From an optimization exercise on the open Yosys and OpenROAD flow, aimed at small area; shortcuts taken in it are not production practice.
At most, simulation tests tie the RTL to the original design; equivalence was not proved.
The series may have gaps, and a smaller design here may also do less where the tests do not look.
Only the layout flow was run in runs 2 and 5 to 8; the RTL was not checked for function there.
Power figures rest on the tool's default switching activity, not on a simulated workload.

==> flow/design.v <==
module lif_neuron #(
    parameter NEURON_WIDTH = 16,       
    parameter WEIGHT_WIDTH = 8,        
    parameter THRESHOLD_WIDTH = 16,    
    parameter LEAK_WIDTH = 16          
)(
    input  wire                      clk,
    input  wire                      rst,
    input  wire [THRESHOLD_WIDTH-1:0] threshold,       
    input  wire [LEAK_WIDTH-1:0]      leak_rate,       
    input  wire [7:0]                 refractory,      
    input  wire                       leaky_enable,    
    input  wire                       reset_on_spike,  
    input  wire [15:0]                input_neuron_id,  
    input  wire [WEIGHT_WIDTH-1:0]    synapse_weight,   
    input  wire                       spike_in_valid,
    output wire                       spike_in_ready,
    output reg  [15:0]                output_neuron_id,  
    output reg                        spike_out_valid,
    input  wire                       spike_out_ready,
    input  wire [15:0]                neuron_id,
    output wire [NEURON_WIDTH-1:0]    membrane_potential,
    output wire                       in_refractory,
    output wire [7:0]                 refract_counter
);
    reg signed [NEURON_WIDTH-1:0] membrane;         
    reg [7:0] refractory_counter;                    
    reg spike_pending;                               
    wire is_refractory = (refractory_counter > 0);
    wire can_integrate = spike_in_valid && spike_in_ready && !is_refractory;
    wire signed [NEURON_WIDTH-1:0] weight_extended = {
        {(NEURON_WIDTH-WEIGHT_WIDTH){synapse_weight[WEIGHT_WIDTH-1]}}, 
        synapse_weight
    };
    wire signed [NEURON_WIDTH+LEAK_WIDTH-1:0] leak_product = membrane * $signed({1'b0, leak_rate});
    wire signed [NEURON_WIDTH-1:0] leak_value = leak_product[NEURON_WIDTH+LEAK_WIDTH-1:LEAK_WIDTH];
    wire spike_condition = (membrane >= $signed(threshold)) && !is_refractory;
    assign spike_in_ready = !is_refractory && !spike_pending;
    localparam STATE_IDLE = 2'b00;
    localparam STATE_INTEGRATE = 2'b01;
    localparam STATE_SPIKE = 2'b10;
    localparam STATE_REFRACT = 2'b11;
    reg [1:0] state, next_state;
    always @(posedge clk) begin
        if (rst) begin
            state <= STATE_IDLE;
        end else begin
            state <= next_state;
        end
    end
    always @(*) begin
        next_state = state;
        case (state)
            STATE_IDLE: begin
                if (can_integrate)
                    next_state = STATE_INTEGRATE;
                else if (spike_pending)
                    next_state = STATE_SPIKE;
            end
            STATE_INTEGRATE: begin
                if (spike_condition)
                    next_state = STATE_SPIKE;
                else
                    next_state = STATE_IDLE;
            end
            STATE_SPIKE: begin
                if (spike_out_ready)
                    next_state = STATE_REFRACT;
            end
            STATE_REFRACT: begin
                if (refractory_counter == 0)
                    next_state = STATE_IDLE;
            end
        endcase
    end
    always @(posedge clk) begin
        if (rst) begin
            membrane <= 0;
            refractory_counter <= 0;
            spike_pending <= 0;
            spike_out_valid <= 0;
            output_neuron_id <= 0;
        end else begin
            case (state)
                STATE_IDLE: begin
                    if (leaky_enable && !is_refractory) begin
                        membrane <= membrane - leak_value;
                        if (membrane < leak_value)
                            membrane <= 0;
                    end
                end
                STATE_INTEGRATE: begin
                    membrane <= membrane + weight_extended;
                    if (spike_condition) begin
                        spike_pending <= 1;
                        output_neuron_id <= neuron_id;
                    end
                end
                STATE_SPIKE: begin
                    spike_out_valid <= 1;
                    if (spike_out_ready) begin
                        spike_out_valid <= 0;
                        spike_pending <= 0;
                        refractory_counter <= refractory;
                        if (reset_on_spike)
                            membrane <= 0;
                        else
                            membrane <= membrane - $signed(threshold);
                    end
                end
                STATE_REFRACT: begin
                    if (refractory_counter > 0)
                        refractory_counter <= refractory_counter - 1;
                end
            endcase
        end
    end
    assign membrane_potential = membrane;
    assign in_refractory = is_refractory;
    assign refract_counter = refractory_counter;
endmodule
==> flow/run.sh <==
#!/bin/bash
# synth_recipe.tcl (not shown) runs the flow's synth.tcl, then flattens the netlist and writes it again
# the make line also repeats each setting of config.mk as NAME=value (left out here)
make -C /OpenROAD-flow-scripts/flow DESIGN_CONFIG=/design/flow/config.mk WORK_HOME=/design/flow/orfs CLKGATE_MAP_FILE= SYNTH_SCRIPT=/design/flow/synth_recipe.tcl finish
==> flow/config.mk <==
export PLATFORM = sky130hd
export DESIGN_NAME = lif_neuron
export DESIGN_NICKNAME = lif_neuron
export VERILOG_FILES = /design/flow/design.v
export SDC_FILE = /design/flow/constraint.sdc
export NUM_CORES = 4
export LEC_CHECK = 0
export CAP_MARGIN = 20
export CORE_MARGIN = 2
export CORE_UTILIZATION = 40
export SLEW_MARGIN = 20
==> flow/constraint.sdc <==
create_clock -name core_clock -period 14.0 [get_ports {clk}]
set_input_delay 2.8000 -clock core_clock [delete_from_list [all_inputs] [get_ports {clk}]]
set_output_delay 2.8000 -clock core_clock [all_outputs]
set_load 0.01 [all_outputs]
==> run_1/floorplan.png <==
Pins as bars on the die edge.
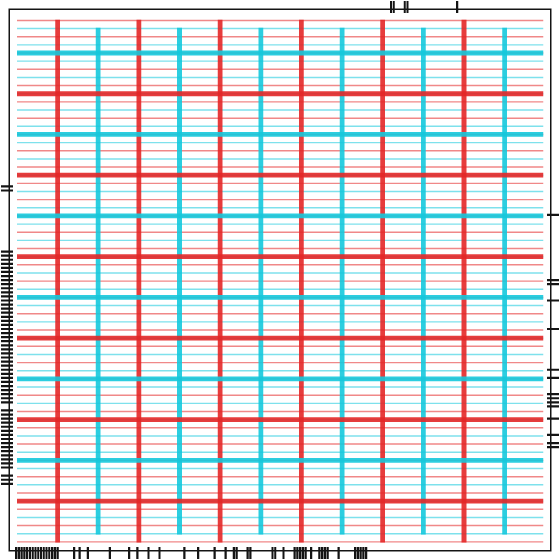
legend:
  red:
    net: VSS
  cyan:
    net: VDD
met5 straps: 12
met4 straps: 12
signal pins: 129
met1 rails: 65
rows: 64

==> run_1/class_map.png <==
Scale bar: 50 µm.
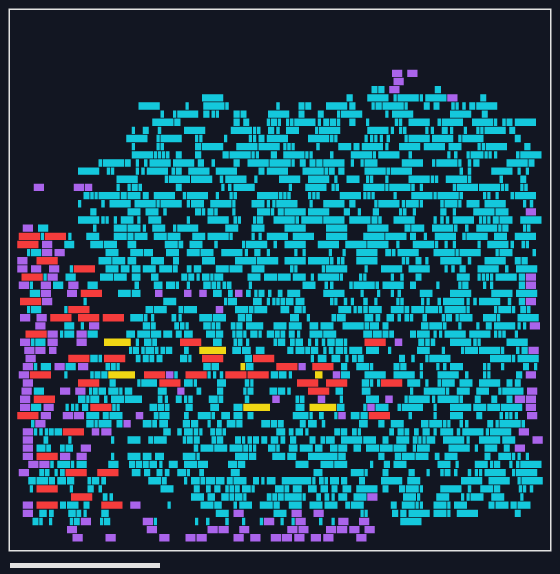
legend:
  purple:
    class: remaining buffers and delay cells
    cells: 132
    share_of_their_area: 9.3%
  yellow:
    class: clock drivers and dummy loads
    cells: 7
    share_of_their_area: 1.0%
  cyan:
    class: remaining logic cells
    cells: 1,364
    share_of_their_area: 83%
  red:
    class: registers
    cells: 44
    share_of_their_area: 6.5%

==> run_1/clock_wires.png <==
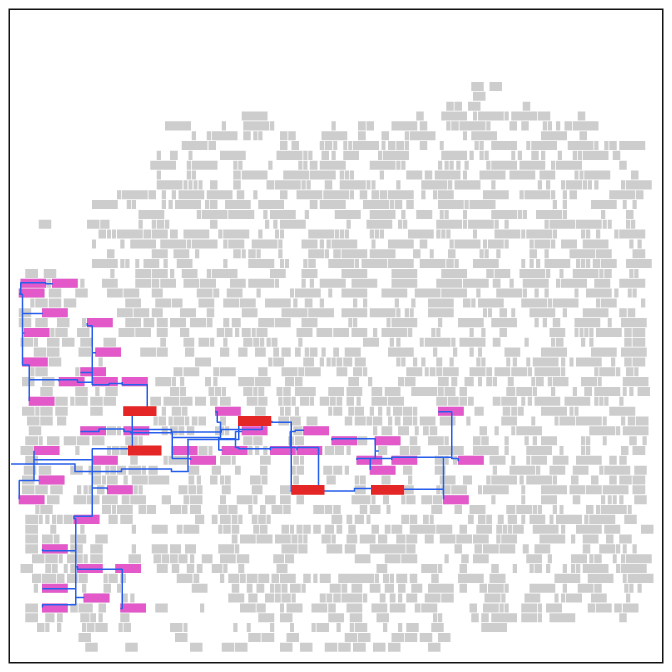
legend:
  red:
    item: clock-net drivers
    count: 5
  blue:
    item: clock wires
    length: 673 µm
  magenta:
    item: flip-flops
    count: 44
routed clock nets: 6

==> flow_summary.ini, run 1 <==
[run_status]
outcome = no timing/DRC/antenna violations

[worst_hold_path]
worstHoldStart = output_neuron_id[6]$_SDFFE_PP0P_
hold_path_depth = 2
min_to = output_neuron_id[6]$_SDFFE_PP0P_

[synthesis]
synthAdderAreaFrac = 0.483
ys_warn_count = 1
yosysMostFrequentCell = inv_1
seq_area_frac_synth = 0.0709
synth_top_area_cell = fa_1
synth.distinct_cells = 64
synth_edf_count = 0
async_reset_ff_frac = 0
synthTopCellsByArea = fa_1, ha_1, inv_1
synthSimpleGateAreaFrac = 0.175
synth_top_area_share = 0.316
synth_cells = 1462

[critical_path]
cp.depth = 31
critPathMaxFanout = 16
start_kind = primary input
max_stage_delay_ps = 880
r2r-start = membrane[1]$_SDFFE_PP0P_
r2r_end = membrane[7]$_SDFFE_PP0P_
reg2reg_slack_ps = 5410
cp-startpoint = leak_rate[7]
cp_num_buf_inv = 5

[power]
p_total_uw = 3450
pwr-share-comb = 0.910
clock_net_power_uw = 115
seq_power_share = 0.057

[drt]
wl_met1_um = 13300
wl_um = 31000
drtPass1Iterations = 4
wl_met3_um = 1440
top_layer = met4

[cells_and_area]
multi_input_cells = 1078
buffers = 132
final-clk-cell-share = 0.00976
multi_input_area_um2 = 10200
reg_top3 = membrane x16, output_neuron_id x16, refractory_counter x8
clock_buffers = 5
layout.nets = 1995
layout_common_cells = inv_1, fa_1, ha_1, nand2_1, and2_1
largest_class = multi-input combinational cells
final_common_cell = inv_1
inverters = 286

[clocking]
cts_buffer_depth = 2
ctsResizeCount = 0
cts_setup_buffers = 0
cts_tree = yes
holdBufCountCts = 0
clk_pin_slew_ps = 60
cts_root_buffer = clkbuf_16

[grt]
track_usage = 0.194
use_met2 = 0.352
grt_busiest_layer = met2
grt_pass1_vias = 10450
grt_max_degree = 33

[die]
die_h_um = 180
num_rows = 64
core_area_um2 = 30600
dieArea_um2 = 32500
fp.dieW_um = 180
well_tap_count = 396

[place]
pre_cts_ws_ps = 2320
placed_cells = 1936
post-dp-hpwl_um = 24400
port_buffers = 112
place_area_um2 = 14000
place_congestion = 0.826

[timing]
max_freq_mhz = 87.7
rsz0062_at_grt = no
min_period_over_period = 0.815
final-setup-viol-count = 0
fin_skew_ps = 8.64

[flow_run]
cap_viol_max_count = 0
## Run 2: files that changed since run 1, shown whole
==> flow/design.v <==
module lif_neuron (
    input  wire        clk,
    input  wire        rst,
    input  wire [15:0] threshold,
    input  wire [15:0] leak_rate,
    input  wire [7:0]  refractory,
    input  wire        leaky_enable,
    input  wire        reset_on_spike,
    input  wire [15:0] input_neuron_id,
    input  wire [7:0]  synapse_weight,
    input  wire        spike_in_valid,
    output wire        spike_in_ready,
    output reg  [15:0] output_neuron_id,
    output reg         spike_out_valid,
    input  wire        spike_out_ready,
    input  wire [15:0] neuron_id,
    output wire [15:0] membrane_potential,
    output wire        in_refractory,
    output wire [7:0]  refract_counter
);
    localparam S_IDLE = 2'd0, S_INT = 2'd1, S_SPK = 2'd2, S_REF = 2'd3;
    reg  [15:0] membrane;
    reg  [7:0]  cnt;
    reg  [1:0]  state;
    wire is_ref  = |cnt;
    wire st_idle = (state == S_IDLE);
    wire st_int  = (state == S_INT);
    wire st_spk  = (state == S_SPK);
    wire st_ref  = (state == S_REF);
    wire fire = st_spk & spike_out_ready;           
    wire leak = st_idle & leaky_enable;
    wire [14:0] leak_res;
    lif_leak u_leak (.m(membrane[14:0]), .l(leak_rate), .y(leak_res));
    wire [15:0] addend = ({16{st_int}} & {{8{synapse_weight[7]}}, synapse_weight})
                       | ({16{fire}} & ~threshold);
    wire [15:0] sum = membrane + addend + {15'd0, fire};
    wire clr = rst | (leak & membrane[15]) | (fire & reset_on_spike);
    wire [15:0] m_next = clr ? 16'd0 : leak ? {1'b0, leak_res} : sum;
    wire ge = $signed(membrane) >= $signed(threshold);
    assign spike_in_ready = !is_ref && !st_spk;
    always @(posedge clk) begin
        membrane <= m_next;
        if (rst) begin
            state <= S_IDLE;
            cnt <= 8'd0;
            spike_out_valid <= 1'b0;
            output_neuron_id <= 16'd0;
        end else begin
            spike_out_valid <= st_spk & !spike_out_ready;
            if (fire)
                cnt <= refractory;
            else if (is_ref)
                cnt <= cnt - 8'd1;
            if (st_int & ge)
                output_neuron_id <= neuron_id;
            case (state)
                S_IDLE: if (spike_in_valid) state <= S_INT;
                S_INT:  state <= ge ? S_SPK : S_IDLE;
                S_SPK:  if (spike_out_ready) state <= S_REF;
                S_REF:  if (!is_ref) state <= S_IDLE;
            endcase
        end
    end
    assign membrane_potential = membrane;
    assign in_refractory = is_ref;
    assign refract_counter = cnt;
endmodule
module lif_leak (
    input  wire [14:0] m,
    input  wire [15:0] l,
    output wire [14:0] y
);
    wire pp_0_0 = ~(m[0] & l[0]);
    wire pp_0_1 = ~(m[0] & l[1]);
    wire pp_0_2 = ~(m[0] & l[2]);
    wire pp_0_3 = ~(m[0] & l[3]);
    wire pp_0_4 = ~(m[0] & l[4]);
    wire pp_0_5 = ~(m[0] & l[5]);
    wire pp_0_6 = ~(m[0] & l[6]);
    wire pp_0_7 = ~(m[0] & l[7]);
    wire pp_0_8 = ~(m[0] & l[8]);
    wire pp_0_9 = ~(m[0] & l[9]);
    wire pp_0_10 = ~(m[0] & l[10]);
    wire pp_0_11 = ~(m[0] & l[11]);
    wire pp_0_12 = ~(m[0] & l[12]);
    wire pp_0_13 = ~(m[0] & l[13]);
    wire pp_0_14 = ~(m[0] & l[14]);
    wire pp_0_15 = ~(m[0] & l[15]);
    wire pp_1_0 = ~(m[1] & l[0]);
    wire pp_1_1 = ~(m[1] & l[1]);
    wire pp_1_2 = ~(m[1] & l[2]);
    wire pp_1_3 = ~(m[1] & l[3]);
    wire pp_1_4 = ~(m[1] & l[4]);
    wire pp_1_5 = ~(m[1] & l[5]);
    wire pp_1_6 = ~(m[1] & l[6]);
    wire pp_1_7 = ~(m[1] & l[7]);
    wire pp_1_8 = ~(m[1] & l[8]);
    wire pp_1_9 = ~(m[1] & l[9]);
    wire pp_1_10 = ~(m[1] & l[10]);
    wire pp_1_11 = ~(m[1] & l[11]);
    wire pp_1_12 = ~(m[1] & l[12]);
    wire pp_1_13 = ~(m[1] & l[13]);
    wire pp_1_14 = ~(m[1] & l[14]);
    wire pp_1_15 = ~(m[1] & l[15]);
    wire pp_2_0 = ~(m[2] & l[0]);
    wire pp_2_1 = ~(m[2] & l[1]);
    wire pp_2_2 = ~(m[2] & l[2]);
    wire pp_2_3 = ~(m[2] & l[3]);
    wire pp_2_4 = ~(m[2] & l[4]);
    wire pp_2_5 = ~(m[2] & l[5]);
    wire pp_2_6 = ~(m[2] & l[6]);
    wire pp_2_7 = ~(m[2] & l[7]);
    wire pp_2_8 = ~(m[2] & l[8]);
    wire pp_2_9 = ~(m[2] & l[9]);
    wire pp_2_10 = ~(m[2] & l[10]);
    wire pp_2_11 = ~(m[2] & l[11]);
    wire pp_2_12 = ~(m[2] & l[12]);
    wire pp_2_13 = ~(m[2] & l[13]);
    wire pp_2_14 = ~(m[2] & l[14]);
    wire pp_2_15 = ~(m[2] & l[15]);
    wire pp_3_0 = ~(m[3] & l[0]);
    wire pp_3_1 = ~(m[3] & l[1]);
    wire pp_3_2 = ~(m[3] & l[2]);
    wire pp_3_3 = ~(m[3] & l[3]);
    wire pp_3_4 = ~(m[3] & l[4]);
    wire pp_3_5 = ~(m[3] & l[5]);
    wire pp_3_6 = ~(m[3] & l[6]);
    wire pp_3_7 = ~(m[3] & l[7]);
    wire pp_3_8 = ~(m[3] & l[8]);
    wire pp_3_9 = ~(m[3] & l[9]);
    wire pp_3_10 = ~(m[3] & l[10]);
    wire pp_3_11 = ~(m[3] & l[11]);
    wire pp_3_12 = ~(m[3] & l[12]);
    wire pp_3_13 = ~(m[3] & l[13]);
    wire pp_3_14 = ~(m[3] & l[14]);
    wire pp_3_15 = ~(m[3] & l[15]);
    wire pp_4_0 = ~(m[4] & l[0]);
    wire pp_4_1 = ~(m[4] & l[1]);
    wire pp_4_2 = ~(m[4] & l[2]);
    wire pp_4_3 = ~(m[4] & l[3]);
    wire pp_4_4 = ~(m[4] & l[4]);
    wire pp_4_5 = ~(m[4] & l[5]);
    wire pp_4_6 = ~(m[4] & l[6]);
    wire pp_4_7 = ~(m[4] & l[7]);
    wire pp_4_8 = ~(m[4] & l[8]);
    wire pp_4_9 = ~(m[4] & l[9]);
    wire pp_4_10 = ~(m[4] & l[10]);
    wire pp_4_11 = ~(m[4] & l[11]);
    wire pp_4_12 = ~(m[4] & l[12]);
    wire pp_4_13 = ~(m[4] & l[13]);
    wire pp_4_14 = ~(m[4] & l[14]);
    wire pp_4_15 = ~(m[4] & l[15]);
    wire pp_5_0 = ~(m[5] & l[0]);
    wire pp_5_1 = ~(m[5] & l[1]);
    wire pp_5_2 = ~(m[5] & l[2]);
    wire pp_5_3 = ~(m[5] & l[3]);
    wire pp_5_4 = ~(m[5] & l[4]);
    wire pp_5_5 = ~(m[5] & l[5]);
    wire pp_5_6 = ~(m[5] & l[6]);
    wire pp_5_7 = ~(m[5] & l[7]);
    wire pp_5_8 = ~(m[5] & l[8]);
    wire pp_5_9 = ~(m[5] & l[9]);
    wire pp_5_10 = ~(m[5] & l[10]);
    wire pp_5_11 = ~(m[5] & l[11]);
    wire pp_5_12 = ~(m[5] & l[12]);
    wire pp_5_13 = ~(m[5] & l[13]);
    wire pp_5_14 = ~(m[5] & l[14]);
    wire pp_5_15 = ~(m[5] & l[15]);
    wire pp_6_0 = ~(m[6] & l[0]);
    wire pp_6_1 = ~(m[6] & l[1]);
    wire pp_6_2 = ~(m[6] & l[2]);
    wire pp_6_3 = ~(m[6] & l[3]);
    wire pp_6_4 = ~(m[6] & l[4]);
    wire pp_6_5 = ~(m[6] & l[5]);
    wire pp_6_6 = ~(m[6] & l[6]);
    wire pp_6_7 = ~(m[6] & l[7]);
    wire pp_6_8 = ~(m[6] & l[8]);
    wire pp_6_9 = ~(m[6] & l[9]);
    wire pp_6_10 = ~(m[6] & l[10]);
    wire pp_6_11 = ~(m[6] & l[11]);
    wire pp_6_12 = ~(m[6] & l[12]);
    wire pp_6_13 = ~(m[6] & l[13]);
    wire pp_6_14 = ~(m[6] & l[14]);
    wire pp_6_15 = ~(m[6] & l[15]);
    wire pp_7_0 = ~(m[7] & l[0]);
    wire pp_7_1 = ~(m[7] & l[1]);
    wire pp_7_2 = ~(m[7] & l[2]);
    wire pp_7_3 = ~(m[7] & l[3]);
    wire pp_7_4 = ~(m[7] & l[4]);
    wire pp_7_5 = ~(m[7] & l[5]);
    wire pp_7_6 = ~(m[7] & l[6]);
    wire pp_7_7 = ~(m[7] & l[7]);
    wire pp_7_8 = ~(m[7] & l[8]);
    wire pp_7_9 = ~(m[7] & l[9]);
    wire pp_7_10 = ~(m[7] & l[10]);
    wire pp_7_11 = ~(m[7] & l[11]);
    wire pp_7_12 = ~(m[7] & l[12]);
    wire pp_7_13 = ~(m[7] & l[13]);
    wire pp_7_14 = ~(m[7] & l[14]);
    wire pp_7_15 = ~(m[7] & l[15]);
    wire pp_8_0 = ~(m[8] & l[0]);
    wire pp_8_1 = ~(m[8] & l[1]);
    wire pp_8_2 = ~(m[8] & l[2]);
    wire pp_8_3 = ~(m[8] & l[3]);
    wire pp_8_4 = ~(m[8] & l[4]);
    wire pp_8_5 = ~(m[8] & l[5]);
    wire pp_8_6 = ~(m[8] & l[6]);
    wire pp_8_7 = ~(m[8] & l[7]);
    wire pp_8_8 = ~(m[8] & l[8]);
    wire pp_8_9 = ~(m[8] & l[9]);
    wire pp_8_10 = ~(m[8] & l[10]);
    wire pp_8_11 = ~(m[8] & l[11]);
    wire pp_8_12 = ~(m[8] & l[12]);
    wire pp_8_13 = ~(m[8] & l[13]);
    wire pp_8_14 = ~(m[8] & l[14]);
    wire pp_8_15 = ~(m[8] & l[15]);
    wire pp_9_0 = ~(m[9] & l[0]);
    wire pp_9_1 = ~(m[9] & l[1]);
    wire pp_9_2 = ~(m[9] & l[2]);
    wire pp_9_3 = ~(m[9] & l[3]);
    wire pp_9_4 = ~(m[9] & l[4]);
    wire pp_9_5 = ~(m[9] & l[5]);
    wire pp_9_6 = ~(m[9] & l[6]);
    wire pp_9_7 = ~(m[9] & l[7]);
    wire pp_9_8 = ~(m[9] & l[8]);
    wire pp_9_9 = ~(m[9] & l[9]);
    wire pp_9_10 = ~(m[9] & l[10]);
    wire pp_9_11 = ~(m[9] & l[11]);
    wire pp_9_12 = ~(m[9] & l[12]);
    wire pp_9_13 = ~(m[9] & l[13]);
    wire pp_9_14 = ~(m[9] & l[14]);
    wire pp_9_15 = ~(m[9] & l[15]);
    wire pp_10_0 = ~(m[10] & l[0]);
    wire pp_10_1 = ~(m[10] & l[1]);
    wire pp_10_2 = ~(m[10] & l[2]);
    wire pp_10_3 = ~(m[10] & l[3]);
    wire pp_10_4 = ~(m[10] & l[4]);
    wire pp_10_5 = ~(m[10] & l[5]);
    wire pp_10_6 = ~(m[10] & l[6]);
    wire pp_10_7 = ~(m[10] & l[7]);
    wire pp_10_8 = ~(m[10] & l[8]);
    wire pp_10_9 = ~(m[10] & l[9]);
    wire pp_10_10 = ~(m[10] & l[10]);
    wire pp_10_11 = ~(m[10] & l[11]);
    wire pp_10_12 = ~(m[10] & l[12]);
    wire pp_10_13 = ~(m[10] & l[13]);
    wire pp_10_14 = ~(m[10] & l[14]);
    wire pp_10_15 = ~(m[10] & l[15]);
    wire pp_11_0 = ~(m[11] & l[0]);
    wire pp_11_1 = ~(m[11] & l[1]);
    wire pp_11_2 = ~(m[11] & l[2]);
    wire pp_11_3 = ~(m[11] & l[3]);
    wire pp_11_4 = ~(m[11] & l[4]);
    wire pp_11_5 = ~(m[11] & l[5]);
    wire pp_11_6 = ~(m[11] & l[6]);
    wire pp_11_7 = ~(m[11] & l[7]);
    wire pp_11_8 = ~(m[11] & l[8]);
    wire pp_11_9 = ~(m[11] & l[9]);
    wire pp_11_10 = ~(m[11] & l[10]);
    wire pp_11_11 = ~(m[11] & l[11]);
    wire pp_11_12 = ~(m[11] & l[12]);
    wire pp_11_13 = ~(m[11] & l[13]);
    wire pp_11_14 = ~(m[11] & l[14]);
    wire pp_11_15 = ~(m[11] & l[15]);
    wire pp_12_0 = ~(m[12] & l[0]);
    wire pp_12_1 = ~(m[12] & l[1]);
    wire pp_12_2 = ~(m[12] & l[2]);
    wire pp_12_3 = ~(m[12] & l[3]);
    wire pp_12_4 = ~(m[12] & l[4]);
    wire pp_12_5 = ~(m[12] & l[5]);
    wire pp_12_6 = ~(m[12] & l[6]);
    wire pp_12_7 = ~(m[12] & l[7]);
    wire pp_12_8 = ~(m[12] & l[8]);
    wire pp_12_9 = ~(m[12] & l[9]);
    wire pp_12_10 = ~(m[12] & l[10]);
    wire pp_12_11 = ~(m[12] & l[11]);
    wire pp_12_12 = ~(m[12] & l[12]);
    wire pp_12_13 = ~(m[12] & l[13]);
    wire pp_12_14 = ~(m[12] & l[14]);
    wire pp_12_15 = ~(m[12] & l[15]);
    wire pp_13_0 = ~(m[13] & l[0]);
    wire pp_13_1 = ~(m[13] & l[1]);
    wire pp_13_2 = ~(m[13] & l[2]);
    wire pp_13_3 = ~(m[13] & l[3]);
    wire pp_13_4 = ~(m[13] & l[4]);
    wire pp_13_5 = ~(m[13] & l[5]);
    wire pp_13_6 = ~(m[13] & l[6]);
    wire pp_13_7 = ~(m[13] & l[7]);
    wire pp_13_8 = ~(m[13] & l[8]);
    wire pp_13_9 = ~(m[13] & l[9]);
    wire pp_13_10 = ~(m[13] & l[10]);
    wire pp_13_11 = ~(m[13] & l[11]);
    wire pp_13_12 = ~(m[13] & l[12]);
    wire pp_13_13 = ~(m[13] & l[13]);
    wire pp_13_14 = ~(m[13] & l[14]);
    wire pp_13_15 = ~(m[13] & l[15]);
    wire pp_14_0 = ~(m[14] & l[0]);
    wire pp_14_1 = ~(m[14] & l[1]);
    wire pp_14_2 = ~(m[14] & l[2]);
    wire pp_14_3 = ~(m[14] & l[3]);
    wire pp_14_4 = ~(m[14] & l[4]);
    wire pp_14_5 = ~(m[14] & l[5]);
    wire pp_14_6 = ~(m[14] & l[6]);
    wire pp_14_7 = ~(m[14] & l[7]);
    wire pp_14_8 = ~(m[14] & l[8]);
    wire pp_14_9 = ~(m[14] & l[9]);
    wire pp_14_10 = ~(m[14] & l[10]);
    wire pp_14_11 = ~(m[14] & l[11]);
    wire pp_14_12 = ~(m[14] & l[12]);
    wire pp_14_13 = ~(m[14] & l[13]);
    wire pp_14_14 = ~(m[14] & l[14]);
    wire pp_14_15 = ~(m[14] & l[15]);
    wire hs1 = ~(pp_0_13 ^ pp_1_12);
    wire hc2 = pp_0_13 | pp_1_12;
    wire fs3, fc4;
    lif_fa u_fs3 (.a(pp_0_14), .b(pp_1_13), .c(pp_2_12), .s(fs3), .co(fc4));
    wire hs5 = ~(pp_3_11 ^ pp_4_10);
    wire hc6 = pp_3_11 | pp_4_10;
    wire fs7, fc8;
    lif_fa u_fs7 (.a(pp_0_15), .b(pp_1_14), .c(pp_2_13), .s(fs7), .co(fc8));
    wire fs9, fc10;
    lif_fa u_fs9 (.a(pp_3_12), .b(pp_4_11), .c(pp_5_10), .s(fs9), .co(fc10));
    wire fs11, fc12;
    lif_fa u_fs11 (.a(m[0]), .b(pp_1_15), .c(pp_2_14), .s(fs11), .co(fc12));
    wire fs13, fc14;
    lif_fa u_fs13 (.a(pp_3_13), .b(pp_4_12), .c(pp_5_11), .s(fs13), .co(fc14));
    wire fs15, fc16;
    lif_fa u_fs15 (.a(m[1]), .b(pp_2_15), .c(pp_3_14), .s(fs15), .co(fc16));
    wire hs17 = ~(pp_4_13 ^ pp_5_12);
    wire hc18 = pp_4_13 | pp_5_12;
    wire fs19, fc20;
    lif_fa u_fs19 (.a(m[2]), .b(pp_3_15), .c(pp_4_14), .s(fs19), .co(fc20));
    wire hs21 = ~(pp_0_9 ^ pp_1_8);
    wire hc22 = pp_0_9 | pp_1_8;
    wire fs23, fc24;
    lif_fa u_fs23 (.a(pp_0_10), .b(pp_1_9), .c(pp_2_8), .s(fs23), .co(fc24));
    wire hs25 = ~(pp_3_7 ^ pp_4_6);
    wire hc26 = pp_3_7 | pp_4_6;
    wire fs27, fc28;
    lif_fa u_fs27 (.a(pp_0_11), .b(pp_1_10), .c(pp_2_9), .s(fs27), .co(fc28));
    wire fs29, fc30;
    lif_fa u_fs29 (.a(pp_3_8), .b(pp_4_7), .c(pp_5_6), .s(fs29), .co(fc30));
    wire hs31 = ~(pp_6_5 ^ pp_7_4);
    wire hc32 = pp_6_5 | pp_7_4;
    wire fs33, fc34;
    lif_fa u_fs33 (.a(pp_0_12), .b(pp_1_11), .c(pp_2_10), .s(fs33), .co(fc34));
    wire fs35, fc36;
    lif_fa u_fs35 (.a(pp_3_9), .b(pp_4_8), .c(pp_5_7), .s(fs35), .co(fc36));
    wire fs37, fc38;
    lif_fa u_fs37 (.a(pp_6_6), .b(pp_7_5), .c(pp_8_4), .s(fs37), .co(fc38));
    wire hs39 = ~(pp_9_3 ^ pp_10_2);
    wire hc40 = pp_9_3 | pp_10_2;
    wire fs41, fc42;
    lif_fa u_fs41 (.a(pp_2_11), .b(pp_3_10), .c(pp_4_9), .s(fs41), .co(fc42));
    wire fs43, fc44;
    lif_fa u_fs43 (.a(pp_5_8), .b(pp_6_7), .c(pp_7_6), .s(fs43), .co(fc44));
    wire fs45, fc46;
    lif_fa u_fs45 (.a(pp_8_5), .b(pp_9_4), .c(pp_10_3), .s(fs45), .co(fc46));
    wire fs47, fc48;
    lif_fa u_fs47 (.a(pp_11_2), .b(pp_12_1), .c(pp_13_0), .s(fs47), .co(fc48));
    wire fs49, fc50;
    lif_fa u_fs49 (.a(pp_5_9), .b(pp_6_8), .c(pp_7_7), .s(fs49), .co(fc50));
    wire fs51, fc52;
    lif_fa u_fs51 (.a(pp_8_6), .b(pp_9_5), .c(pp_10_4), .s(fs51), .co(fc52));
    wire fs53, fc54;
    lif_fa u_fs53 (.a(pp_11_3), .b(pp_12_2), .c(pp_13_1), .s(fs53), .co(fc54));
    wire fs55, fc56;
    lif_fa u_fs55 (.a(pp_14_0), .b(hs5), .c(hc2), .s(fs55), .co(fc56));
    wire fs57, fc58;
    lif_fa u_fs57 (.a(pp_6_9), .b(pp_7_8), .c(pp_8_7), .s(fs57), .co(fc58));
    wire fs59, fc60;
    lif_fa u_fs59 (.a(pp_9_6), .b(pp_10_5), .c(pp_11_4), .s(fs59), .co(fc60));
    wire fs61, fc62;
    lif_fa u_fs61 (.a(pp_12_3), .b(pp_13_2), .c(pp_14_1), .s(fs61), .co(fc62));
    wire fs63, fc64;
    lif_fa u_fs63 (.a(hc6), .b(fs7), .c(fs9), .s(fs63), .co(fc64));
    wire fs65, fc66;
    lif_fa u_fs65 (.a(pp_6_10), .b(pp_7_9), .c(pp_8_8), .s(fs65), .co(fc66));
    wire fs67, fc68;
    lif_fa u_fs67 (.a(pp_9_7), .b(pp_10_6), .c(pp_11_5), .s(fs67), .co(fc68));
    wire fs69, fc70;
    lif_fa u_fs69 (.a(pp_12_4), .b(pp_13_3), .c(pp_14_2), .s(fs69), .co(fc70));
    wire fs71, fc72;
    lif_fa u_fs71 (.a(fs11), .b(fs13), .c(fc8), .s(fs71), .co(fc72));
    wire fs73, fc74;
    lif_fa u_fs73 (.a(pp_6_11), .b(pp_7_10), .c(pp_8_9), .s(fs73), .co(fc74));
    wire fs75, fc76;
    lif_fa u_fs75 (.a(pp_9_8), .b(pp_10_7), .c(pp_11_6), .s(fs75), .co(fc76));
    wire fs77, fc78;
    lif_fa u_fs77 (.a(pp_12_5), .b(pp_13_4), .c(pp_14_3), .s(fs77), .co(fc78));
    wire fs79, fc80;
    lif_fa u_fs79 (.a(hs17), .b(fs15), .c(fc12), .s(fs79), .co(fc80));
    wire fs81, fc82;
    lif_fa u_fs81 (.a(pp_5_13), .b(pp_6_12), .c(pp_7_11), .s(fs81), .co(fc82));
    wire fs83, fc84;
    lif_fa u_fs83 (.a(pp_8_10), .b(pp_9_9), .c(pp_10_8), .s(fs83), .co(fc84));
    wire fs85, fc86;
    lif_fa u_fs85 (.a(pp_11_7), .b(pp_12_6), .c(pp_13_5), .s(fs85), .co(fc86));
    wire fs87, fc88;
    lif_fa u_fs87 (.a(pp_14_4), .b(hc18), .c(fs19), .s(fs87), .co(fc88));
    wire fs89, fc90;
    lif_fa u_fs89 (.a(m[3]), .b(pp_4_15), .c(pp_5_14), .s(fs89), .co(fc90));
    wire fs91, fc92;
    lif_fa u_fs91 (.a(pp_6_13), .b(pp_7_12), .c(pp_8_11), .s(fs91), .co(fc92));
    wire fs93, fc94;
    lif_fa u_fs93 (.a(pp_9_10), .b(pp_10_9), .c(pp_11_8), .s(fs93), .co(fc94));
    wire fs95, fc96;
    lif_fa u_fs95 (.a(pp_12_7), .b(pp_13_6), .c(pp_14_5), .s(fs95), .co(fc96));
    wire fs97, fc98;
    lif_fa u_fs97 (.a(m[4]), .b(pp_5_15), .c(pp_6_14), .s(fs97), .co(fc98));
    wire fs99, fc100;
    lif_fa u_fs99 (.a(pp_7_13), .b(pp_8_12), .c(pp_9_11), .s(fs99), .co(fc100));
    wire fs101, fc102;
    lif_fa u_fs101 (.a(pp_10_10), .b(pp_11_9), .c(pp_12_8), .s(fs101), .co(fc102));
    wire fs103, fc104;
    lif_fa u_fs103 (.a(m[5]), .b(pp_6_15), .c(pp_7_14), .s(fs103), .co(fc104));
    wire fs105, fc106;
    lif_fa u_fs105 (.a(pp_8_13), .b(pp_9_12), .c(pp_10_11), .s(fs105), .co(fc106));
    wire fs107, fc108;
    lif_fa u_fs107 (.a(m[6]), .b(pp_7_15), .c(pp_8_14), .s(fs107), .co(fc108));
    wire hs109 = ~(pp_0_6 ^ pp_1_5);
    wire hc110 = pp_0_6 | pp_1_5;
    wire fs111, fc112;
    lif_fa u_fs111 (.a(pp_0_7), .b(pp_1_6), .c(pp_2_5), .s(fs111), .co(fc112));
    wire hs113 = ~(pp_3_4 ^ pp_4_3);
    wire hc114 = pp_3_4 | pp_4_3;
    wire fs115, fc116;
    lif_fa u_fs115 (.a(pp_0_8), .b(pp_1_7), .c(pp_2_6), .s(fs115), .co(fc116));
    wire fs117, fc118;
    lif_fa u_fs117 (.a(pp_3_5), .b(pp_4_4), .c(pp_5_3), .s(fs117), .co(fc118));
    wire hs119 = ~(pp_6_2 ^ pp_7_1);
    wire hc120 = pp_6_2 | pp_7_1;
    wire fs121, fc122;
    lif_fa u_fs121 (.a(pp_2_7), .b(pp_3_6), .c(pp_4_5), .s(fs121), .co(fc122));
    wire fs123, fc124;
    lif_fa u_fs123 (.a(pp_5_4), .b(pp_6_3), .c(pp_7_2), .s(fs123), .co(fc124));
    wire fs125, fc126;
    lif_fa u_fs125 (.a(pp_8_1), .b(pp_9_0), .c(hs21), .s(fs125), .co(fc126));
    wire fs127, fc128;
    lif_fa u_fs127 (.a(pp_5_5), .b(pp_6_4), .c(pp_7_3), .s(fs127), .co(fc128));
    wire fs129, fc130;
    lif_fa u_fs129 (.a(pp_8_2), .b(pp_9_1), .c(pp_10_0), .s(fs129), .co(fc130));
    wire fs131, fc132;
    lif_fa u_fs131 (.a(hs25), .b(hc22), .c(fs23), .s(fs131), .co(fc132));
    wire fs133, fc134;
    lif_fa u_fs133 (.a(pp_8_3), .b(pp_9_2), .c(pp_10_1), .s(fs133), .co(fc134));
    wire fs135, fc136;
    lif_fa u_fs135 (.a(pp_11_0), .b(hs31), .c(hc26), .s(fs135), .co(fc136));
    wire fs137, fc138;
    lif_fa u_fs137 (.a(fs27), .b(fs29), .c(fc24), .s(fs137), .co(fc138));
    wire fs139, fc140;
    lif_fa u_fs139 (.a(pp_11_1), .b(pp_12_0), .c(hs39), .s(fs139), .co(fc140));
    wire fs141, fc142;
    lif_fa u_fs141 (.a(hc32), .b(fs33), .c(fs35), .s(fs141), .co(fc142));
    wire fs143, fc144;
    lif_fa u_fs143 (.a(fs37), .b(fc28), .c(fc30), .s(fs143), .co(fc144));
    wire fs145, fc146;
    lif_fa u_fs145 (.a(hs1), .b(hc40), .c(fs41), .s(fs145), .co(fc146));
    wire fs147, fc148;
    lif_fa u_fs147 (.a(fs43), .b(fs45), .c(fs47), .s(fs147), .co(fc148));
    wire fs149, fc150;
    lif_fa u_fs149 (.a(fc34), .b(fc36), .c(fc38), .s(fs149), .co(fc150));
    wire fs151, fc152;
    lif_fa u_fs151 (.a(fs3), .b(fs49), .c(fs51), .s(fs151), .co(fc152));
    wire fs153, fc154;
    lif_fa u_fs153 (.a(fs53), .b(fc42), .c(fc44), .s(fs153), .co(fc154));
    wire fs155, fc156;
    lif_fa u_fs155 (.a(fc46), .b(fc48), .c(fs55), .s(fs155), .co(fc156));
    wire fs157, fc158;
    lif_fa u_fs157 (.a(fc4), .b(fs57), .c(fs59), .s(fs157), .co(fc158));
    wire fs159, fc160;
    lif_fa u_fs159 (.a(fs61), .b(fc50), .c(fc52), .s(fs159), .co(fc160));
    wire fs161, fc162;
    lif_fa u_fs161 (.a(fc54), .b(fc56), .c(fs63), .s(fs161), .co(fc162));
    wire fs163, fc164;
    lif_fa u_fs163 (.a(fc10), .b(fs65), .c(fs67), .s(fs163), .co(fc164));
    wire fs165, fc166;
    lif_fa u_fs165 (.a(fs69), .b(fc58), .c(fc60), .s(fs165), .co(fc166));
    wire fs167, fc168;
    lif_fa u_fs167 (.a(fc62), .b(fs71), .c(fc64), .s(fs167), .co(fc168));
    wire fs169, fc170;
    lif_fa u_fs169 (.a(fc14), .b(fs73), .c(fs75), .s(fs169), .co(fc170));
    wire fs171, fc172;
    lif_fa u_fs171 (.a(fs77), .b(fc66), .c(fc68), .s(fs171), .co(fc172));
    wire fs173, fc174;
    lif_fa u_fs173 (.a(fc70), .b(fs79), .c(fc72), .s(fs173), .co(fc174));
    wire fs175, fc176;
    lif_fa u_fs175 (.a(fc16), .b(fs81), .c(fs83), .s(fs175), .co(fc176));
    wire fs177, fc178;
    lif_fa u_fs177 (.a(fs85), .b(fc74), .c(fc76), .s(fs177), .co(fc178));
    wire fs179, fc180;
    lif_fa u_fs179 (.a(fc78), .b(fs87), .c(fc80), .s(fs179), .co(fc180));
    wire fs181, fc182;
    lif_fa u_fs181 (.a(fc20), .b(fs89), .c(fs91), .s(fs181), .co(fc182));
    wire fs183, fc184;
    lif_fa u_fs183 (.a(fs93), .b(fs95), .c(fc82), .s(fs183), .co(fc184));
    wire fs185, fc186;
    lif_fa u_fs185 (.a(fc84), .b(fc86), .c(fc88), .s(fs185), .co(fc186));
    wire fs187, fc188;
    lif_fa u_fs187 (.a(pp_13_7), .b(pp_14_6), .c(fs97), .s(fs187), .co(fc188));
    wire fs189, fc190;
    lif_fa u_fs189 (.a(fs99), .b(fs101), .c(fc90), .s(fs189), .co(fc190));
    wire fs191, fc192;
    lif_fa u_fs191 (.a(fc92), .b(fc94), .c(fc96), .s(fs191), .co(fc192));
    wire fs193, fc194;
    lif_fa u_fs193 (.a(pp_11_10), .b(pp_12_9), .c(pp_13_8), .s(fs193), .co(fc194));
    wire fs195, fc196;
    lif_fa u_fs195 (.a(pp_14_7), .b(fs103), .c(fs105), .s(fs195), .co(fc196));
    wire fs197, fc198;
    lif_fa u_fs197 (.a(fc98), .b(fc100), .c(fc102), .s(fs197), .co(fc198));
    wire fs199, fc200;
    lif_fa u_fs199 (.a(pp_9_13), .b(pp_10_12), .c(pp_11_11), .s(fs199), .co(fc200));
    wire fs201, fc202;
    lif_fa u_fs201 (.a(pp_12_10), .b(pp_13_9), .c(pp_14_8), .s(fs201), .co(fc202));
    wire fs203, fc204;
    lif_fa u_fs203 (.a(fs107), .b(fc104), .c(fc106), .s(fs203), .co(fc204));
    wire fs205, fc206;
    lif_fa u_fs205 (.a(m[7]), .b(pp_8_15), .c(pp_9_14), .s(fs205), .co(fc206));
    wire fs207, fc208;
    lif_fa u_fs207 (.a(pp_10_13), .b(pp_11_12), .c(pp_12_11), .s(fs207), .co(fc208));
    wire fs209, fc210;
    lif_fa u_fs209 (.a(pp_13_10), .b(pp_14_9), .c(fc108), .s(fs209), .co(fc210));
    wire fs211, fc212;
    lif_fa u_fs211 (.a(m[8]), .b(pp_9_15), .c(pp_10_14), .s(fs211), .co(fc212));
    wire fs213, fc214;
    lif_fa u_fs213 (.a(pp_11_13), .b(pp_12_12), .c(pp_13_11), .s(fs213), .co(fc214));
    wire fs215, fc216;
    lif_fa u_fs215 (.a(m[9]), .b(pp_10_15), .c(pp_11_14), .s(fs215), .co(fc216));
    wire hs217 = ~(pp_0_4 ^ pp_1_3);
    wire hc218 = pp_0_4 | pp_1_3;
    wire fs219, fc220;
    lif_fa u_fs219 (.a(pp_0_5), .b(pp_1_4), .c(pp_2_3), .s(fs219), .co(fc220));
    wire hs221 = ~(pp_3_2 ^ pp_4_1);
    wire hc222 = pp_3_2 | pp_4_1;
    wire fs223, fc224;
    lif_fa u_fs223 (.a(pp_2_4), .b(pp_3_3), .c(pp_4_2), .s(fs223), .co(fc224));
    wire fs225, fc226;
    lif_fa u_fs225 (.a(pp_5_1), .b(pp_6_0), .c(hs109), .s(fs225), .co(fc226));
    wire fs227, fc228;
    lif_fa u_fs227 (.a(pp_5_2), .b(pp_6_1), .c(pp_7_0), .s(fs227), .co(fc228));
    wire fs229, fc230;
    lif_fa u_fs229 (.a(hs113), .b(hc110), .c(fs111), .s(fs229), .co(fc230));
    wire fs231, fc232;
    lif_fa u_fs231 (.a(pp_8_0), .b(hs119), .c(hc114), .s(fs231), .co(fc232));
    wire fs233, fc234;
    lif_fa u_fs233 (.a(fs115), .b(fs117), .c(fc112), .s(fs233), .co(fc234));
    wire fs235, fc236;
    lif_fa u_fs235 (.a(hc120), .b(fs121), .c(fs123), .s(fs235), .co(fc236));
    wire fs237, fc238;
    lif_fa u_fs237 (.a(fc116), .b(fc118), .c(fs125), .s(fs237), .co(fc238));
    wire fs239, fc240;
    lif_fa u_fs239 (.a(fs127), .b(fs129), .c(fc122), .s(fs239), .co(fc240));
    wire fs241, fc242;
    lif_fa u_fs241 (.a(fc124), .b(fc126), .c(fs131), .s(fs241), .co(fc242));
    wire fs243, fc244;
    lif_fa u_fs243 (.a(fs133), .b(fc128), .c(fc130), .s(fs243), .co(fc244));
    wire fs245, fc246;
    lif_fa u_fs245 (.a(fs135), .b(fs137), .c(fc132), .s(fs245), .co(fc246));
    wire fs247, fc248;
    lif_fa u_fs247 (.a(fc134), .b(fs139), .c(fc136), .s(fs247), .co(fc248));
    wire fs249, fc250;
    lif_fa u_fs249 (.a(fs141), .b(fs143), .c(fc138), .s(fs249), .co(fc250));
    wire fs251, fc252;
    lif_fa u_fs251 (.a(fc140), .b(fs145), .c(fs147), .s(fs251), .co(fc252));
    wire fs253, fc254;
    lif_fa u_fs253 (.a(fs149), .b(fc142), .c(fc144), .s(fs253), .co(fc254));
    wire fs255, fc256;
    lif_fa u_fs255 (.a(fs151), .b(fs153), .c(fc146), .s(fs255), .co(fc256));
    wire fs257, fc258;
    lif_fa u_fs257 (.a(fc148), .b(fc150), .c(fs155), .s(fs257), .co(fc258));
    wire fs259, fc260;
    lif_fa u_fs259 (.a(fs157), .b(fs159), .c(fc152), .s(fs259), .co(fc260));
    wire fs261, fc262;
    lif_fa u_fs261 (.a(fc154), .b(fc156), .c(fs161), .s(fs261), .co(fc262));
    wire fs263, fc264;
    lif_fa u_fs263 (.a(fs163), .b(fs165), .c(fc158), .s(fs263), .co(fc264));
    wire fs265, fc266;
    lif_fa u_fs265 (.a(fc160), .b(fs167), .c(fc162), .s(fs265), .co(fc266));
    wire fs267, fc268;
    lif_fa u_fs267 (.a(fs169), .b(fs171), .c(fc164), .s(fs267), .co(fc268));
    wire fs269, fc270;
    lif_fa u_fs269 (.a(fc166), .b(fs173), .c(fc168), .s(fs269), .co(fc270));
    wire fs271, fc272;
    lif_fa u_fs271 (.a(fs175), .b(fs177), .c(fc170), .s(fs271), .co(fc272));
    wire fs273, fc274;
    lif_fa u_fs273 (.a(fc172), .b(fs179), .c(fc174), .s(fs273), .co(fc274));
    wire fs275, fc276;
    lif_fa u_fs275 (.a(fs181), .b(fs183), .c(fc176), .s(fs275), .co(fc276));
    wire fs277, fc278;
    lif_fa u_fs277 (.a(fc178), .b(fs185), .c(fc180), .s(fs277), .co(fc278));
    wire fs279, fc280;
    lif_fa u_fs279 (.a(fs187), .b(fs189), .c(fs191), .s(fs279), .co(fc280));
    wire fs281, fc282;
    lif_fa u_fs281 (.a(fc182), .b(fc184), .c(fc186), .s(fs281), .co(fc282));
    wire fs283, fc284;
    lif_fa u_fs283 (.a(fs193), .b(fs195), .c(fs197), .s(fs283), .co(fc284));
    wire fs285, fc286;
    lif_fa u_fs285 (.a(fc188), .b(fc190), .c(fc192), .s(fs285), .co(fc286));
    wire fs287, fc288;
    lif_fa u_fs287 (.a(fs199), .b(fs201), .c(fc194), .s(fs287), .co(fc288));
    wire fs289, fc290;
    lif_fa u_fs289 (.a(fs203), .b(fc196), .c(fc198), .s(fs289), .co(fc290));
    wire fs291, fc292;
    lif_fa u_fs291 (.a(fs205), .b(fs207), .c(fc200), .s(fs291), .co(fc292));
    wire fs293, fc294;
    lif_fa u_fs293 (.a(fc202), .b(fs209), .c(fc204), .s(fs293), .co(fc294));
    wire fs295, fc296;
    lif_fa u_fs295 (.a(pp_14_10), .b(fs211), .c(fs213), .s(fs295), .co(fc296));
    wire fs297, fc298;
    lif_fa u_fs297 (.a(fc206), .b(fc208), .c(fc210), .s(fs297), .co(fc298));
    wire fs299, fc300;
    lif_fa u_fs299 (.a(pp_12_13), .b(pp_13_12), .c(pp_14_11), .s(fs299), .co(fc300));
    wire fs301, fc302;
    lif_fa u_fs301 (.a(fs215), .b(fc212), .c(fc214), .s(fs301), .co(fc302));
    wire fs303, fc304;
    lif_fa u_fs303 (.a(m[10]), .b(pp_11_15), .c(pp_12_14), .s(fs303), .co(fc304));
    wire fs305, fc306;
    lif_fa u_fs305 (.a(pp_13_13), .b(pp_14_12), .c(fc216), .s(fs305), .co(fc306));
    wire fs307, fc308;
    lif_fa u_fs307 (.a(m[11]), .b(pp_12_15), .c(pp_13_14), .s(fs307), .co(fc308));
    wire hs309 = ~(pp_0_3 ^ pp_1_2);
    wire hc310 = pp_0_3 | pp_1_2;
    wire fs311, fc312;
    lif_fa u_fs311 (.a(pp_2_2), .b(pp_3_1), .c(pp_4_0), .s(fs311), .co(fc312));
    wire fs313, fc314;
    lif_fa u_fs313 (.a(pp_5_0), .b(hs221), .c(hc218), .s(fs313), .co(fc314));
    wire fs315, fc316;
    lif_fa u_fs315 (.a(hc222), .b(fs223), .c(fc220), .s(fs315), .co(fc316));
    wire fs317, fc318;
    lif_fa u_fs317 (.a(fs227), .b(fc224), .c(fc226), .s(fs317), .co(fc318));
    wire fs319, fc320;
    lif_fa u_fs319 (.a(fc228), .b(fs231), .c(fs233), .s(fs319), .co(fc320));
    wire fs321, fc322;
    lif_fa u_fs321 (.a(fc232), .b(fs235), .c(fc234), .s(fs321), .co(fc322));
    wire fs323, fc324;
    lif_fa u_fs323 (.a(fs239), .b(fc236), .c(fc238), .s(fs323), .co(fc324));
    wire fs325, fc326;
    lif_fa u_fs325 (.a(fs243), .b(fc240), .c(fs245), .s(fs325), .co(fc326));
    wire fs327, fc328;
    lif_fa u_fs327 (.a(fc244), .b(fs247), .c(fs249), .s(fs327), .co(fc328));
    wire fs329, fc330;
    lif_fa u_fs329 (.a(fc248), .b(fs251), .c(fs253), .s(fs329), .co(fc330));
    wire fs331, fc332;
    lif_fa u_fs331 (.a(fs255), .b(fc252), .c(fc254), .s(fs331), .co(fc332));
    wire fs333, fc334;
    lif_fa u_fs333 (.a(fs259), .b(fc256), .c(fc258), .s(fs333), .co(fc334));
    wire fs335, fc336;
    lif_fa u_fs335 (.a(fs263), .b(fc260), .c(fs265), .s(fs335), .co(fc336));
    wire fs337, fc338;
    lif_fa u_fs337 (.a(fs267), .b(fc264), .c(fs269), .s(fs337), .co(fc338));
    wire fs339, fc340;
    lif_fa u_fs339 (.a(fs271), .b(fc268), .c(fs273), .s(fs339), .co(fc340));
    wire fs341, fc342;
    lif_fa u_fs341 (.a(fs275), .b(fc272), .c(fs277), .s(fs341), .co(fc342));
    wire fs343, fc344;
    lif_fa u_fs343 (.a(fs279), .b(fc276), .c(fs281), .s(fs343), .co(fc344));
    wire fs345, fc346;
    lif_fa u_fs345 (.a(fs283), .b(fs285), .c(fc280), .s(fs345), .co(fc346));
    wire fs347, fc348;
    lif_fa u_fs347 (.a(fs287), .b(fs289), .c(fc284), .s(fs347), .co(fc348));
    wire fs349, fc350;
    lif_fa u_fs349 (.a(fs291), .b(fc288), .c(fs293), .s(fs349), .co(fc350));
    wire fs351, fc352;
    lif_fa u_fs351 (.a(fs295), .b(fc292), .c(fs297), .s(fs351), .co(fc352));
    wire fs353, fc354;
    lif_fa u_fs353 (.a(fs299), .b(fs301), .c(fc296), .s(fs353), .co(fc354));
    wire fs355, fc356;
    lif_fa u_fs355 (.a(fs303), .b(fc300), .c(fs305), .s(fs355), .co(fc356));
    wire fs357, fc358;
    lif_fa u_fs357 (.a(pp_14_13), .b(fs307), .c(fc304), .s(fs357), .co(fc358));
    wire fs359, fc360;
    lif_fa u_fs359 (.a(m[12]), .b(pp_13_15), .c(pp_14_14), .s(fs359), .co(fc360));
    wire hs361 = ~(pp_0_2 ^ pp_1_1);
    wire hc362 = pp_0_2 | pp_1_1;
    wire fs363, fc364;
    lif_fa u_fs363 (.a(pp_2_1), .b(pp_3_0), .c(hs309), .s(fs363), .co(fc364));
    wire fs365, fc366;
    lif_fa u_fs365 (.a(hs217), .b(hc310), .c(fs311), .s(fs365), .co(fc366));
    wire fs367, fc368;
    lif_fa u_fs367 (.a(fs219), .b(fc312), .c(fs313), .s(fs367), .co(fc368));
    wire fs369, fc370;
    lif_fa u_fs369 (.a(fs225), .b(fc314), .c(fs315), .s(fs369), .co(fc370));
    wire fs371, fc372;
    lif_fa u_fs371 (.a(fs229), .b(fc316), .c(fs317), .s(fs371), .co(fc372));
    wire fs373, fc374;
    lif_fa u_fs373 (.a(fc230), .b(fc318), .c(fs319), .s(fs373), .co(fc374));
    wire fs375, fc376;
    lif_fa u_fs375 (.a(fs237), .b(fs321), .c(fc320), .s(fs375), .co(fc376));
    wire fs377, fc378;
    lif_fa u_fs377 (.a(fs241), .b(fc322), .c(fs323), .s(fs377), .co(fc378));
    wire fs379, fc380;
    lif_fa u_fs379 (.a(fc242), .b(fc324), .c(fs325), .s(fs379), .co(fc380));
    wire fs381, fc382;
    lif_fa u_fs381 (.a(fc246), .b(fs327), .c(fc326), .s(fs381), .co(fc382));
    wire fs383, fc384;
    lif_fa u_fs383 (.a(fc250), .b(fs329), .c(fc328), .s(fs383), .co(fc384));
    wire fs385, fc386;
    lif_fa u_fs385 (.a(fs257), .b(fs331), .c(fc330), .s(fs385), .co(fc386));
    wire fs387, fc388;
    lif_fa u_fs387 (.a(fs261), .b(fc332), .c(fs333), .s(fs387), .co(fc388));
    wire fs389, fc390;
    lif_fa u_fs389 (.a(fc262), .b(fc334), .c(fs335), .s(fs389), .co(fc390));
    wire fs391, fc392;
    lif_fa u_fs391 (.a(fc266), .b(fs337), .c(fc336), .s(fs391), .co(fc392));
    wire fs393, fc394;
    lif_fa u_fs393 (.a(fc270), .b(fs339), .c(fc338), .s(fs393), .co(fc394));
    wire fs395, fc396;
    lif_fa u_fs395 (.a(fc274), .b(fs341), .c(fc340), .s(fs395), .co(fc396));
    wire fs397, fc398;
    lif_fa u_fs397 (.a(fc278), .b(fs343), .c(fc342), .s(fs397), .co(fc398));
    wire fs399, fc400;
    lif_fa u_fs399 (.a(fc282), .b(fs345), .c(fc344), .s(fs399), .co(fc400));
    wire fs401, fc402;
    lif_fa u_fs401 (.a(fc286), .b(fs347), .c(fc346), .s(fs401), .co(fc402));
    wire fs403, fc404;
    lif_fa u_fs403 (.a(fc290), .b(fs349), .c(fc348), .s(fs403), .co(fc404));
    wire fs405, fc406;
    lif_fa u_fs405 (.a(fc294), .b(fs351), .c(fc350), .s(fs405), .co(fc406));
    wire fs407, fc408;
    lif_fa u_fs407 (.a(fc298), .b(fs353), .c(fc352), .s(fs407), .co(fc408));
    wire fs409, fc410;
    lif_fa u_fs409 (.a(fc302), .b(fs355), .c(fc354), .s(fs409), .co(fc410));
    wire fs411, fc412;
    lif_fa u_fs411 (.a(fc306), .b(fs357), .c(fc356), .s(fs411), .co(fc412));
    wire fs413, fc414;
    lif_fa u_fs413 (.a(fc308), .b(fs359), .c(fc358), .s(fs413), .co(fc414));
    wire fs415, fc416;
    lif_fa u_fs415 (.a(m[13]), .b(pp_14_15), .c(fc360), .s(fs415), .co(fc416));
    wire lc417 = (pp_0_0 & 1'b1) | (pp_0_0 & 1'b1) | (1'b1 & 1'b1);
    wire lc418 = (pp_0_1 & pp_1_0) | (pp_0_1 & lc417) | (pp_1_0 & lc417);
    wire lc419 = (pp_2_0 & hs361) | (pp_2_0 & lc418) | (hs361 & lc418);
    wire lc420 = (fs363 & hc362) | (fs363 & lc419) | (hc362 & lc419);
    wire lc421 = (fs365 & fc364) | (fs365 & lc420) | (fc364 & lc420);
    wire lc422 = (fs367 & fc366) | (fs367 & lc421) | (fc366 & lc421);
    wire lc423 = (fs369 & fc368) | (fs369 & lc422) | (fc368 & lc422);
    wire lc424 = (fs371 & fc370) | (fs371 & lc423) | (fc370 & lc423);
    wire lc425 = (fs373 & fc372) | (fs373 & lc424) | (fc372 & lc424);
    wire lc426 = (fs375 & fc374) | (fs375 & lc425) | (fc374 & lc425);
    wire lc427 = (fs377 & fc376) | (fs377 & lc426) | (fc376 & lc426);
    wire lc428 = (fs379 & fc378) | (fs379 & lc427) | (fc378 & lc427);
    wire lc429 = (fs381 & fc380) | (fs381 & lc428) | (fc380 & lc428);
    wire lc430 = (fs383 & fc382) | (fs383 & lc429) | (fc382 & lc429);
    wire lc431 = (fs385 & fc384) | (fs385 & lc430) | (fc384 & lc430);
    wire lc432 = (fs387 & fc386) | (fs387 & lc431) | (fc386 & lc431);
    wire hc433, hc433s;
    lif_fa u_hc433 (.a(fs389), .b(fc388), .c(lc432), .s(hc433s), .co(hc433));
    assign y[0] = hc433s;
    wire hc434, hc434s;
    lif_fa u_hc434 (.a(fs391), .b(fc390), .c(hc433), .s(hc434s), .co(hc434));
    assign y[1] = hc434s;
    wire hc435, hc435s;
    lif_fa u_hc435 (.a(fs393), .b(fc392), .c(hc434), .s(hc435s), .co(hc435));
    assign y[2] = hc435s;
    wire hc436, hc436s;
    lif_fa u_hc436 (.a(fs395), .b(fc394), .c(hc435), .s(hc436s), .co(hc436));
    assign y[3] = hc436s;
    wire hc437, hc437s;
    lif_fa u_hc437 (.a(fs397), .b(fc396), .c(hc436), .s(hc437s), .co(hc437));
    assign y[4] = hc437s;
    wire hc438, hc438s;
    lif_fa u_hc438 (.a(fs399), .b(fc398), .c(hc437), .s(hc438s), .co(hc438));
    assign y[5] = hc438s;
    wire hc439, hc439s;
    lif_fa u_hc439 (.a(fs401), .b(fc400), .c(hc438), .s(hc439s), .co(hc439));
    assign y[6] = hc439s;
    wire hc440, hc440s;
    lif_fa u_hc440 (.a(fs403), .b(fc402), .c(hc439), .s(hc440s), .co(hc440));
    assign y[7] = hc440s;
    wire hc441, hc441s;
    lif_fa u_hc441 (.a(fs405), .b(fc404), .c(hc440), .s(hc441s), .co(hc441));
    assign y[8] = hc441s;
    wire hc442, hc442s;
    lif_fa u_hc442 (.a(fs407), .b(fc406), .c(hc441), .s(hc442s), .co(hc442));
    assign y[9] = hc442s;
    wire hc443, hc443s;
    lif_fa u_hc443 (.a(fs409), .b(fc408), .c(hc442), .s(hc443s), .co(hc443));
    assign y[10] = hc443s;
    wire hc444, hc444s;
    lif_fa u_hc444 (.a(fs411), .b(fc410), .c(hc443), .s(hc444s), .co(hc444));
    assign y[11] = hc444s;
    wire hc445, hc445s;
    lif_fa u_hc445 (.a(fs413), .b(fc412), .c(hc444), .s(hc445s), .co(hc445));
    assign y[12] = hc445s;
    wire hc446, hc446s;
    lif_fa u_hc446 (.a(fs415), .b(fc414), .c(hc445), .s(hc446s), .co(hc446));
    assign y[13] = hc446s;
    assign y[14] = (m[14] ^ fc416 ^ hc446);
endmodule
module lif_fa (
    input  wire a,
    input  wire b,
    input  wire c,
    output wire s,
    output wire co
);
    assign s = a ^ b ^ c;
    assign co = (a & b) | (a & c) | (b & c);
endmodule
==> flow/config.mk <==
export PLATFORM = sky130hd
export DESIGN_NAME = lif_neuron
export DESIGN_NICKNAME = lif_neuron
export VERILOG_FILES = /design/flow/design.v
export SDC_FILE = /design/flow/constraint.sdc
export NUM_CORES = 4
export LEC_CHECK = 0
export CAP_MARGIN = 20
export CORE_MARGIN = 2
export CORE_UTILIZATION = 40
export SLEW_MARGIN = 20
export SYNTH_HIERARCHICAL = 1
export SYNTH_MINIMUM_KEEP_SIZE = 0
==> run_2/top_view.png <==
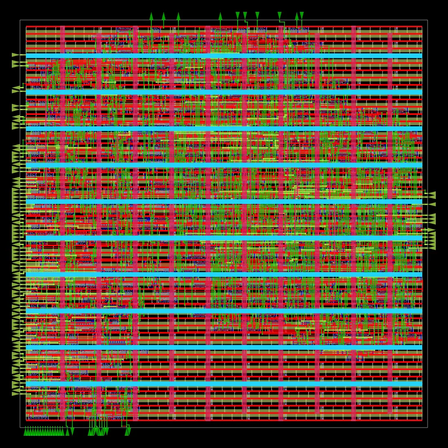
Util after Layout: 0.479
Die Area: 23,100 µm²
final WL: 24,000 µm
Layout Cells excl Fill: 1,304
chip width: 152 µm

==> run_2/class_map.png <==
Scale bar: 50 µm.
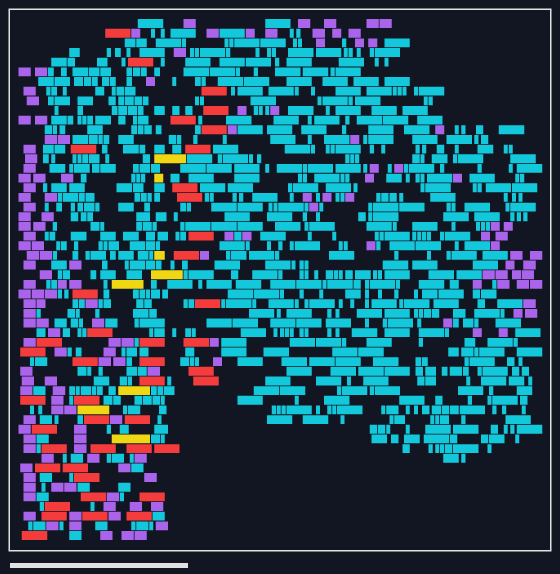
legend:
  yellow:
    class: clock drivers and dummy loads
    cells: 8
    share_of_their_area: 1.7%
  cyan:
    class: remaining logic cells
    cells: 822
    share_of_their_area: 76%
  red:
    class: registers
    cells: 43
    share_of_their_area: 8.6%
  purple:
    class: remaining buffers and delay cells
    cells: 151
    share_of_their_area: 14%

==> flow_summary.ini, run 2 <==
[run_status]
outcome = no timing/DRC/antenna violations

[cells_and_area]
inverters = 53
multi_input_area_um2 = 7390
diodes = 0
layout_common_cells = nand2_1, fa_1, clkdlybuf4s50_1, inv_1
seq_area_frac = 0.0829
final-clk-cell-share = 0.0165
multi_input_cells = 769
bufAreaShareNonClock = 0.136
layout.nets = 1364
area_growth_pct = 18.4
buffers = 151
final_common_cell = nand2_1
largest_class = multi-input combinational cells
n_fill_cell = 2058
seq_cells = 43
clock_buffers = 5
final_layout_size_suffix_gt1_frac = 0.0518
design_area_um2 = 10400
regArea_um2 = 861
multi_input_area_share = 0.711
reg_top3 = membrane x16, output_neuron_id x16, cnt x8

[critical_path]
cp.depth = 30
cp_top_family = adder cells
cp_num_buf_inv = 1
r2r_end = membrane[14]$_SDFF_PP0_
critical_path.endpoint_type = flop
reg2reg_slack_ps = 3070
worst_ep_arrival_time_ps = 13440
critPathMaxFanout = 7
max_stage_delay_ps = 740
cp_data_required_time_ps = 14220
cp-startpoint = leak_rate[9]
r2r-start = membrane[0]$_SDFF_PP0_
start_kind = primary input
crit_top_cell = fa_1
reg2reg_depth = 29
cpMaxStageDelayCell = clkdlybuf4s50_1
criticalPathCategory = primary input to flop

[power]
p_int_uw = 1280
p_total_uw = 2560
clock_net_power_uw = 139
p_clk_frac = 0.054
powerDensity_nw_per_um2 = 247
sw_frac_of_total = 0.500
p_sw_uw = 1280
p_seq_uw = 206
seq_power_share = 0.080
pwr-share-comb = 0.865
p_comb_uw = 2210
p_leak_uw = 0.00342

[timing]
min_period_ps = 13220
drv_slew = 0
min_period_over_period = 0.944
rsz0062_at_grt = no
tightest_slew_ps = 889
worst_slack_ps = 778
slew_headroom = 0.407
final_hold_viol_count = 0
final-setup-viol-count = 0
fin_skew_ps = 7.34
max_freq_mhz = 75.6

[synthesis]
synth_top_area_cell = fa_1
synth_edf_count = 0
synthAdderAreaFrac = 0.544
synth.distinct_cells = 55
seq_area_frac_synth = 0.0982
yosysMostFrequentCell = nand2_1
synthSimpleGateAreaFrac = 0.173
synthTopCellsByArea = fa_1, nand2_1, dfxtp_1
synth_cells = 931
syn_area_per_cell_um2 = 9.42
ys_warn_count = 7
synth_compound_area_frac = 0.0868
synth_top_area_share = 0.479
synth_xor_area_frac = 0.0160
synthMuxAreaShare = 0.0218
synth-seq-cells = 43
synth_top_family_by_area = adder cells
async_reset_ff_frac = 0
syn_area_um2 = 8770

[grt]
grt_pass1_vias = 7670
grt_busiest_layer = met2
track_usage = 0.218
grt_use_met1 = 0.298
grt_max_degree = 31
antenna_found_initial = 0
gr-total-overflow = 0
grt_pass1_wl_um = 40300

[place]
pre_cts_ws_ps = 413
port_buffers = 112
placed_cells = 1296
place_congestion = 0.889
place_area_um2 = 10200
post-dp-hpwl_um = 19200

[drt]
drt_iter0_markers = 319
wl_met3_um = 1640
drt-wirelength-per-cell_um = 18.4
wl_met1_um = 10500
top_layer = met4
drtPass1Iterations = 5
viasPerCell = 5.26
vias = 6853

[clocking]
clock-sinks = 43
cts_setup_buffers = 0
ctsResizeCount = 0
cts_tree = yes
insertion_delay_ps = 290
cts_buffer_depth = 2
holdBufCountCts = 0
htree_num_levels = 2
cts_root_buffer = clkbuf_16
clk_pin_slew_ps = 70

[flow_run]
cap_viol_max_count = 0

[worst_hold_path]
min_to = output_neuron_id[5]$_SDFFE_PP0P_
hold_path_class = flop to flop
worstHoldStart = output_neuron_id[5]$_SDFFE_PP0P_
hold_path_depth = 2

[die]
num_rows = 54
well_tap_count = 280
start_util = 0.404
ioPinCount = 129
core_area_um2 = 21700
==> run_2/congestion_map.png <==
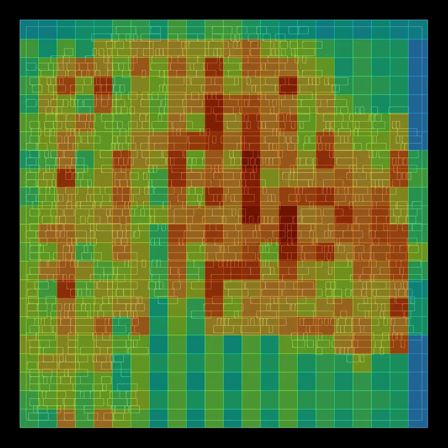
GR Util met3: 0.0408
met2 Use GR: 0.362

==> run_2/layers.png <==
Scale bar: 50 µm.
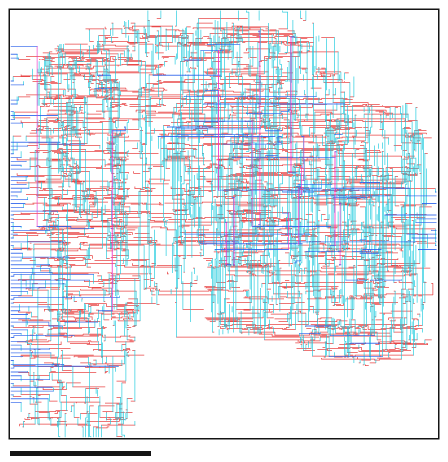
legend:
  magenta:
    layer: M4
    wire_length: 483 µm
  cyan:
    layer: M2
    wire_length: 11,400 µm
  blue:
    layer: M3
    wire_length: 1,640 µm
  red:
    layer: M1
    wire_length: 10,500 µm

==> inputs of run 3 (changes only) <==
--- a/flow/design.v
+++ b/flow/design.v
@@ -34,8 +34,25 @@
     wire [15:0] addend = ({16{st_int}} & {{8{synapse_weight[7]}}, synapse_weight})
                        | ({16{fire}} & ~threshold);
-    wire [15:0] sum = membrane + addend + {15'd0, fire};
+    wire [15:0] sum;
+    wire [16:0] ac;
+    assign ac[0] = fire;
+    genvar gi;
+    generate
+        for (gi = 0; gi < 16; gi = gi + 1) begin : g_add
+            lif_fa u_fa (.a(membrane[gi]), .b(addend[gi]), .c(ac[gi]), .s(sum[gi]), .co(ac[gi + 1]));
+        end
+    endgenerate
     wire clr = rst | (leak & membrane[15]) | (fire & reset_on_spike);
     wire [15:0] m_next = clr ? 16'd0 : leak ? {1'b0, leak_res} : sum;
-    wire ge = $signed(membrane) >= $signed(threshold);
+    wire [16:0] gc;
+    assign gc[0] = 1'b1;
+    generate
+        for (gi = 0; gi < 16; gi = gi + 1) begin : g_cmp
+            wire ma = (gi == 15) ? ~membrane[gi] : membrane[gi];
+            wire tb = (gi == 15) ? threshold[gi] : ~threshold[gi];
+            assign gc[gi + 1] = (ma & tb) | (ma & gc[gi]) | (tb & gc[gi]);
+        end
+    endgenerate
+    wire ge = gc[16];
     assign spike_in_ready = !is_ref && !st_spk;
     always @(posedge clk) begin
@@ -50,6 +67,6 @@
             if (fire)
                 cnt <= refractory;
-            else if (is_ref)
-                cnt <= cnt - 8'd1;
+            else
+                cnt <= cnt - {7'd0, is_ref};
             if (st_int & ge)
                 output_neuron_id <= neuron_id;
==> run_3/class_map.png <==
Scale bar: 50 µm.
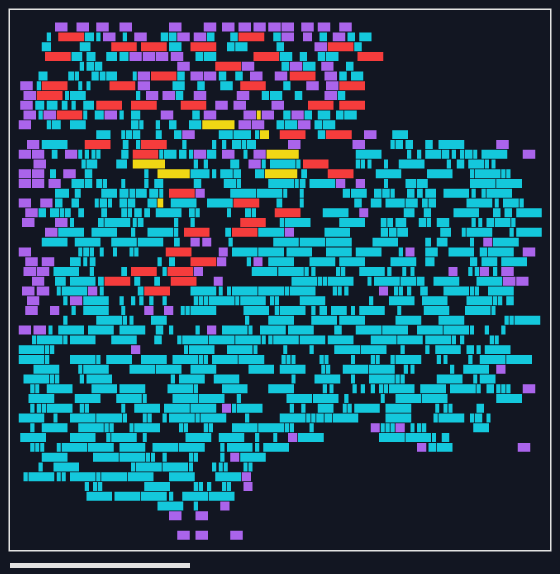
legend:
  cyan:
    class: remaining logic cells
    cells: 752
    share_of_their_area: 75%
  yellow:
    class: clock drivers and dummy loads
    cells: 8
    share_of_their_area: 1.5%
  red:
    class: registers
    cells: 43
    share_of_their_area: 8.9%
  purple:
    class: remaining buffers and delay cells
    cells: 146
    share_of_their_area: 14%

==> run_3/congestion_map.png <==
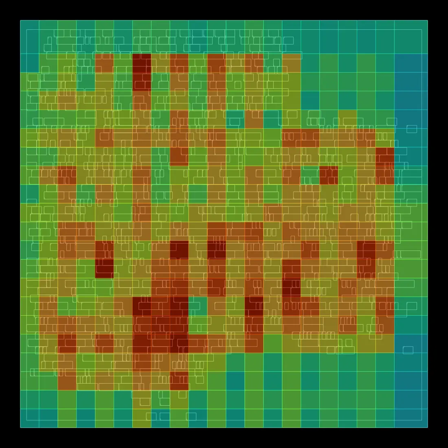
routing usage on met1: 0.294
Util after Layout: 0.475

==> flow_summary.ini, run 3 <==
[die]
die_h_um = 150
well_tap_count = 275
dieArea_um2 = 22600
num_rows = 53
start_util = 0.407
ioPinCount = 129
fp.dieW_um = 150
core_area_um2 = 21000

[drt]
wl_met2_um = 11600
wl_met1_um = 9990
ant_nets = 0
wl_um = 23000
drtPass1Iterations = 5
drt-wirelength-per-cell_um = 18.8
vias = 6379
wl_met3_um = 967
top_layer = met4
viasPerCell = 5.21
drt_iter0_markers = 330

[timing]
drv_slew = 0
min_period_over_period = 0.955
final-setup-viol-count = 0
slew_headroom = 0.320
final_hold_viol_count = 0
tightest_slew_ps = 1020
worst_slack_ps = 634
max_freq_mhz = 74.8
rsz0062_at_grt = no
fin_skew_ps = 10.2
min_period_ps = 13370

[cells_and_area]
seq_cells = 43
design_area_um2 = 9980
final_layout_size_suffix_gt1_frac = 0.0516
seq_area_frac = 0.0863
layout_common_cells = nand2_1, fa_1, clkdlybuf4s50_1, inv_1, dfxtp_1
reg_top3 = membrane x16, output_neuron_id x16, cnt x8
layout.nets = 1274
final-clk-cell-share = 0.0142
final_common_cell = nand2_1
clock_buffers = 6
multi_input_area_um2 = 7090
n_fill_cell = 2002
largest_class = multi-input combinational cells
inverters = 45
regArea_um2 = 861
multi_input_area_share = 0.710
multi_input_cells = 707
area_growth_pct = 16.6
fin_cells = 1224
bufAreaShareNonClock = 0.138
diodes = 0
buffers = 146

[worst_hold_path]
hold_path_class = flop to flop
min_to = output_neuron_id[14]$_SDFFE_PP0P_
worstHoldStart = output_neuron_id[14]$_SDFFE_PP0P_
hold_path_depth = 2

[clocking]
insertion_delay_ps = 290
cts_buffer_depth = 2
ctsResizeCount = 0
cts_tree = yes
cts_made_buffers = 5
holdBufCountCts = 0
htree_num_levels = 2
clk_pin_slew_ps = 60
clock-sinks = 43
cts_setup_buffers = 0
cts_root_buffer = clkbuf_16

[synthesis]
synthTopCellsByArea = fa_1, nand2_1, dfxtp_1
synth_compound_area_frac = 0.0639
synth_edf_count = 0
synth_xor_area_frac = 0.00716
ys_warn_count = 7
synth_commonest_cells = nand2_1, fa_1, clkbuf_1, inv_1, dfxtp_1
seq_area_frac_synth = 0.101
synthMuxAreaShare = 0.0187
synth_cells = 875
yosysMostFrequentCell = nand2_1
async_reset_ff_frac = 0
synth.distinct_cells = 54
syn_area_um2 = 8560
syn_area_per_cell_um2 = 9.78
synth_top_area_cell = fa_1
ys.flop_type = dfxtp_1
synth_top_area_share = 0.524
synth-seq-cells = 43
synthAdderAreaFrac = 0.551
synth_top_family_by_area = adder cells
synthSimpleGateAreaFrac = 0.187

[power]
p_sw_uw = 1130
power_leader = combinational cells
clock_net_power_uw = 115
p_clk_frac = 0.051
p_int_uw = 1130
p_seq_uw = 207
ir_worst_vdd_uv = 158
powerDensity_nw_per_um2 = 226
p_leak_uw = 0.00296
pwr-share-comb = 0.857
seq_power_share = 0.092
p_comb_uw = 1940
p_total_uw = 2260
sw_frac_of_total = 0.499

[critical_path]
cp_data_required_time_ps = 14170
cp-endpoint = membrane[14]$_SDFF_PP0_
r2r_end = membrane[14]$_SDFF_PP0_
cp_num_buf_inv = 1
cp_top_family = adder cells
criticalPathCategory = primary input to flop
crit_top_cell = fa_1
critPathMaxFanout = 10
cp.depth = 29
cpMaxStageDelayCell = clkdlybuf4s50_1
critical_path.endpoint_type = flop
reg2reg_depth = 29
start_kind = primary input
cp-startpoint = leak_rate[8]
r2r-start = membrane[6]$_SDFF_PP0_
worst_ep_arrival_time_ps = 13540
max_stage_delay_ps = 820
reg2reg_slack_ps = 3070

[place]
place_area_um2 = 9840
place_congestion = 0.837
pre_cts_ws_ps = 340
post-dp-hpwl_um = 18000
placed_cells = 1216
port_buffers = 112

[grt]
grt_pass1_wl_um = 37400
use_met2 = 0.369
grt_busiest_layer = met2
track_usage = 0.214
grt_pass1_vias = 6987
antenna_found_initial = 0
grt_max_degree = 45
grt_use_met3 = 0.0218
gr-total-overflow = 0

[flow_run]
cap_viol_max_count = 0

[run_status]
outcome = no timing/DRC/antenna violations
==> run_3/clock_wires.png <==
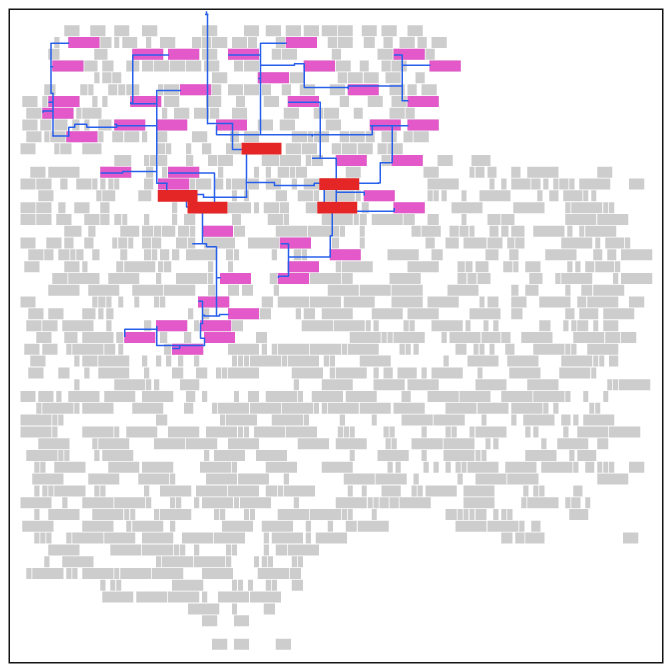
legend:
  blue:
    item: clock wires
    length: 597 µm
  red:
    item: clock-net drivers
    count: 5
  magenta:
    item: flip-flops
    count: 43
routed clock nets: 6

==> run_3/floorplan.png <==
Pins as bars on the die edge.
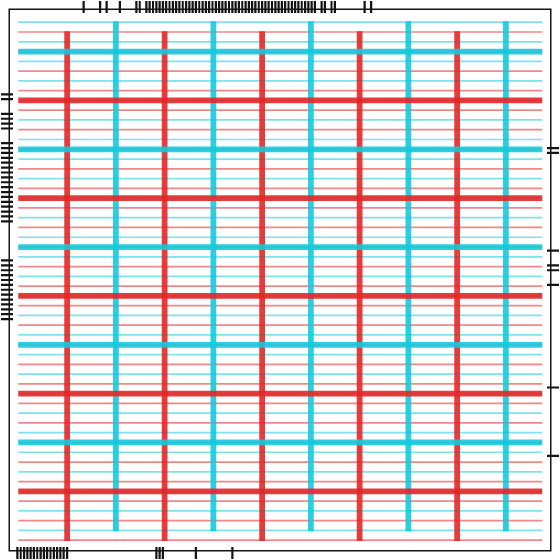
legend:
  cyan:
    net: VDD
  red:
    net: VSS
rows: 53
signal pins: 129

==> inputs of run 4 (changes only) <==
==> flow/flow/run.sh (new file) <==
#!/bin/bash
# Standard ORFS layout (standard.sh: standard synthesis, floorplan,
# placement, CTS, routing), with one change: the buffers that buffer_ports
# puts on every input and output port are the smallest plain buffer
# (sky130_fd_sc_hd__buf_1) instead of the cell the resizer picks by default.
set -euo pipefail
cd "$(dirname "$0")/.."
bash standard.sh "BUFFER_PORTS_ARGS=-buffer_cell sky130_fd_sc_hd__buf_1" finish > make_finish.log 2>&1
==> flow/standard.sh (new file) <==
#!/bin/bash
# synth_recipe.tcl (not shown) runs the flow's synth.tcl, then flattens the netlist and writes it again
# the make line also repeats each setting of config.mk as NAME=value (left out here)
make -C /OpenROAD-flow-scripts/flow DESIGN_CONFIG=/design/flow/config.mk WORK_HOME=/design/flow/orfs CLKGATE_MAP_FILE= SYNTH_SCRIPT=/design/flow/synth_recipe.tcl "${@:-finish}"
removed: flow/run.sh
==> run_4/layers.png <==
Scale bar: 50 µm.
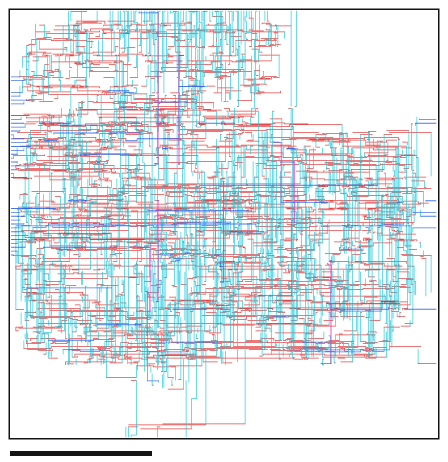
legend:
  blue:
    layer: M3
    wire_length: 1,110 µm
  red:
    layer: M1
    wire_length: 10,100 µm
  magenta:
    layer: M4
    wire_length: 337 µm
  cyan:
    layer: M2
    wire_length: 11,800 µm

==> run_4/top_view.png <==
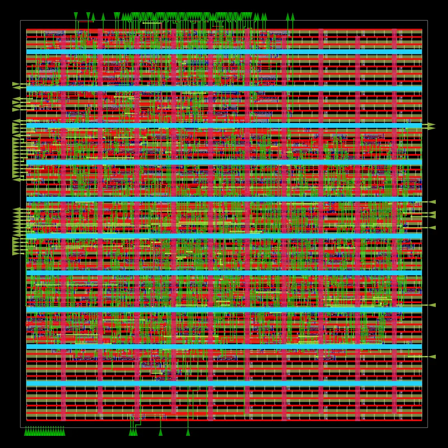
Layout Cells excl Fill: 1,226
chip height: 150 µm
Die Area: 22,600 µm²

==> flow_summary.ini, run 4 <==
[synthesis]
synth_top_area_cell = fa_1
synth_top_area_share = 0.524
synth-seq-cells = 43
syn_area_um2 = 8560
synth_cells = 875
ys.flop_type = dfxtp_1
synth_commonest_cells = nand2_1, fa_1, clkbuf_1, inv_1, dfxtp_1

[drt]
ant_nets = 0
drt_iter0_markers = 291
wl_met1_um = 10100
wl_um = 23300
viasPerCell = 5.23
vias = 6408
wl_met2_um = 11800
drtPass1Iterations = 7

[clocking]
cts_root_buffer = clkbuf_16
htree_num_levels = 2
cts_made_buffers = 5
cts_setup_buffers = 0
ctsResizeCount = 0
insertion_delay_ps = 290
cts_buffer_depth = 2
holdBufCountCts = 0

[critical_path]
r2r-start = membrane[7]$_SDFF_PP0_
critical_path.endpoint_type = flop
max_stage_delay_ps = 580
reg2reg_depth = 29
critPathMaxFanout = 11
cp.depth = 29
cp_top_family = adder cells
cp_num_buf_inv = 1
worst_ep_arrival_time_ps = 13200
r2r_end = membrane[14]$_SDFF_PP0_
cp-endpoint = membrane[14]$_SDFF_PP0_
cp-startpoint = leak_rate[9]

[cells_and_area]
area_growth_pct = 8.67
diodes = 0
utilization = 0.442
multi_input_area_share = 0.762
reg_top3 = membrane x16, output_neuron_id x16, cnt x8
final-clk-cell-share = 0.0160
multi_input_cells = 707
largest_class = multi-input combinational cells
bufAreaShareNonClock = 0.0743
seq_area_frac = 0.0925
seq_cells = 43
layout_common_cells = nand2_1, fa_1, buf_1, inv_1, dfxtp_1

[die]
num_rows = 53
ioPinCount = 129
well_tap_count = 275

[place]
place_area_um2 = 9150
post-dp-hpwl_um = 18300
place_congestion = 0.833
port_buffers = 112
placed_cells = 1218

[timing]
final_hold_viol_count = 0
final-setup-viol-count = 0
min_period_ps = 12990
drv_slew = 0

[power]
p_sw_uw = 1130
p_leak_uw = 0.00268
p_clk_frac = 0.054
clock_net_power_uw = 119
seq_power_share = 0.091
powerDensity_nw_per_um2 = 238
p_seq_uw = 202
power_leader = combinational cells

[grt]
grt_use_met3 = 0.0194
antenna_found_initial = 0
grt_pass1_wl_um = 37400
grt_max_degree = 45
use_met2 = 0.379
grt_use_met1 = 0.298
grt_pass1_vias = 6942

[flow_run]
cap_viol_max_count = 0

[run_status]
outcome = no timing/DRC/antenna violations

[worst_hold_path]
hold_path_class = flop to flop
worstHoldStart = output_neuron_id[7]$_SDFFE_PP0P_
==> run_4/class_map.png <==
Scale bar: 50 µm.
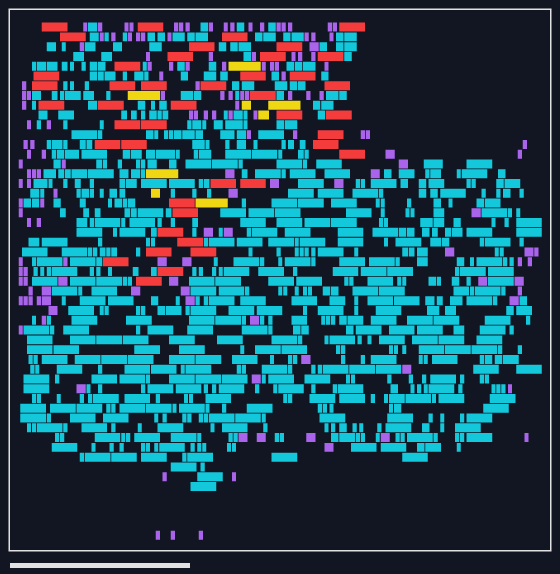
legend:
  red:
    class: registers
    cells: 43
    share_of_their_area: 9.6%
  yellow:
    class: clock drivers and dummy loads
    cells: 8
    share_of_their_area: 1.7%
  cyan:
    class: remaining logic cells
    cells: 752
    share_of_their_area: 81%
  purple:
    class: remaining buffers and delay cells
    cells: 148
    share_of_their_area: 7.7%

==> run_4/clock_wires.png <==
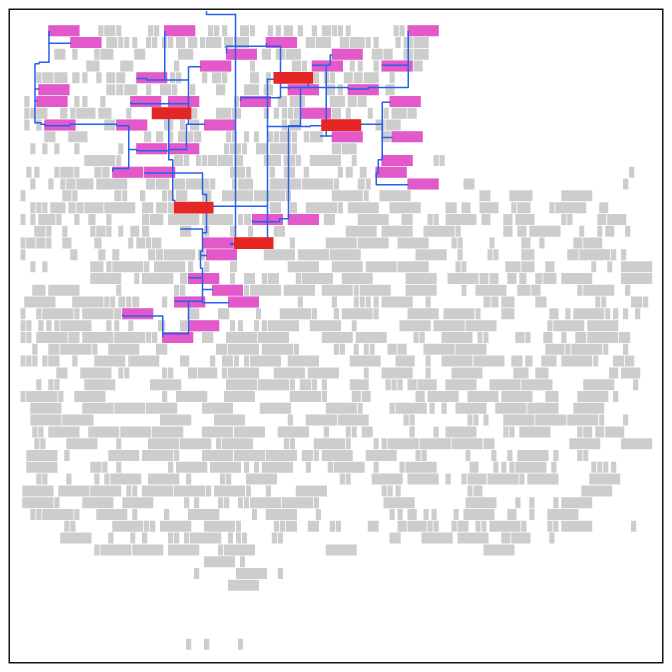
legend:
  blue:
    item: clock wires
    length: 608 µm
  red:
    item: clock-net drivers
    count: 5
  magenta:
    item: flip-flops
    count: 43
routed clock nets: 6

==> inputs of run 5 (changes only) <==
--- a/flow/design.v
+++ b/flow/design.v
@@ -15,11 +15,11 @@
     input  wire        spike_out_ready,
     input  wire [15:0] neuron_id,
-    output wire [15:0] membrane_potential,
+    output reg  [15:0] membrane_potential,
     output wire        in_refractory,
-    output wire [7:0]  refract_counter
+    output reg  [7:0]  refract_counter
 );
     localparam S_IDLE = 2'd0, S_INT = 2'd1, S_SPK = 2'd2, S_REF = 2'd3;
-    reg  [15:0] membrane;
-    reg  [7:0]  cnt;
+    wire [15:0] membrane = membrane_potential;
+    wire [7:0]  cnt = refract_counter;
     reg  [1:0]  state;
     wire is_ref  = |cnt;
@@ -49,7 +49,9 @@
     generate
         for (gi = 0; gi < 16; gi = gi + 1) begin : g_cmp
-            wire ma = (gi == 15) ? ~membrane[gi] : membrane[gi];
-            wire tb = (gi == 15) ? threshold[gi] : ~threshold[gi];
-            assign gc[gi + 1] = (ma & tb) | (ma & gc[gi]) | (tb & gc[gi]);
+            if (gi == 15) begin : g_top
+                assign gc[gi + 1] = (~membrane[gi] & threshold[gi]) | (~membrane[gi] & gc[gi]) | (threshold[gi] & gc[gi]);
+            end else begin : g_low
+                assign gc[gi + 1] = (membrane[gi] & ~threshold[gi]) | (membrane[gi] & gc[gi]) | (~threshold[gi] & gc[gi]);
+            end
         end
     endgenerate
@@ -57,8 +59,8 @@
     assign spike_in_ready = !is_ref && !st_spk;
     always @(posedge clk) begin
-        membrane <= m_next;
+        membrane_potential <= m_next;
         if (rst) begin
             state <= S_IDLE;
-            cnt <= 8'd0;
+            refract_counter <= 8'd0;
             spike_out_valid <= 1'b0;
             output_neuron_id <= 16'd0;
@@ -66,7 +68,7 @@
             spike_out_valid <= st_spk & !spike_out_ready;
             if (fire)
-                cnt <= refractory;
+                refract_counter <= refractory;
             else
-                cnt <= cnt - {7'd0, is_ref};
+                refract_counter <= cnt - {7'd0, is_ref};
             if (st_int & ge)
                 output_neuron_id <= neuron_id;
@@ -79,7 +81,5 @@
         end
     end
-    assign membrane_potential = membrane;
     assign in_refractory = is_ref;
-    assign refract_counter = cnt;
 endmodule
 module lif_leak (
@@ -760,46 +760,32 @@
     wire lc431 = (fs385 & fc384) | (fs385 & lc430) | (fc384 & lc430);
     wire lc432 = (fs387 & fc386) | (fs387 & lc431) | (fc386 & lc431);
-    wire hc433, hc433s;
-    lif_fa u_hc433 (.a(fs389), .b(fc388), .c(lc432), .s(hc433s), .co(hc433));
-    assign y[0] = hc433s;
-    wire hc434, hc434s;
-    lif_fa u_hc434 (.a(fs391), .b(fc390), .c(hc433), .s(hc434s), .co(hc434));
-    assign y[1] = hc434s;
-    wire hc435, hc435s;
-    lif_fa u_hc435 (.a(fs393), .b(fc392), .c(hc434), .s(hc435s), .co(hc435));
-    assign y[2] = hc435s;
-    wire hc436, hc436s;
-    lif_fa u_hc436 (.a(fs395), .b(fc394), .c(hc435), .s(hc436s), .co(hc436));
-    assign y[3] = hc436s;
-    wire hc437, hc437s;
-    lif_fa u_hc437 (.a(fs397), .b(fc396), .c(hc436), .s(hc437s), .co(hc437));
-    assign y[4] = hc437s;
-    wire hc438, hc438s;
-    lif_fa u_hc438 (.a(fs399), .b(fc398), .c(hc437), .s(hc438s), .co(hc438));
-    assign y[5] = hc438s;
-    wire hc439, hc439s;
-    lif_fa u_hc439 (.a(fs401), .b(fc400), .c(hc438), .s(hc439s), .co(hc439));
-    assign y[6] = hc439s;
-    wire hc440, hc440s;
-    lif_fa u_hc440 (.a(fs403), .b(fc402), .c(hc439), .s(hc440s), .co(hc440));
-    assign y[7] = hc440s;
-    wire hc441, hc441s;
-    lif_fa u_hc441 (.a(fs405), .b(fc404), .c(hc440), .s(hc441s), .co(hc441));
-    assign y[8] = hc441s;
-    wire hc442, hc442s;
-    lif_fa u_hc442 (.a(fs407), .b(fc406), .c(hc441), .s(hc442s), .co(hc442));
-    assign y[9] = hc442s;
-    wire hc443, hc443s;
-    lif_fa u_hc443 (.a(fs409), .b(fc408), .c(hc442), .s(hc443s), .co(hc443));
-    assign y[10] = hc443s;
-    wire hc444, hc444s;
-    lif_fa u_hc444 (.a(fs411), .b(fc410), .c(hc443), .s(hc444s), .co(hc444));
-    assign y[11] = hc444s;
-    wire hc445, hc445s;
-    lif_fa u_hc445 (.a(fs413), .b(fc412), .c(hc444), .s(hc445s), .co(hc445));
-    assign y[12] = hc445s;
-    wire hc446, hc446s;
-    lif_fa u_hc446 (.a(fs415), .b(fc414), .c(hc445), .s(hc446s), .co(hc446));
-    assign y[13] = hc446s;
+    wire hc433;
+    lif_fa u_hc433 (.a(fs389), .b(fc388), .c(lc432), .s(y[0]), .co(hc433));
+    wire hc434;
+    lif_fa u_hc434 (.a(fs391), .b(fc390), .c(hc433), .s(y[1]), .co(hc434));
+    wire hc435;
+    lif_fa u_hc435 (.a(fs393), .b(fc392), .c(hc434), .s(y[2]), .co(hc435));
+    wire hc436;
+    lif_fa u_hc436 (.a(fs395), .b(fc394), .c(hc435), .s(y[3]), .co(hc436));
+    wire hc437;
+    lif_fa u_hc437 (.a(fs397), .b(fc396), .c(hc436), .s(y[4]), .co(hc437));
+    wire hc438;
+    lif_fa u_hc438 (.a(fs399), .b(fc398), .c(hc437), .s(y[5]), .co(hc438));
+    wire hc439;
+    lif_fa u_hc439 (.a(fs401), .b(fc400), .c(hc438), .s(y[6]), .co(hc439));
+    wire hc440;
+    lif_fa u_hc440 (.a(fs403), .b(fc402), .c(hc439), .s(y[7]), .co(hc440));
+    wire hc441;
+    lif_fa u_hc441 (.a(fs405), .b(fc404), .c(hc440), .s(y[8]), .co(hc441));
+    wire hc442;
+    lif_fa u_hc442 (.a(fs407), .b(fc406), .c(hc441), .s(y[9]), .co(hc442));
+    wire hc443;
+    lif_fa u_hc443 (.a(fs409), .b(fc408), .c(hc442), .s(y[10]), .co(hc443));
+    wire hc444;
+    lif_fa u_hc444 (.a(fs411), .b(fc410), .c(hc443), .s(y[11]), .co(hc444));
+    wire hc445;
+    lif_fa u_hc445 (.a(fs413), .b(fc412), .c(hc444), .s(y[12]), .co(hc445));
+    wire hc446;
+    lif_fa u_hc446 (.a(fs415), .b(fc414), .c(hc445), .s(y[13]), .co(hc446));
     assign y[14] = (m[14] ^ fc416 ^ hc446);
 endmodule
==> run_5/floorplan.png <==
Pins as bars on the die edge.
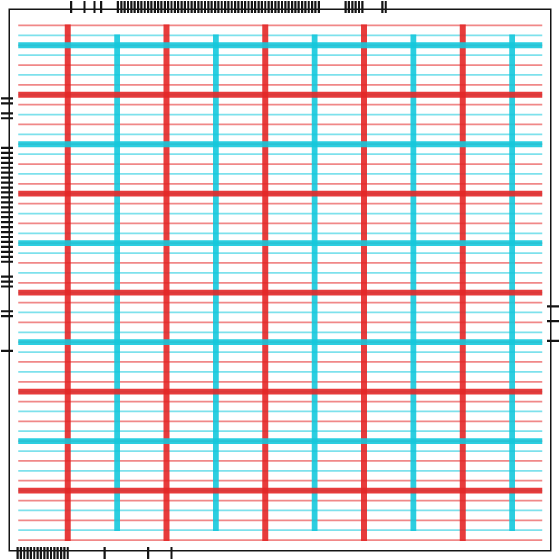
legend:
  red:
    net: VSS
  cyan:
    net: VDD
met5 straps: 10
signal pins: 129
rows: 52
met1 rails: 53
met4 straps: 10

==> run_5/class_map.png <==
Scale bar: 50 µm.
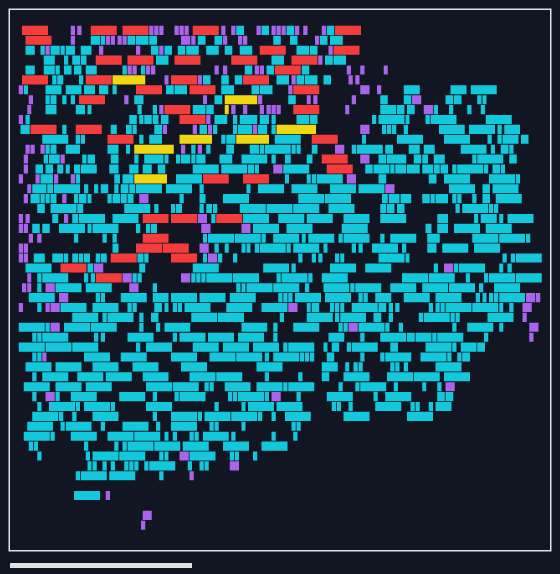
legend:
  purple:
    class: remaining buffers and delay cells
    cells: 148
    share_of_their_area: 7.7%
  yellow:
    class: clock drivers and dummy loads
    cells: 8
    share_of_their_area: 2.1%
  red:
    class: registers
    cells: 43
    share_of_their_area: 9.6%
  cyan:
    class: remaining logic cells
    cells: 752
    share_of_their_area: 81%

==> flow_summary.ini, run 5 <==
[grt]
grt_max_degree = 45
grt_use_met3 = 0.0190
grt_pass1_wl_um = 37400
gr-total-overflow = 0
grt_pass1_vias = 7142
antenna_found_initial = 0
grt_busiest_layer = met2
grt_use_met1 = 0.291
track_usage = 0.218

[synthesis]
synth_cells = 846
ys.flop_type = dfxtp_1
syn_area_per_cell_um2 = 9.86
synth.distinct_cells = 54
ys_warn_count = 7
synthSimpleGateAreaFrac = 0.192
synthAdderAreaFrac = 0.565
synth_edf_count = 0
synthTopCellsByArea = fa_1, nand2_1, dfxtp_1
seq_area_frac_synth = 0.103
yosysMostFrequentCell = nand2_1
syn_area_um2 = 8340
synthMuxAreaShare = 0.0192
synth_top_family_by_area = adder cells
async_reset_ff_frac = 0
synth_top_area_share = 0.538
synth_compound_area_frac = 0.0655

[power]
p_sw_uw = 1110
p_comb_uw = 1870
sw_frac_of_total = 0.499
power_leader = combinational cells
clock_net_power_uw = 151
p_seq_uw = 197
p_clk_frac = 0.068
p_leak_uw = 0.00271
pwr-share-comb = 0.843
ir_worst_vdd_uv = 199
seq_power_share = 0.089
p_total_uw = 2210

[critical_path]
max_stage_delay_ps = 560
cpMaxStageDelayCell = fa_1
cp_top_family = adder cells
r2r_end = membrane_potential[14]$_SDFF_PP0_
reg2reg_slack_ps = 3360
reg2reg_depth = 29
cp_data_required_time_ps = 14200
critPathMaxFanout = 8
start_kind = primary input
worst_ep_arrival_time_ps = 12960
cp_num_buf_inv = 1
crit_top_cell = fa_1
cp-endpoint = membrane_potential[14]$_SDFF_PP0_
critical_path.endpoint_type = flop
cp-startpoint = leak_rate[8]
criticalPathCategory = primary input to flop
r2r-start = membrane_potential[8]$_SDFF_PP0_
cp.depth = 29

[timing]
worst_slack_ps = 1230
final-setup-viol-count = 0
tightest_slew_ps = 984
fin_skew_ps = 7.26
rsz0062_at_grt = no
min_period_over_period = 0.912
slew_headroom = 0.344
drv_slew = 0
final_hold_viol_count = 0
min_period_ps = 12770

[worst_hold_path]
worstHoldStart = output_neuron_id[4]$_SDFFE_PP0P_
hold_path_depth = 2
min_to = output_neuron_id[4]$_SDFFE_PP0P_
hold_path_class = flop to flop

[cells_and_area]
diodes = 0
clock_buffers = 6
multi_input_area_um2 = 7090
area_growth_pct = 11.9
largest_class = multi-input combinational cells
final_common_cell = nand2_1
regArea_um2 = 861
layout_common_cells = nand2_1, fa_1, buf_1, inv_1, dfxtp_1
reg_top3 = membrane_potential x16, output_neuron_id x16, refract_counter x8
fin_cells = 1221
inverters = 45
buffers = 148
n_fill_cell = 2019
final_layout_size_suffix_gt1_frac = 0.0536
multi_input_area_share = 0.759
seq_cells = 43
layout.nets = 1276
seq_area_frac = 0.0922
multi_input_cells = 707
design_area_um2 = 9340
bufAreaShareNonClock = 0.0740

[place]
port_buffers = 112
pre_cts_ws_ps = 846
place_congestion = 0.825
post-dp-hpwl_um = 18000
placed_cells = 1213
place_area_um2 = 9150

[clocking]
clock-sinks = 43
cts_made_buffers = 5
cts_root_buffer = clkbuf_16
insertion_delay_ps = 290
htree_num_levels = 2
ctsResizeCount = 0
cts_setup_buffers = 0
clk_pin_slew_ps = 70
cts_tree = yes
holdBufCountCts = 0
cts_buffer_depth = 2

[drt]
wl_met3_um = 934
vias = 6375
wl_um = 22700
viasPerCell = 5.22
wl_met2_um = 11500
drt_iter0_markers = 298
top_layer = met4
ant_nets = 0

[die]
ioPinCount = 129
core_area_um2 = 20400
start_util = 0.410
dieArea_um2 = 22000
fp.dieW_um = 148
num_rows = 52
die_h_um = 148

[run_status]
outcome = no timing/DRC/antenna violations

[flow_run]
cap_viol_max_count = 0
==> run_5/congestion_map.png <==
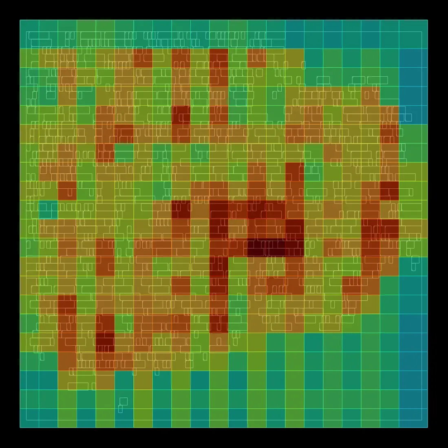
Util after Layout: 0.458
Routed wire per std cell: 18.6 µm

==> run_5/layers.png <==
Scale bar: 50 µm.
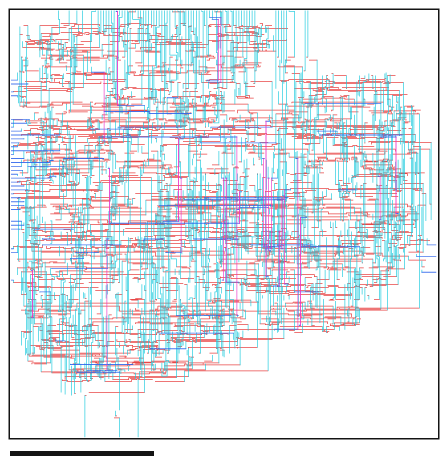
legend:
  red:
    layer: M1
    wire_length: 9,540 µm
  magenta:
    layer: M4
    wire_length: 721 µm
  cyan:
    layer: M2
    wire_length: 11,500 µm
  blue:
    layer: M3
    wire_length: 934 µm

==> inputs of run 6 (changes only) <==
--- a/flow/design.v
+++ b/flow/design.v
@@ -20,67 +20,110 @@
 );
     localparam S_IDLE = 2'd0, S_INT = 2'd1, S_SPK = 2'd2, S_REF = 2'd3;
-    wire [15:0] membrane = membrane_potential;
+    reg  [1:0] state;
+    wire [15:0] m = membrane_potential;
     wire [7:0]  cnt = refract_counter;
-    reg  [1:0]  state;
     wire is_ref  = |cnt;
     wire st_idle = (state == S_IDLE);
     wire st_int  = (state == S_INT);
     wire st_spk  = (state == S_SPK);
-    wire st_ref  = (state == S_REF);
     wire fire = st_spk & spike_out_ready;           
+    wire nfire = ~fire;
     wire leak = st_idle & leaky_enable;
+    wire [16:0] gc;
+    assign gc[0] = 1'b1;
+    genvar gi;
+    generate
+        for (gi = 0; gi < 15; gi = gi + 1) begin : g_cmp
+            assign gc[gi + 1] = (m[gi] & ~threshold[gi]) | (m[gi] & gc[gi]) | (~threshold[gi] & gc[gi]);
+        end
+    endgenerate
+    assign gc[16] = (~m[15] & threshold[15]) | (~m[15] & gc[15]) | (threshold[15] & gc[15]);
+    wire ge = gc[16];
+    wire take = st_int & ge;                        
     wire [14:0] leak_res;
-    lif_leak u_leak (.m(membrane[14:0]), .l(leak_rate), .y(leak_res));
-    wire [15:0] addend = ({16{st_int}} & {{8{synapse_weight[7]}}, synapse_weight})
-                       | ({16{fire}} & ~threshold);
-    wire [15:0] sum;
+    lif_leak u_leak (.m(m[14:0]), .l(leak_rate), .y(leak_res));
+    wire [15:0] wext = {{8{synapse_weight[7]}}, synapse_weight};
+    wire [15:0] addend, sum;
     wire [16:0] ac;
     assign ac[0] = fire;
-    genvar gi;
     generate
         for (gi = 0; gi < 16; gi = gi + 1) begin : g_add
-            lif_fa u_fa (.a(membrane[gi]), .b(addend[gi]), .c(ac[gi]), .s(sum[gi]), .co(ac[gi + 1]));
+            lif_addend u_ad (.s(st_int), .w(wext[gi]), .nf(nfire), .t(threshold[gi]), .y(addend[gi]));
+            lif_fa u_fa (.a(m[gi]), .b(addend[gi]), .c(ac[gi]), .s(sum[gi]), .co(ac[gi + 1]));
         end
     endgenerate
-    wire clr = rst | (leak & membrane[15]) | (fire & reset_on_spike);
-    wire [15:0] m_next = clr ? 16'd0 : leak ? {1'b0, leak_res} : sum;
-    wire [16:0] gc;
-    assign gc[0] = 1'b1;
+    wire k_leak = leak & ~rst & ~m[15];
+    wire k_sum  = ~leak & ~rst & ~(fire & reset_on_spike);
+    wire [15:0] m_next;
     generate
-        for (gi = 0; gi < 16; gi = gi + 1) begin : g_cmp
-            if (gi == 15) begin : g_top
-                assign gc[gi + 1] = (~membrane[gi] & threshold[gi]) | (~membrane[gi] & gc[gi]) | (threshold[gi] & gc[gi]);
-            end else begin : g_low
-                assign gc[gi + 1] = (membrane[gi] & ~threshold[gi]) | (membrane[gi] & gc[gi]) | (~threshold[gi] & gc[gi]);
-            end
+        for (gi = 0; gi < 15; gi = gi + 1) begin : g_mn
+            lif_ao22 u_mn (.a(k_leak), .b(leak_res[gi]), .c(k_sum), .d(sum[gi]), .y(m_next[gi]));
         end
     endgenerate
-    wire ge = gc[16];
-    assign spike_in_ready = !is_ref && !st_spk;
+    assign m_next[15] = k_sum & sum[15];
+    wire k_id_ld = ~rst & take;
+    wire k_id_hd = ~rst & ~take;
+    wire [15:0] id_next;
+    generate
+        for (gi = 0; gi < 16; gi = gi + 1) begin : g_id
+            lif_ao22 u_id (.a(k_id_ld), .b(neuron_id[gi]), .c(k_id_hd), .d(output_neuron_id[gi]), .y(id_next[gi]));
+        end
+    endgenerate
+    wire [7:0] dec = cnt - {7'd0, is_ref};
+    wire k_c_ld = ~rst & fire;
+    wire k_c_dn = ~rst & ~fire;
+    wire [7:0] cnt_next;
+    generate
+        for (gi = 0; gi < 8; gi = gi + 1) begin : g_cn
+            lif_ao22 u_cn (.a(k_c_ld), .b(refractory[gi]), .c(k_c_dn), .d(dec[gi]), .y(cnt_next[gi]));
+        end
+    endgenerate
+    reg [1:0] state_next;
+    always @(*) begin
+        case (state)
+            S_IDLE:  state_next = spike_in_valid ? S_INT : S_IDLE;
+            S_INT:   state_next = ge ? S_SPK : S_IDLE;
+            S_SPK:   state_next = spike_out_ready ? S_REF : S_SPK;
+            default: state_next = is_ref ? S_REF : S_IDLE;
+        endcase
+    end
     always @(posedge clk) begin
         membrane_potential <= m_next;
-        if (rst) begin
-            state <= S_IDLE;
-            refract_counter <= 8'd0;
-            spike_out_valid <= 1'b0;
-            output_neuron_id <= 16'd0;
-        end else begin
-            spike_out_valid <= st_spk & !spike_out_ready;
-            if (fire)
-                refract_counter <= refractory;
-            else
-                refract_counter <= cnt - {7'd0, is_ref};
-            if (st_int & ge)
-                output_neuron_id <= neuron_id;
-            case (state)
-                S_IDLE: if (spike_in_valid) state <= S_INT;
-                S_INT:  state <= ge ? S_SPK : S_IDLE;
-                S_SPK:  if (spike_out_ready) state <= S_REF;
-                S_REF:  if (!is_ref) state <= S_IDLE;
-            endcase
-        end
+        output_neuron_id <= id_next;
+        refract_counter <= cnt_next;
+        spike_out_valid <= ~rst & st_spk & ~spike_out_ready;
+        state <= rst ? S_IDLE : state_next;
     end
+    assign spike_in_ready = ~is_ref & ~st_spk;
     assign in_refractory = is_ref;
 endmodule
+module lif_fa (
+    input  wire a,
+    input  wire b,
+    input  wire c,
+    output wire s,
+    output wire co
+);
+    assign s = a ^ b ^ c;
+    assign co = (a & b) | (a & c) | (b & c);
+endmodule
+module lif_ao22 (
+    input  wire a,
+    input  wire b,
+    input  wire c,
+    input  wire d,
+    output wire y
+);
+    assign y = (a & b) | (c & d);
+endmodule
+module lif_addend (
+    input  wire s,
+    input  wire w,
+    input  wire nf,
+    input  wire t,
+    output wire y
+);
+    assign y = (s & w) | ~(nf | t);
+endmodule
 module lif_leak (
     input  wire [14:0] m,
@@ -790,12 +833,2 @@
     assign y[14] = (m[14] ^ fc416 ^ hc446);
 endmodule
-module lif_fa (
-    input  wire a,
-    input  wire b,
-    input  wire c,
-    output wire s,
-    output wire co
-);
-    assign s = a ^ b ^ c;
-    assign co = (a & b) | (a & c) | (b & c);
-endmodule
--- a/flow/config.mk
+++ b/flow/config.mk
@@ -9,4 +9,5 @@
 export CORE_MARGIN = 2
 export CORE_UTILIZATION = 40
+export GPL_TIMING_DRIVEN = 0
 export SLEW_MARGIN = 20
 export SYNTH_HIERARCHICAL = 1
==> run_6/class_map.png <==
Scale bar: 50 µm.
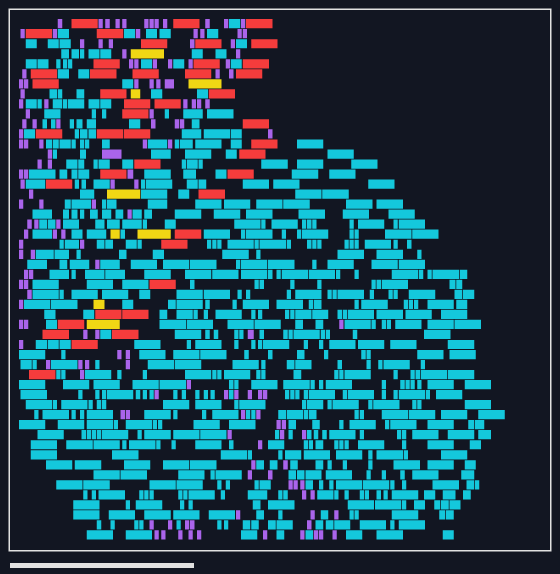
legend:
  red:
    class: registers
    cells: 43
    share_of_their_area: 9.9%
  purple:
    class: remaining buffers and delay cells
    cells: 153
    share_of_their_area: 6.8%
  yellow:
    class: clock drivers and dummy loads
    cells: 8
    share_of_their_area: 1.7%
  cyan:
    class: remaining logic cells
    cells: 680
    share_of_their_area: 82%

==> run_6/floorplan.png <==
Pins as bars on the die edge.
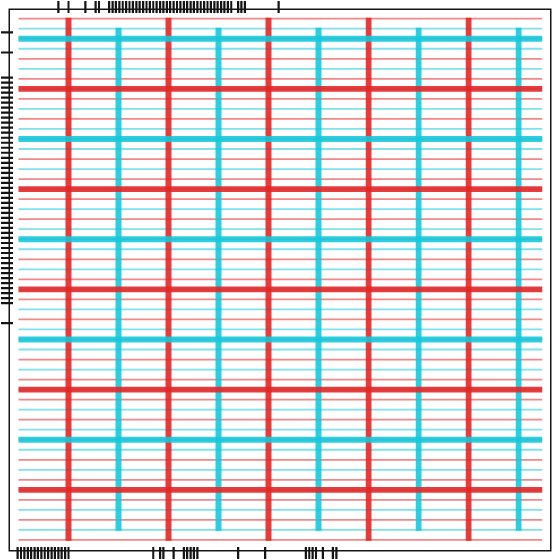
legend:
  red:
    net: VSS
  cyan:
    net: VDD
met4 straps: 10
signal pins: 129

==> flow_summary.ini, run 6 <==
[worst_hold_path]
worstHoldStart = output_neuron_id[0]$_DFF_P_
hold_path_depth = 1
min_to = output_neuron_id[0]$_DFF_P_
hold_path_class = flop to flop

[power]
ir_worst_vdd_uv = 226
power_leader = combinational cells
p_leak_uw = 0.00260
seq_power_share = 0.093
p_total_uw = 2340
p_clk_frac = 0.052
p_sw_uw = 1180
powerDensity_nw_per_um2 = 258
sw_frac_of_total = 0.506

[timing]
rsz0062_at_grt = no
worst_slack_ps = 560
slew_headroom = 0.328
fin_skew_ps = 5.53
max_freq_mhz = 74.4
min_period_over_period = 0.960
drv_slew = 0
tightest_slew_ps = 1010

[grt]
grt_use_met1 = 0.297
grt_pass1_wl_um = 36900
use_met2 = 0.378
grt_pass1_vias = 6835
grt_use_met3 = 0.0422

[clocking]
cts_setup_buffers = 0
insertion_delay_ps = 300
cts_root_buffer = clkbuf_16
cts_buffer_depth = 2
holdBufCountCts = 0
clk_pin_slew_ps = 60

[place]
placed_cells = 1146
port_buffers = 111

[critical_path]
cp_top_family = adder cells
cpMaxStageDelayCell = fa_1
critPathMaxFanout = 10
worst_ep_arrival_time_ps = 13630
critical_path.endpoint_type = flop
crit_top_cell = fa_1
max_stage_delay_ps = 580

[flow_run]
cap_viol_max_count = 0

[synthesis]
ys_warn_count = 7
synthMuxAreaShare = 0
seq_area_frac_synth = 0.106
syn_area_per_cell_um2 = 10.7
synthAdderAreaFrac = 0.583
synth_commonest_cells = fa_1, nand2_1, inv_1, dfxtp_1, a22o_1
synth_xor_area_frac = 0.00862
async_reset_ff_frac = 0
yosysMostFrequentCell = fa_1

[drt]
vias = 6133
viasPerCell = 5.31
wl_met1_um = 9290

[cells_and_area]
fin_cells = 1154
seq_area_frac = 0.0949
layout.nets = 1209
buffers = 153
seq_cells = 43
bufAreaShareNonClock = 0.0653
regArea_um2 = 861
area_growth_pct = 11.6
multi_input_area_share = 0.766
final-clk-cell-share = 0.0164
n_fill_cell = 1981

[run_status]
outcome = no timing/DRC/antenna violations
==> run_6/top_view.png <==
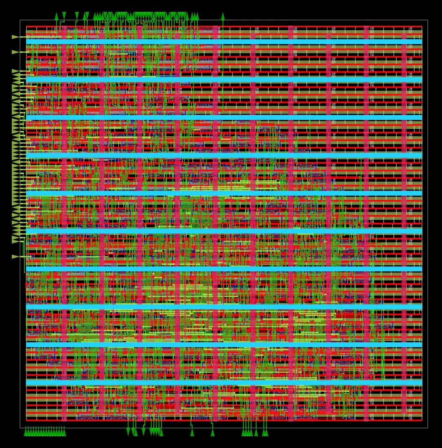
post-route cell area: 9070 µm²
chip width: 147 µm
Util after Layout: 0.451

==> run_6/congestion_map.png <==
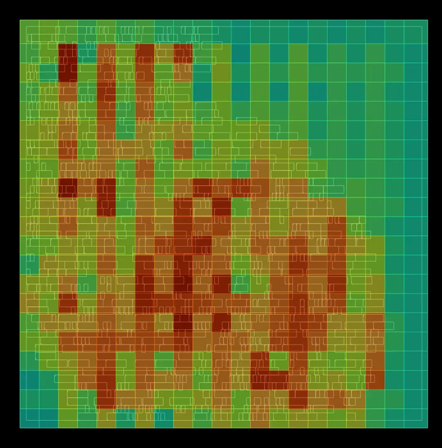
Routed wire per std cell: 19.4 µm
layer with the highest usage: met2
Global Route Usage Sum: 0.223

==> inputs of run 7 (changes only) <==
--- a/flow/config.mk
+++ b/flow/config.mk
@@ -9,4 +9,5 @@
 export CORE_MARGIN = 2
 export CORE_UTILIZATION = 40
+export CTS_BUF_LIST = sky130_fd_sc_hd__clkbuf_8
 export GPL_TIMING_DRIVEN = 0
 export SLEW_MARGIN = 20
==> run_7/clock_wires.png <==
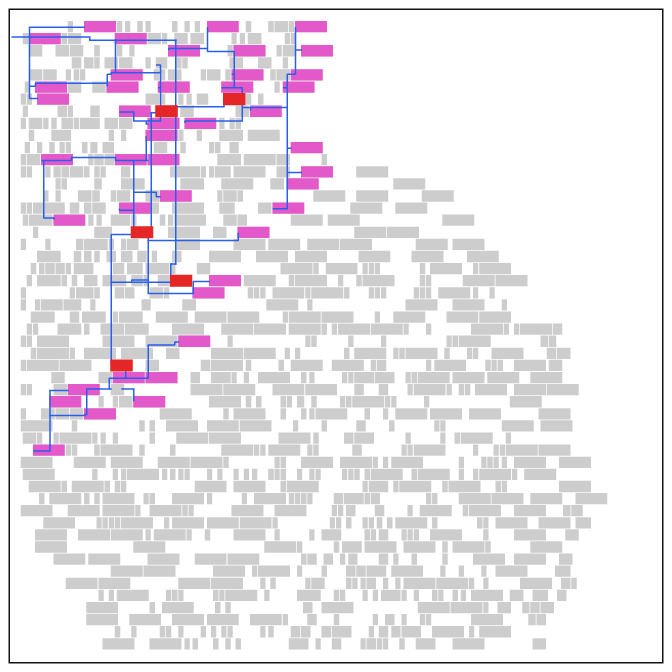
legend:
  red:
    item: clock-net drivers
    count: 5
  blue:
    item: clock wires
    length: 622 µm
  magenta:
    item: flip-flops
    count: 43
routed clock nets: 6

==> run_7/layers.png <==
Scale bar: 50 µm.
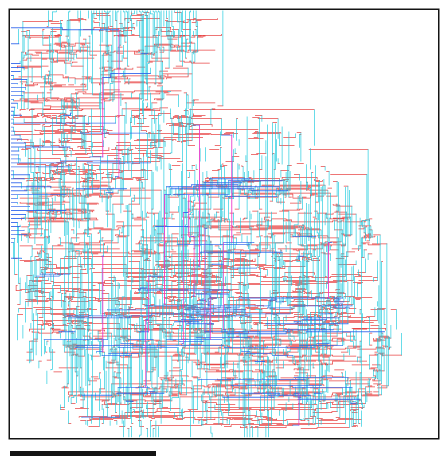
legend:
  cyan:
    layer: M2
    wire_length: 11,100 µm
  blue:
    layer: M3
    wire_length: 1,740 µm
  magenta:
    layer: M4
    wire_length: 465 µm
  red:
    layer: M1
    wire_length: 9,140 µm

==> flow_summary.ini, run 7 <==
[run_status]
outcome = no timing/DRC/antenna violations

[synthesis]
synth_top_area_cell = fa_1
ys.flop_type = dfxtp_1
synth_edf_count = 0
synthSimpleGateAreaFrac = 0.150
synth_xor_area_frac = 0.00862
synth_compound_area_frac = 0.112
synth-seq-cells = 43
ys_warn_count = 7
synth_commonest_cells = fa_1, nand2_1, inv_1, dfxtp_1, a22o_1
syn_area_per_cell_um2 = 10.7
synthMuxAreaShare = 0
synthAdderAreaFrac = 0.583
syn_area_um2 = 8120
synthTopCellsByArea = fa_1, dfxtp_1, nand2_1
synth.distinct_cells = 52

[cells_and_area]
buffers = 153
diodes = 0
multi_input_cells = 632
regArea_um2 = 861
final-clk-cell-share = 0.0103
layout_common_cells = fa_1, nand2_1, buf_1, inv_1, dfxtp_1
largest_class = multi-input combinational cells
multi_input_area_share = 0.771
clock_buffers = 5
multi_input_area_um2 = 6950
design_area_um2 = 9010
bufAreaShareNonClock = 0.0657
final_common_cell = fa_1
final_layout_size_suffix_gt1_frac = 0.0475

[grt]
antenna_found_initial = 0
use_met2 = 0.377
grt_max_degree = 20
grt_pass1_vias = 6834
grt_pass1_wl_um = 36900

[critical_path]
cp_top_family = adder cells
r2r_end = membrane_potential[14]$_DFF_P_
crit_top_cell = fa_1
critical_path.endpoint_type = flop
criticalPathCategory = primary input to flop
r2r-start = membrane_potential[8]$_DFF_P_
start_kind = primary input
cp-startpoint = leak_rate[11]
cp.depth = 29
cpMaxStageDelayCell = fa_1
reg2reg_depth = 29
cp_num_buf_inv = 2
cp_data_required_time_ps = 14200
cp-endpoint = membrane_potential[14]$_DFF_P_

[timing]
rsz0062_at_grt = no
max_freq_mhz = 74.2
slew_headroom = 0.328
min_period_ps = 13480
drv_slew = 0
final_hold_viol_count = 0
tightest_slew_ps = 1010
fin_skew_ps = 8.94

[die]
well_tap_count = 270
ioPinCount = 129
core_area_um2 = 20100
num_rows = 52

[power]
pwr-share-comb = 0.869
p_clk_frac = 0.037
power_leader = combinational cells
clock_net_power_uw = 84.5
p_comb_uw = 1990
p_int_uw = 1120
sw_frac_of_total = 0.511
p_total_uw = 2300

[place]
placed_cells = 1146
place_congestion = 0.875
place_area_um2 = 8920
post-dp-hpwl_um = 17900
port_buffers = 111

[clocking]
cts_root_buffer = clkbuf_8
cts_setup_buffers = 0
insertion_delay_ps = 310
htree_num_levels = 2
cts_made_buffers = 5
ctsResizeCount = 0
holdBufCountCts = 0

[worst_hold_path]
hold_path_class = flop to flop
hold_path_depth = 1

[drt]
drt_iter0_markers = 324
wl_met1_um = 9140
drtPass1Iterations = 7

[flow_run]
cap_viol_max_count = 0
==> run_7/congestion_map.png <==
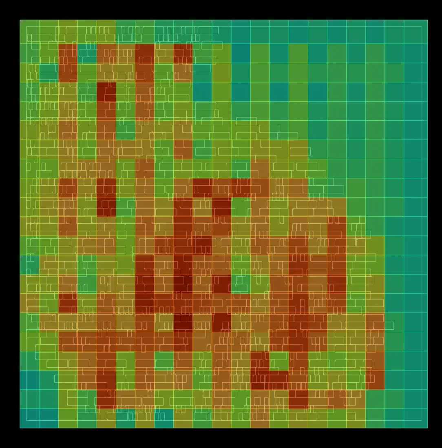
GR Util met3: 0.0419
Global Route Usage Sum: 0.222
routing usage on met1: 0.296
Util after Layout: 0.448

==> run_7/top_view.png <==
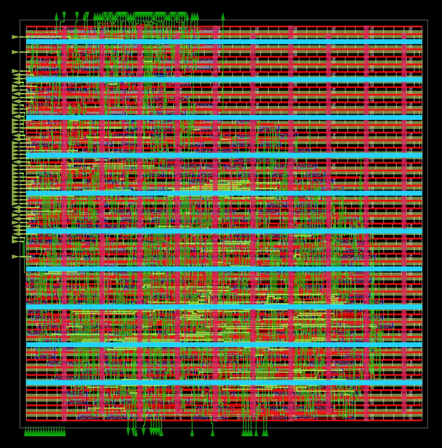
chip height: 147 µm
Layout Cells excl Fill: 1,154

==> inputs of run 8 (changes only) <==
--- a/flow/design.v
+++ b/flow/design.v
@@ -371,10 +371,10 @@
     wire pp_14_14 = ~(m[14] & l[14]);
     wire pp_14_15 = ~(m[14] & l[15]);
-    wire hs1 = ~(pp_0_13 ^ pp_1_12);
-    wire hc2 = pp_0_13 | pp_1_12;
+    wire hs1, hc2;
+    lif_fa u_hs1 (.a(pp_0_13), .b(pp_1_12), .c(1'b1), .s(hs1), .co(hc2));
     wire fs3, fc4;
     lif_fa u_fs3 (.a(pp_0_14), .b(pp_1_13), .c(pp_2_12), .s(fs3), .co(fc4));
-    wire hs5 = ~(pp_3_11 ^ pp_4_10);
-    wire hc6 = pp_3_11 | pp_4_10;
+    wire hs5, hc6;
+    lif_fa u_hs5 (.a(pp_3_11), .b(pp_4_10), .c(1'b1), .s(hs5), .co(hc6));
     wire fs7, fc8;
     lif_fa u_fs7 (.a(pp_0_15), .b(pp_1_14), .c(pp_2_13), .s(fs7), .co(fc8));
@@ -387,20 +387,20 @@
     wire fs15, fc16;
     lif_fa u_fs15 (.a(m[1]), .b(pp_2_15), .c(pp_3_14), .s(fs15), .co(fc16));
-    wire hs17 = ~(pp_4_13 ^ pp_5_12);
-    wire hc18 = pp_4_13 | pp_5_12;
+    wire hs17, hc18;
+    lif_fa u_hs17 (.a(pp_4_13), .b(pp_5_12), .c(1'b1), .s(hs17), .co(hc18));
     wire fs19, fc20;
     lif_fa u_fs19 (.a(m[2]), .b(pp_3_15), .c(pp_4_14), .s(fs19), .co(fc20));
-    wire hs21 = ~(pp_0_9 ^ pp_1_8);
-    wire hc22 = pp_0_9 | pp_1_8;
+    wire hs21, hc22;
+    lif_fa u_hs21 (.a(pp_0_9), .b(pp_1_8), .c(1'b1), .s(hs21), .co(hc22));
     wire fs23, fc24;
     lif_fa u_fs23 (.a(pp_0_10), .b(pp_1_9), .c(pp_2_8), .s(fs23), .co(fc24));
-    wire hs25 = ~(pp_3_7 ^ pp_4_6);
-    wire hc26 = pp_3_7 | pp_4_6;
+    wire hs25, hc26;
+    lif_fa u_hs25 (.a(pp_3_7), .b(pp_4_6), .c(1'b1), .s(hs25), .co(hc26));
     wire fs27, fc28;
     lif_fa u_fs27 (.a(pp_0_11), .b(pp_1_10), .c(pp_2_9), .s(fs27), .co(fc28));
     wire fs29, fc30;
     lif_fa u_fs29 (.a(pp_3_8), .b(pp_4_7), .c(pp_5_6), .s(fs29), .co(fc30));
-    wire hs31 = ~(pp_6_5 ^ pp_7_4);
-    wire hc32 = pp_6_5 | pp_7_4;
+    wire hs31, hc32;
+    lif_fa u_hs31 (.a(pp_6_5), .b(pp_7_4), .c(1'b1), .s(hs31), .co(hc32));
     wire fs33, fc34;
     lif_fa u_fs33 (.a(pp_0_12), .b(pp_1_11), .c(pp_2_10), .s(fs33), .co(fc34));
@@ -409,6 +409,6 @@
     wire fs37, fc38;
     lif_fa u_fs37 (.a(pp_6_6), .b(pp_7_5), .c(pp_8_4), .s(fs37), .co(fc38));
-    wire hs39 = ~(pp_9_3 ^ pp_10_2);
-    wire hc40 = pp_9_3 | pp_10_2;
+    wire hs39, hc40;
+    lif_fa u_hs39 (.a(pp_9_3), .b(pp_10_2), .c(1'b1), .s(hs39), .co(hc40));
     wire fs41, fc42;
     lif_fa u_fs41 (.a(pp_2_11), .b(pp_3_10), .c(pp_4_9), .s(fs41), .co(fc42));
@@ -479,16 +479,16 @@
     wire fs107, fc108;
     lif_fa u_fs107 (.a(m[6]), .b(pp_7_15), .c(pp_8_14), .s(fs107), .co(fc108));
-    wire hs109 = ~(pp_0_6 ^ pp_1_5);
-    wire hc110 = pp_0_6 | pp_1_5;
+    wire hs109, hc110;
+    lif_fa u_hs109 (.a(pp_0_6), .b(pp_1_5), .c(1'b1), .s(hs109), .co(hc110));
     wire fs111, fc112;
     lif_fa u_fs111 (.a(pp_0_7), .b(pp_1_6), .c(pp_2_5), .s(fs111), .co(fc112));
-    wire hs113 = ~(pp_3_4 ^ pp_4_3);
-    wire hc114 = pp_3_4 | pp_4_3;
+    wire hs113, hc114;
+    lif_fa u_hs113 (.a(pp_3_4), .b(pp_4_3), .c(1'b1), .s(hs113), .co(hc114));
     wire fs115, fc116;
     lif_fa u_fs115 (.a(pp_0_8), .b(pp_1_7), .c(pp_2_6), .s(fs115), .co(fc116));
     wire fs117, fc118;
     lif_fa u_fs117 (.a(pp_3_5), .b(pp_4_4), .c(pp_5_3), .s(fs117), .co(fc118));
-    wire hs119 = ~(pp_6_2 ^ pp_7_1);
-    wire hc120 = pp_6_2 | pp_7_1;
+    wire hs119, hc120;
+    lif_fa u_hs119 (.a(pp_6_2), .b(pp_7_1), .c(1'b1), .s(hs119), .co(hc120));
     wire fs121, fc122;
     lif_fa u_fs121 (.a(pp_2_7), .b(pp_3_6), .c(pp_4_5), .s(fs121), .co(fc122));
@@ -587,10 +587,10 @@
     wire fs215, fc216;
     lif_fa u_fs215 (.a(m[9]), .b(pp_10_15), .c(pp_11_14), .s(fs215), .co(fc216));
-    wire hs217 = ~(pp_0_4 ^ pp_1_3);
-    wire hc218 = pp_0_4 | pp_1_3;
+    wire hs217, hc218;
+    lif_fa u_hs217 (.a(pp_0_4), .b(pp_1_3), .c(1'b1), .s(hs217), .co(hc218));
     wire fs219, fc220;
     lif_fa u_fs219 (.a(pp_0_5), .b(pp_1_4), .c(pp_2_3), .s(fs219), .co(fc220));
-    wire hs221 = ~(pp_3_2 ^ pp_4_1);
-    wire hc222 = pp_3_2 | pp_4_1;
+    wire hs221, hc222;
+    lif_fa u_hs221 (.a(pp_3_2), .b(pp_4_1), .c(1'b1), .s(hs221), .co(hc222));
     wire fs223, fc224;
     lif_fa u_fs223 (.a(pp_2_4), .b(pp_3_3), .c(pp_4_2), .s(fs223), .co(fc224));
@@ -679,6 +679,6 @@
     wire fs307, fc308;
     lif_fa u_fs307 (.a(m[11]), .b(pp_12_15), .c(pp_13_14), .s(fs307), .co(fc308));
-    wire hs309 = ~(pp_0_3 ^ pp_1_2);
-    wire hc310 = pp_0_3 | pp_1_2;
+    wire hs309, hc310;
+    lif_fa u_hs309 (.a(pp_0_3), .b(pp_1_2), .c(1'b1), .s(hs309), .co(hc310));
     wire fs311, fc312;
     lif_fa u_fs311 (.a(pp_2_2), .b(pp_3_1), .c(pp_4_0), .s(fs311), .co(fc312));
@@ -731,6 +731,6 @@
     wire fs359, fc360;
     lif_fa u_fs359 (.a(m[12]), .b(pp_13_15), .c(pp_14_14), .s(fs359), .co(fc360));
-    wire hs361 = ~(pp_0_2 ^ pp_1_1);
-    wire hc362 = pp_0_2 | pp_1_1;
+    wire hs361, hc362;
+    lif_fa u_hs361 (.a(pp_0_2), .b(pp_1_1), .c(1'b1), .s(hs361), .co(hc362));
     wire fs363, fc364;
     lif_fa u_fs363 (.a(pp_2_1), .b(pp_3_0), .c(hs309), .s(fs363), .co(fc364));
==> flow/flow/run.sh (replaced) <==
#!/bin/bash
# Standard ORFS layout (standard.sh: standard synthesis, floorplan,
# placement, CTS, routing) with two changes:
# - the buffers that buffer_ports puts on every input and output port are the
#   smallest plain buffer (sky130_fd_sc_hd__buf_1) instead of the cell the
#   resizer picks by default;
# - clock tree synthesis uses clkbuf_8 buffers and no dummy loads.
set -euo pipefail
cd "$(dirname "$0")/.."
bash standard.sh \
  "BUFFER_PORTS_ARGS=-buffer_cell sky130_fd_sc_hd__buf_1" \
  "CTS_ARGS=-sink_clustering_enable -repair_clock_nets -dont_use_dummy_load -buf_list sky130_fd_sc_hd__clkbuf_8" \
  finish > make_finish.log 2>&1
--- a/flow/config.mk
+++ b/flow/config.mk
@@ -9,5 +9,4 @@
 export CORE_MARGIN = 2
 export CORE_UTILIZATION = 40
-export CTS_BUF_LIST = sky130_fd_sc_hd__clkbuf_8
 export GPL_TIMING_DRIVEN = 0
 export SLEW_MARGIN = 20
==> run_8/clock_wires.png <==
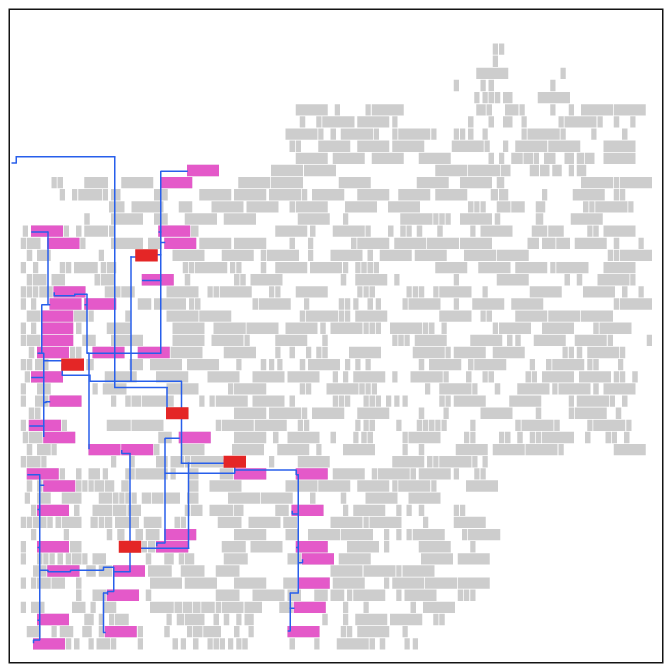
legend:
  red:
    item: clock-net drivers
    count: 5
  magenta:
    item: flip-flops
    count: 43
  blue:
    item: clock wires
    length: 625 µm
routed clock nets: 6

==> run_8/class_map.png <==
Scale bar: 50 µm.
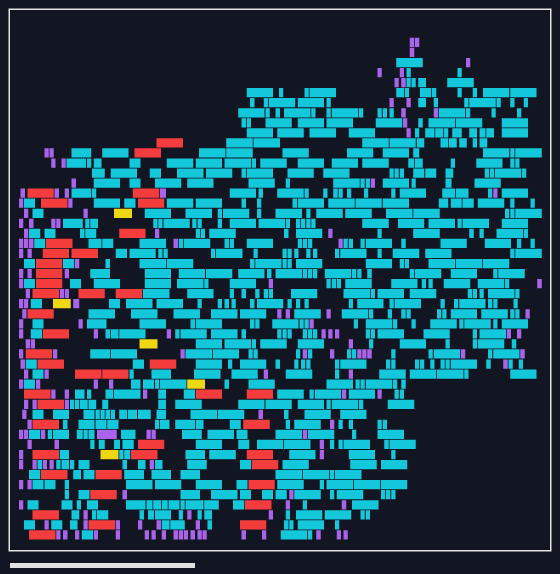
legend:
  red:
    class: registers
    cells: 43
    share_of_their_area: 10%
  purple:
    class: remaining buffers and delay cells
    cells: 159
    share_of_their_area: 7.1%
  yellow:
    class: clock-net drivers
    cells: 5
    share_of_their_area: 0.80%
  cyan:
    class: remaining logic cells
    cells: 670
    share_of_their_area: 82%

==> flow_summary.ini, run 8 <==
[critical_path]
start_kind = primary input
critPathMaxFanout = 10
worst_ep_arrival_time_ps = 13510
r2r-start = membrane_potential[5]$_DFF_P_
criticalPathCategory = primary input to flop
crit_top_cell = fa_1
r2r_end = membrane_potential[14]$_DFF_P_
cp_num_buf_inv = 2
cp_top_family = adder cells
reg2reg_slack_ps = 2600
cp-startpoint = leak_rate[5]
cp.depth = 29
cp_data_required_time_ps = 14200

[worst_hold_path]
min_to = output_neuron_id[4]$_DFF_P_
hold_path_depth = 1

[power]
p_int_uw = 1240
p_total_uw = 2520
power_leader = combinational cells
powerDensity_nw_per_um2 = 280
sw_frac_of_total = 0.509
clock_net_power_uw = 72.6
p_clk_frac = 0.029
p_seq_uw = 201
p_leak_uw = 0.00251

[clocking]
cts_made_buffers = 5
cts_setup_buffers = 0
holdBufCountCts = 0
htree_num_levels = 2
insertion_delay_ps = 300
ctsResizeCount = 0

[drt]
drtPass1Iterations = 4
wl_met2_um = 10600
vias = 5969
wl_met3_um = 1400
ant_nets = 0
drt_iter0_markers = 346
drt-wirelength-per-cell_um = 18.6

[timing]
drv_slew = 0
min_period_over_period = 0.951
fin_skew_ps = 7.50
slew_headroom = 0.335
rsz0062_at_grt = no
worst_slack_ps = 689

[synthesis]
synthAdderAreaFrac = 0.599
async_reset_ff_frac = 0
synth_xor_area_frac = 0.00867
syn_area_per_cell_um2 = 10.8
synth_top_family_by_area = adder cells
synthSimpleGateAreaFrac = 0.143
synth_commonest_cells = nand2_1, fa_1, clkbuf_1, dfxtp_1, a22o_1
synth-seq-cells = 43
yosysMostFrequentCell = nand2_1
synth_top_area_share = 0.590
seq_area_frac_synth = 0.107
synthMuxAreaShare = 0

[cells_and_area]
final_common_cell = nand2_1
clock_buffers = 5
final-clk-cell-share = 0.00766
fin_cells = 1142
diodes = 0
layout.nets = 1205
design_area_um2 = 8980
largest_class = multi-input combinational cells
layout_common_cells = nand2_1, fa_1, buf_1, clkbuf_1, dfxtp_1
buffers = 159
seq_cells = 43
bufAreaShareNonClock = 0.0680
area_growth_pct = 11.1

[die]
ioPinCount = 129
fp.dieW_um = 146
well_tap_count = 265
die_h_um = 146

[place]
port_buffers = 111
placed_cells = 1137
pre_cts_ws_ps = 356

[grt]
grt_use_met1 = 0.292

[run_status]
outcome = no timing/DRC/antenna violations

[flow_run]
cap_viol_max_count = 0
==> run_8/floorplan.png <==
Pins as bars on the die edge.
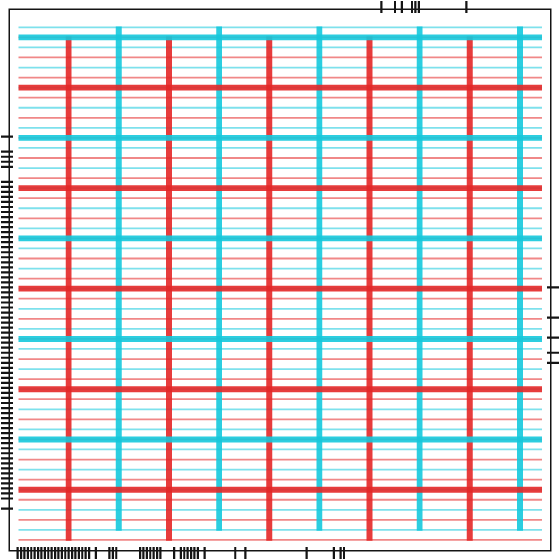
legend:
  red:
    net: VSS
  cyan:
    net: VDD
met4 straps: 10
met1 rails: 52
met5 straps: 10
signal pins: 129
rows: 51

==> run_8/congestion_map.png <==
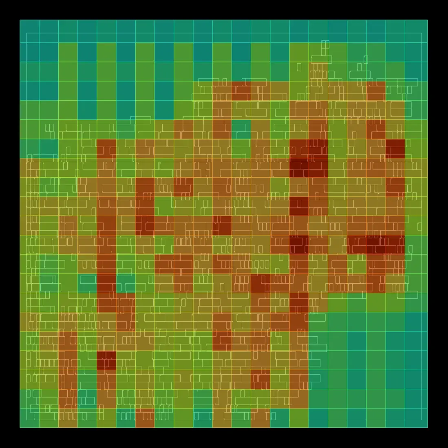
Global Route Usage Sum: 0.213
GR Util met3: 0.0363
met2 Use GR: 0.357
Util after Layout: 0.457

port drivers added, routing unchanged:
The results above use ideal ports. As a check the final layouts listed here were re-extracted and re-timed, cells and wires unchanged.
Step 1, drivers: a clkbuf_16 drives clk and a buf_2 each remaining input, both assumed.
Step 2 times the ports against the registers' clock, not the clock port: input delays grow and output delays shrink by t, the midpoint of the rising clock arrivals with the driver on.
Three values: ideal, step 1, step 2; two values: the first two.
run | t (ns) | setup slack, ns | latest minus earliest clock arrival (ns) | worst slew at a driven data input, ns
run 1 | 0.322 | 2.593 / 2.606 / 2.284 | 0.009 / 0.008 | 0.05
run 2 | 0.328 | 0.778 / 0.779 / 0.451 | 0.007 / 0.008 | 0.05
run 3 | 0.310 | 0.634 / 0.637 / 0.327 | 0.010 / 0.010 | 0.05
run 4 | 0.320 | 1.011 / 1.009 / 0.689 | 0.008 / 0.008 | 0.05
run 5 | 0.311 | 1.233 / 1.227 / 0.915 | 0.007 / 0.007 | 0.05
run 6 | 0.332 | 0.560 / 0.574 / 0.242 | 0.006 / 0.005 | 0.05
run 7 | 0.337 | 0.524 / 0.534 / 0.198 | 0.009 / 0.009 | 0.06
run 8 | 0.331 | 0.689 / 0.699 / 0.368 | 0.008 / 0.008 | 0.05
After both steps every run listed still meets setup and hold. The setup slack of run 2, which loses most, moves by +0.001 ns with the drivers and by -0.327 ns with both steps.
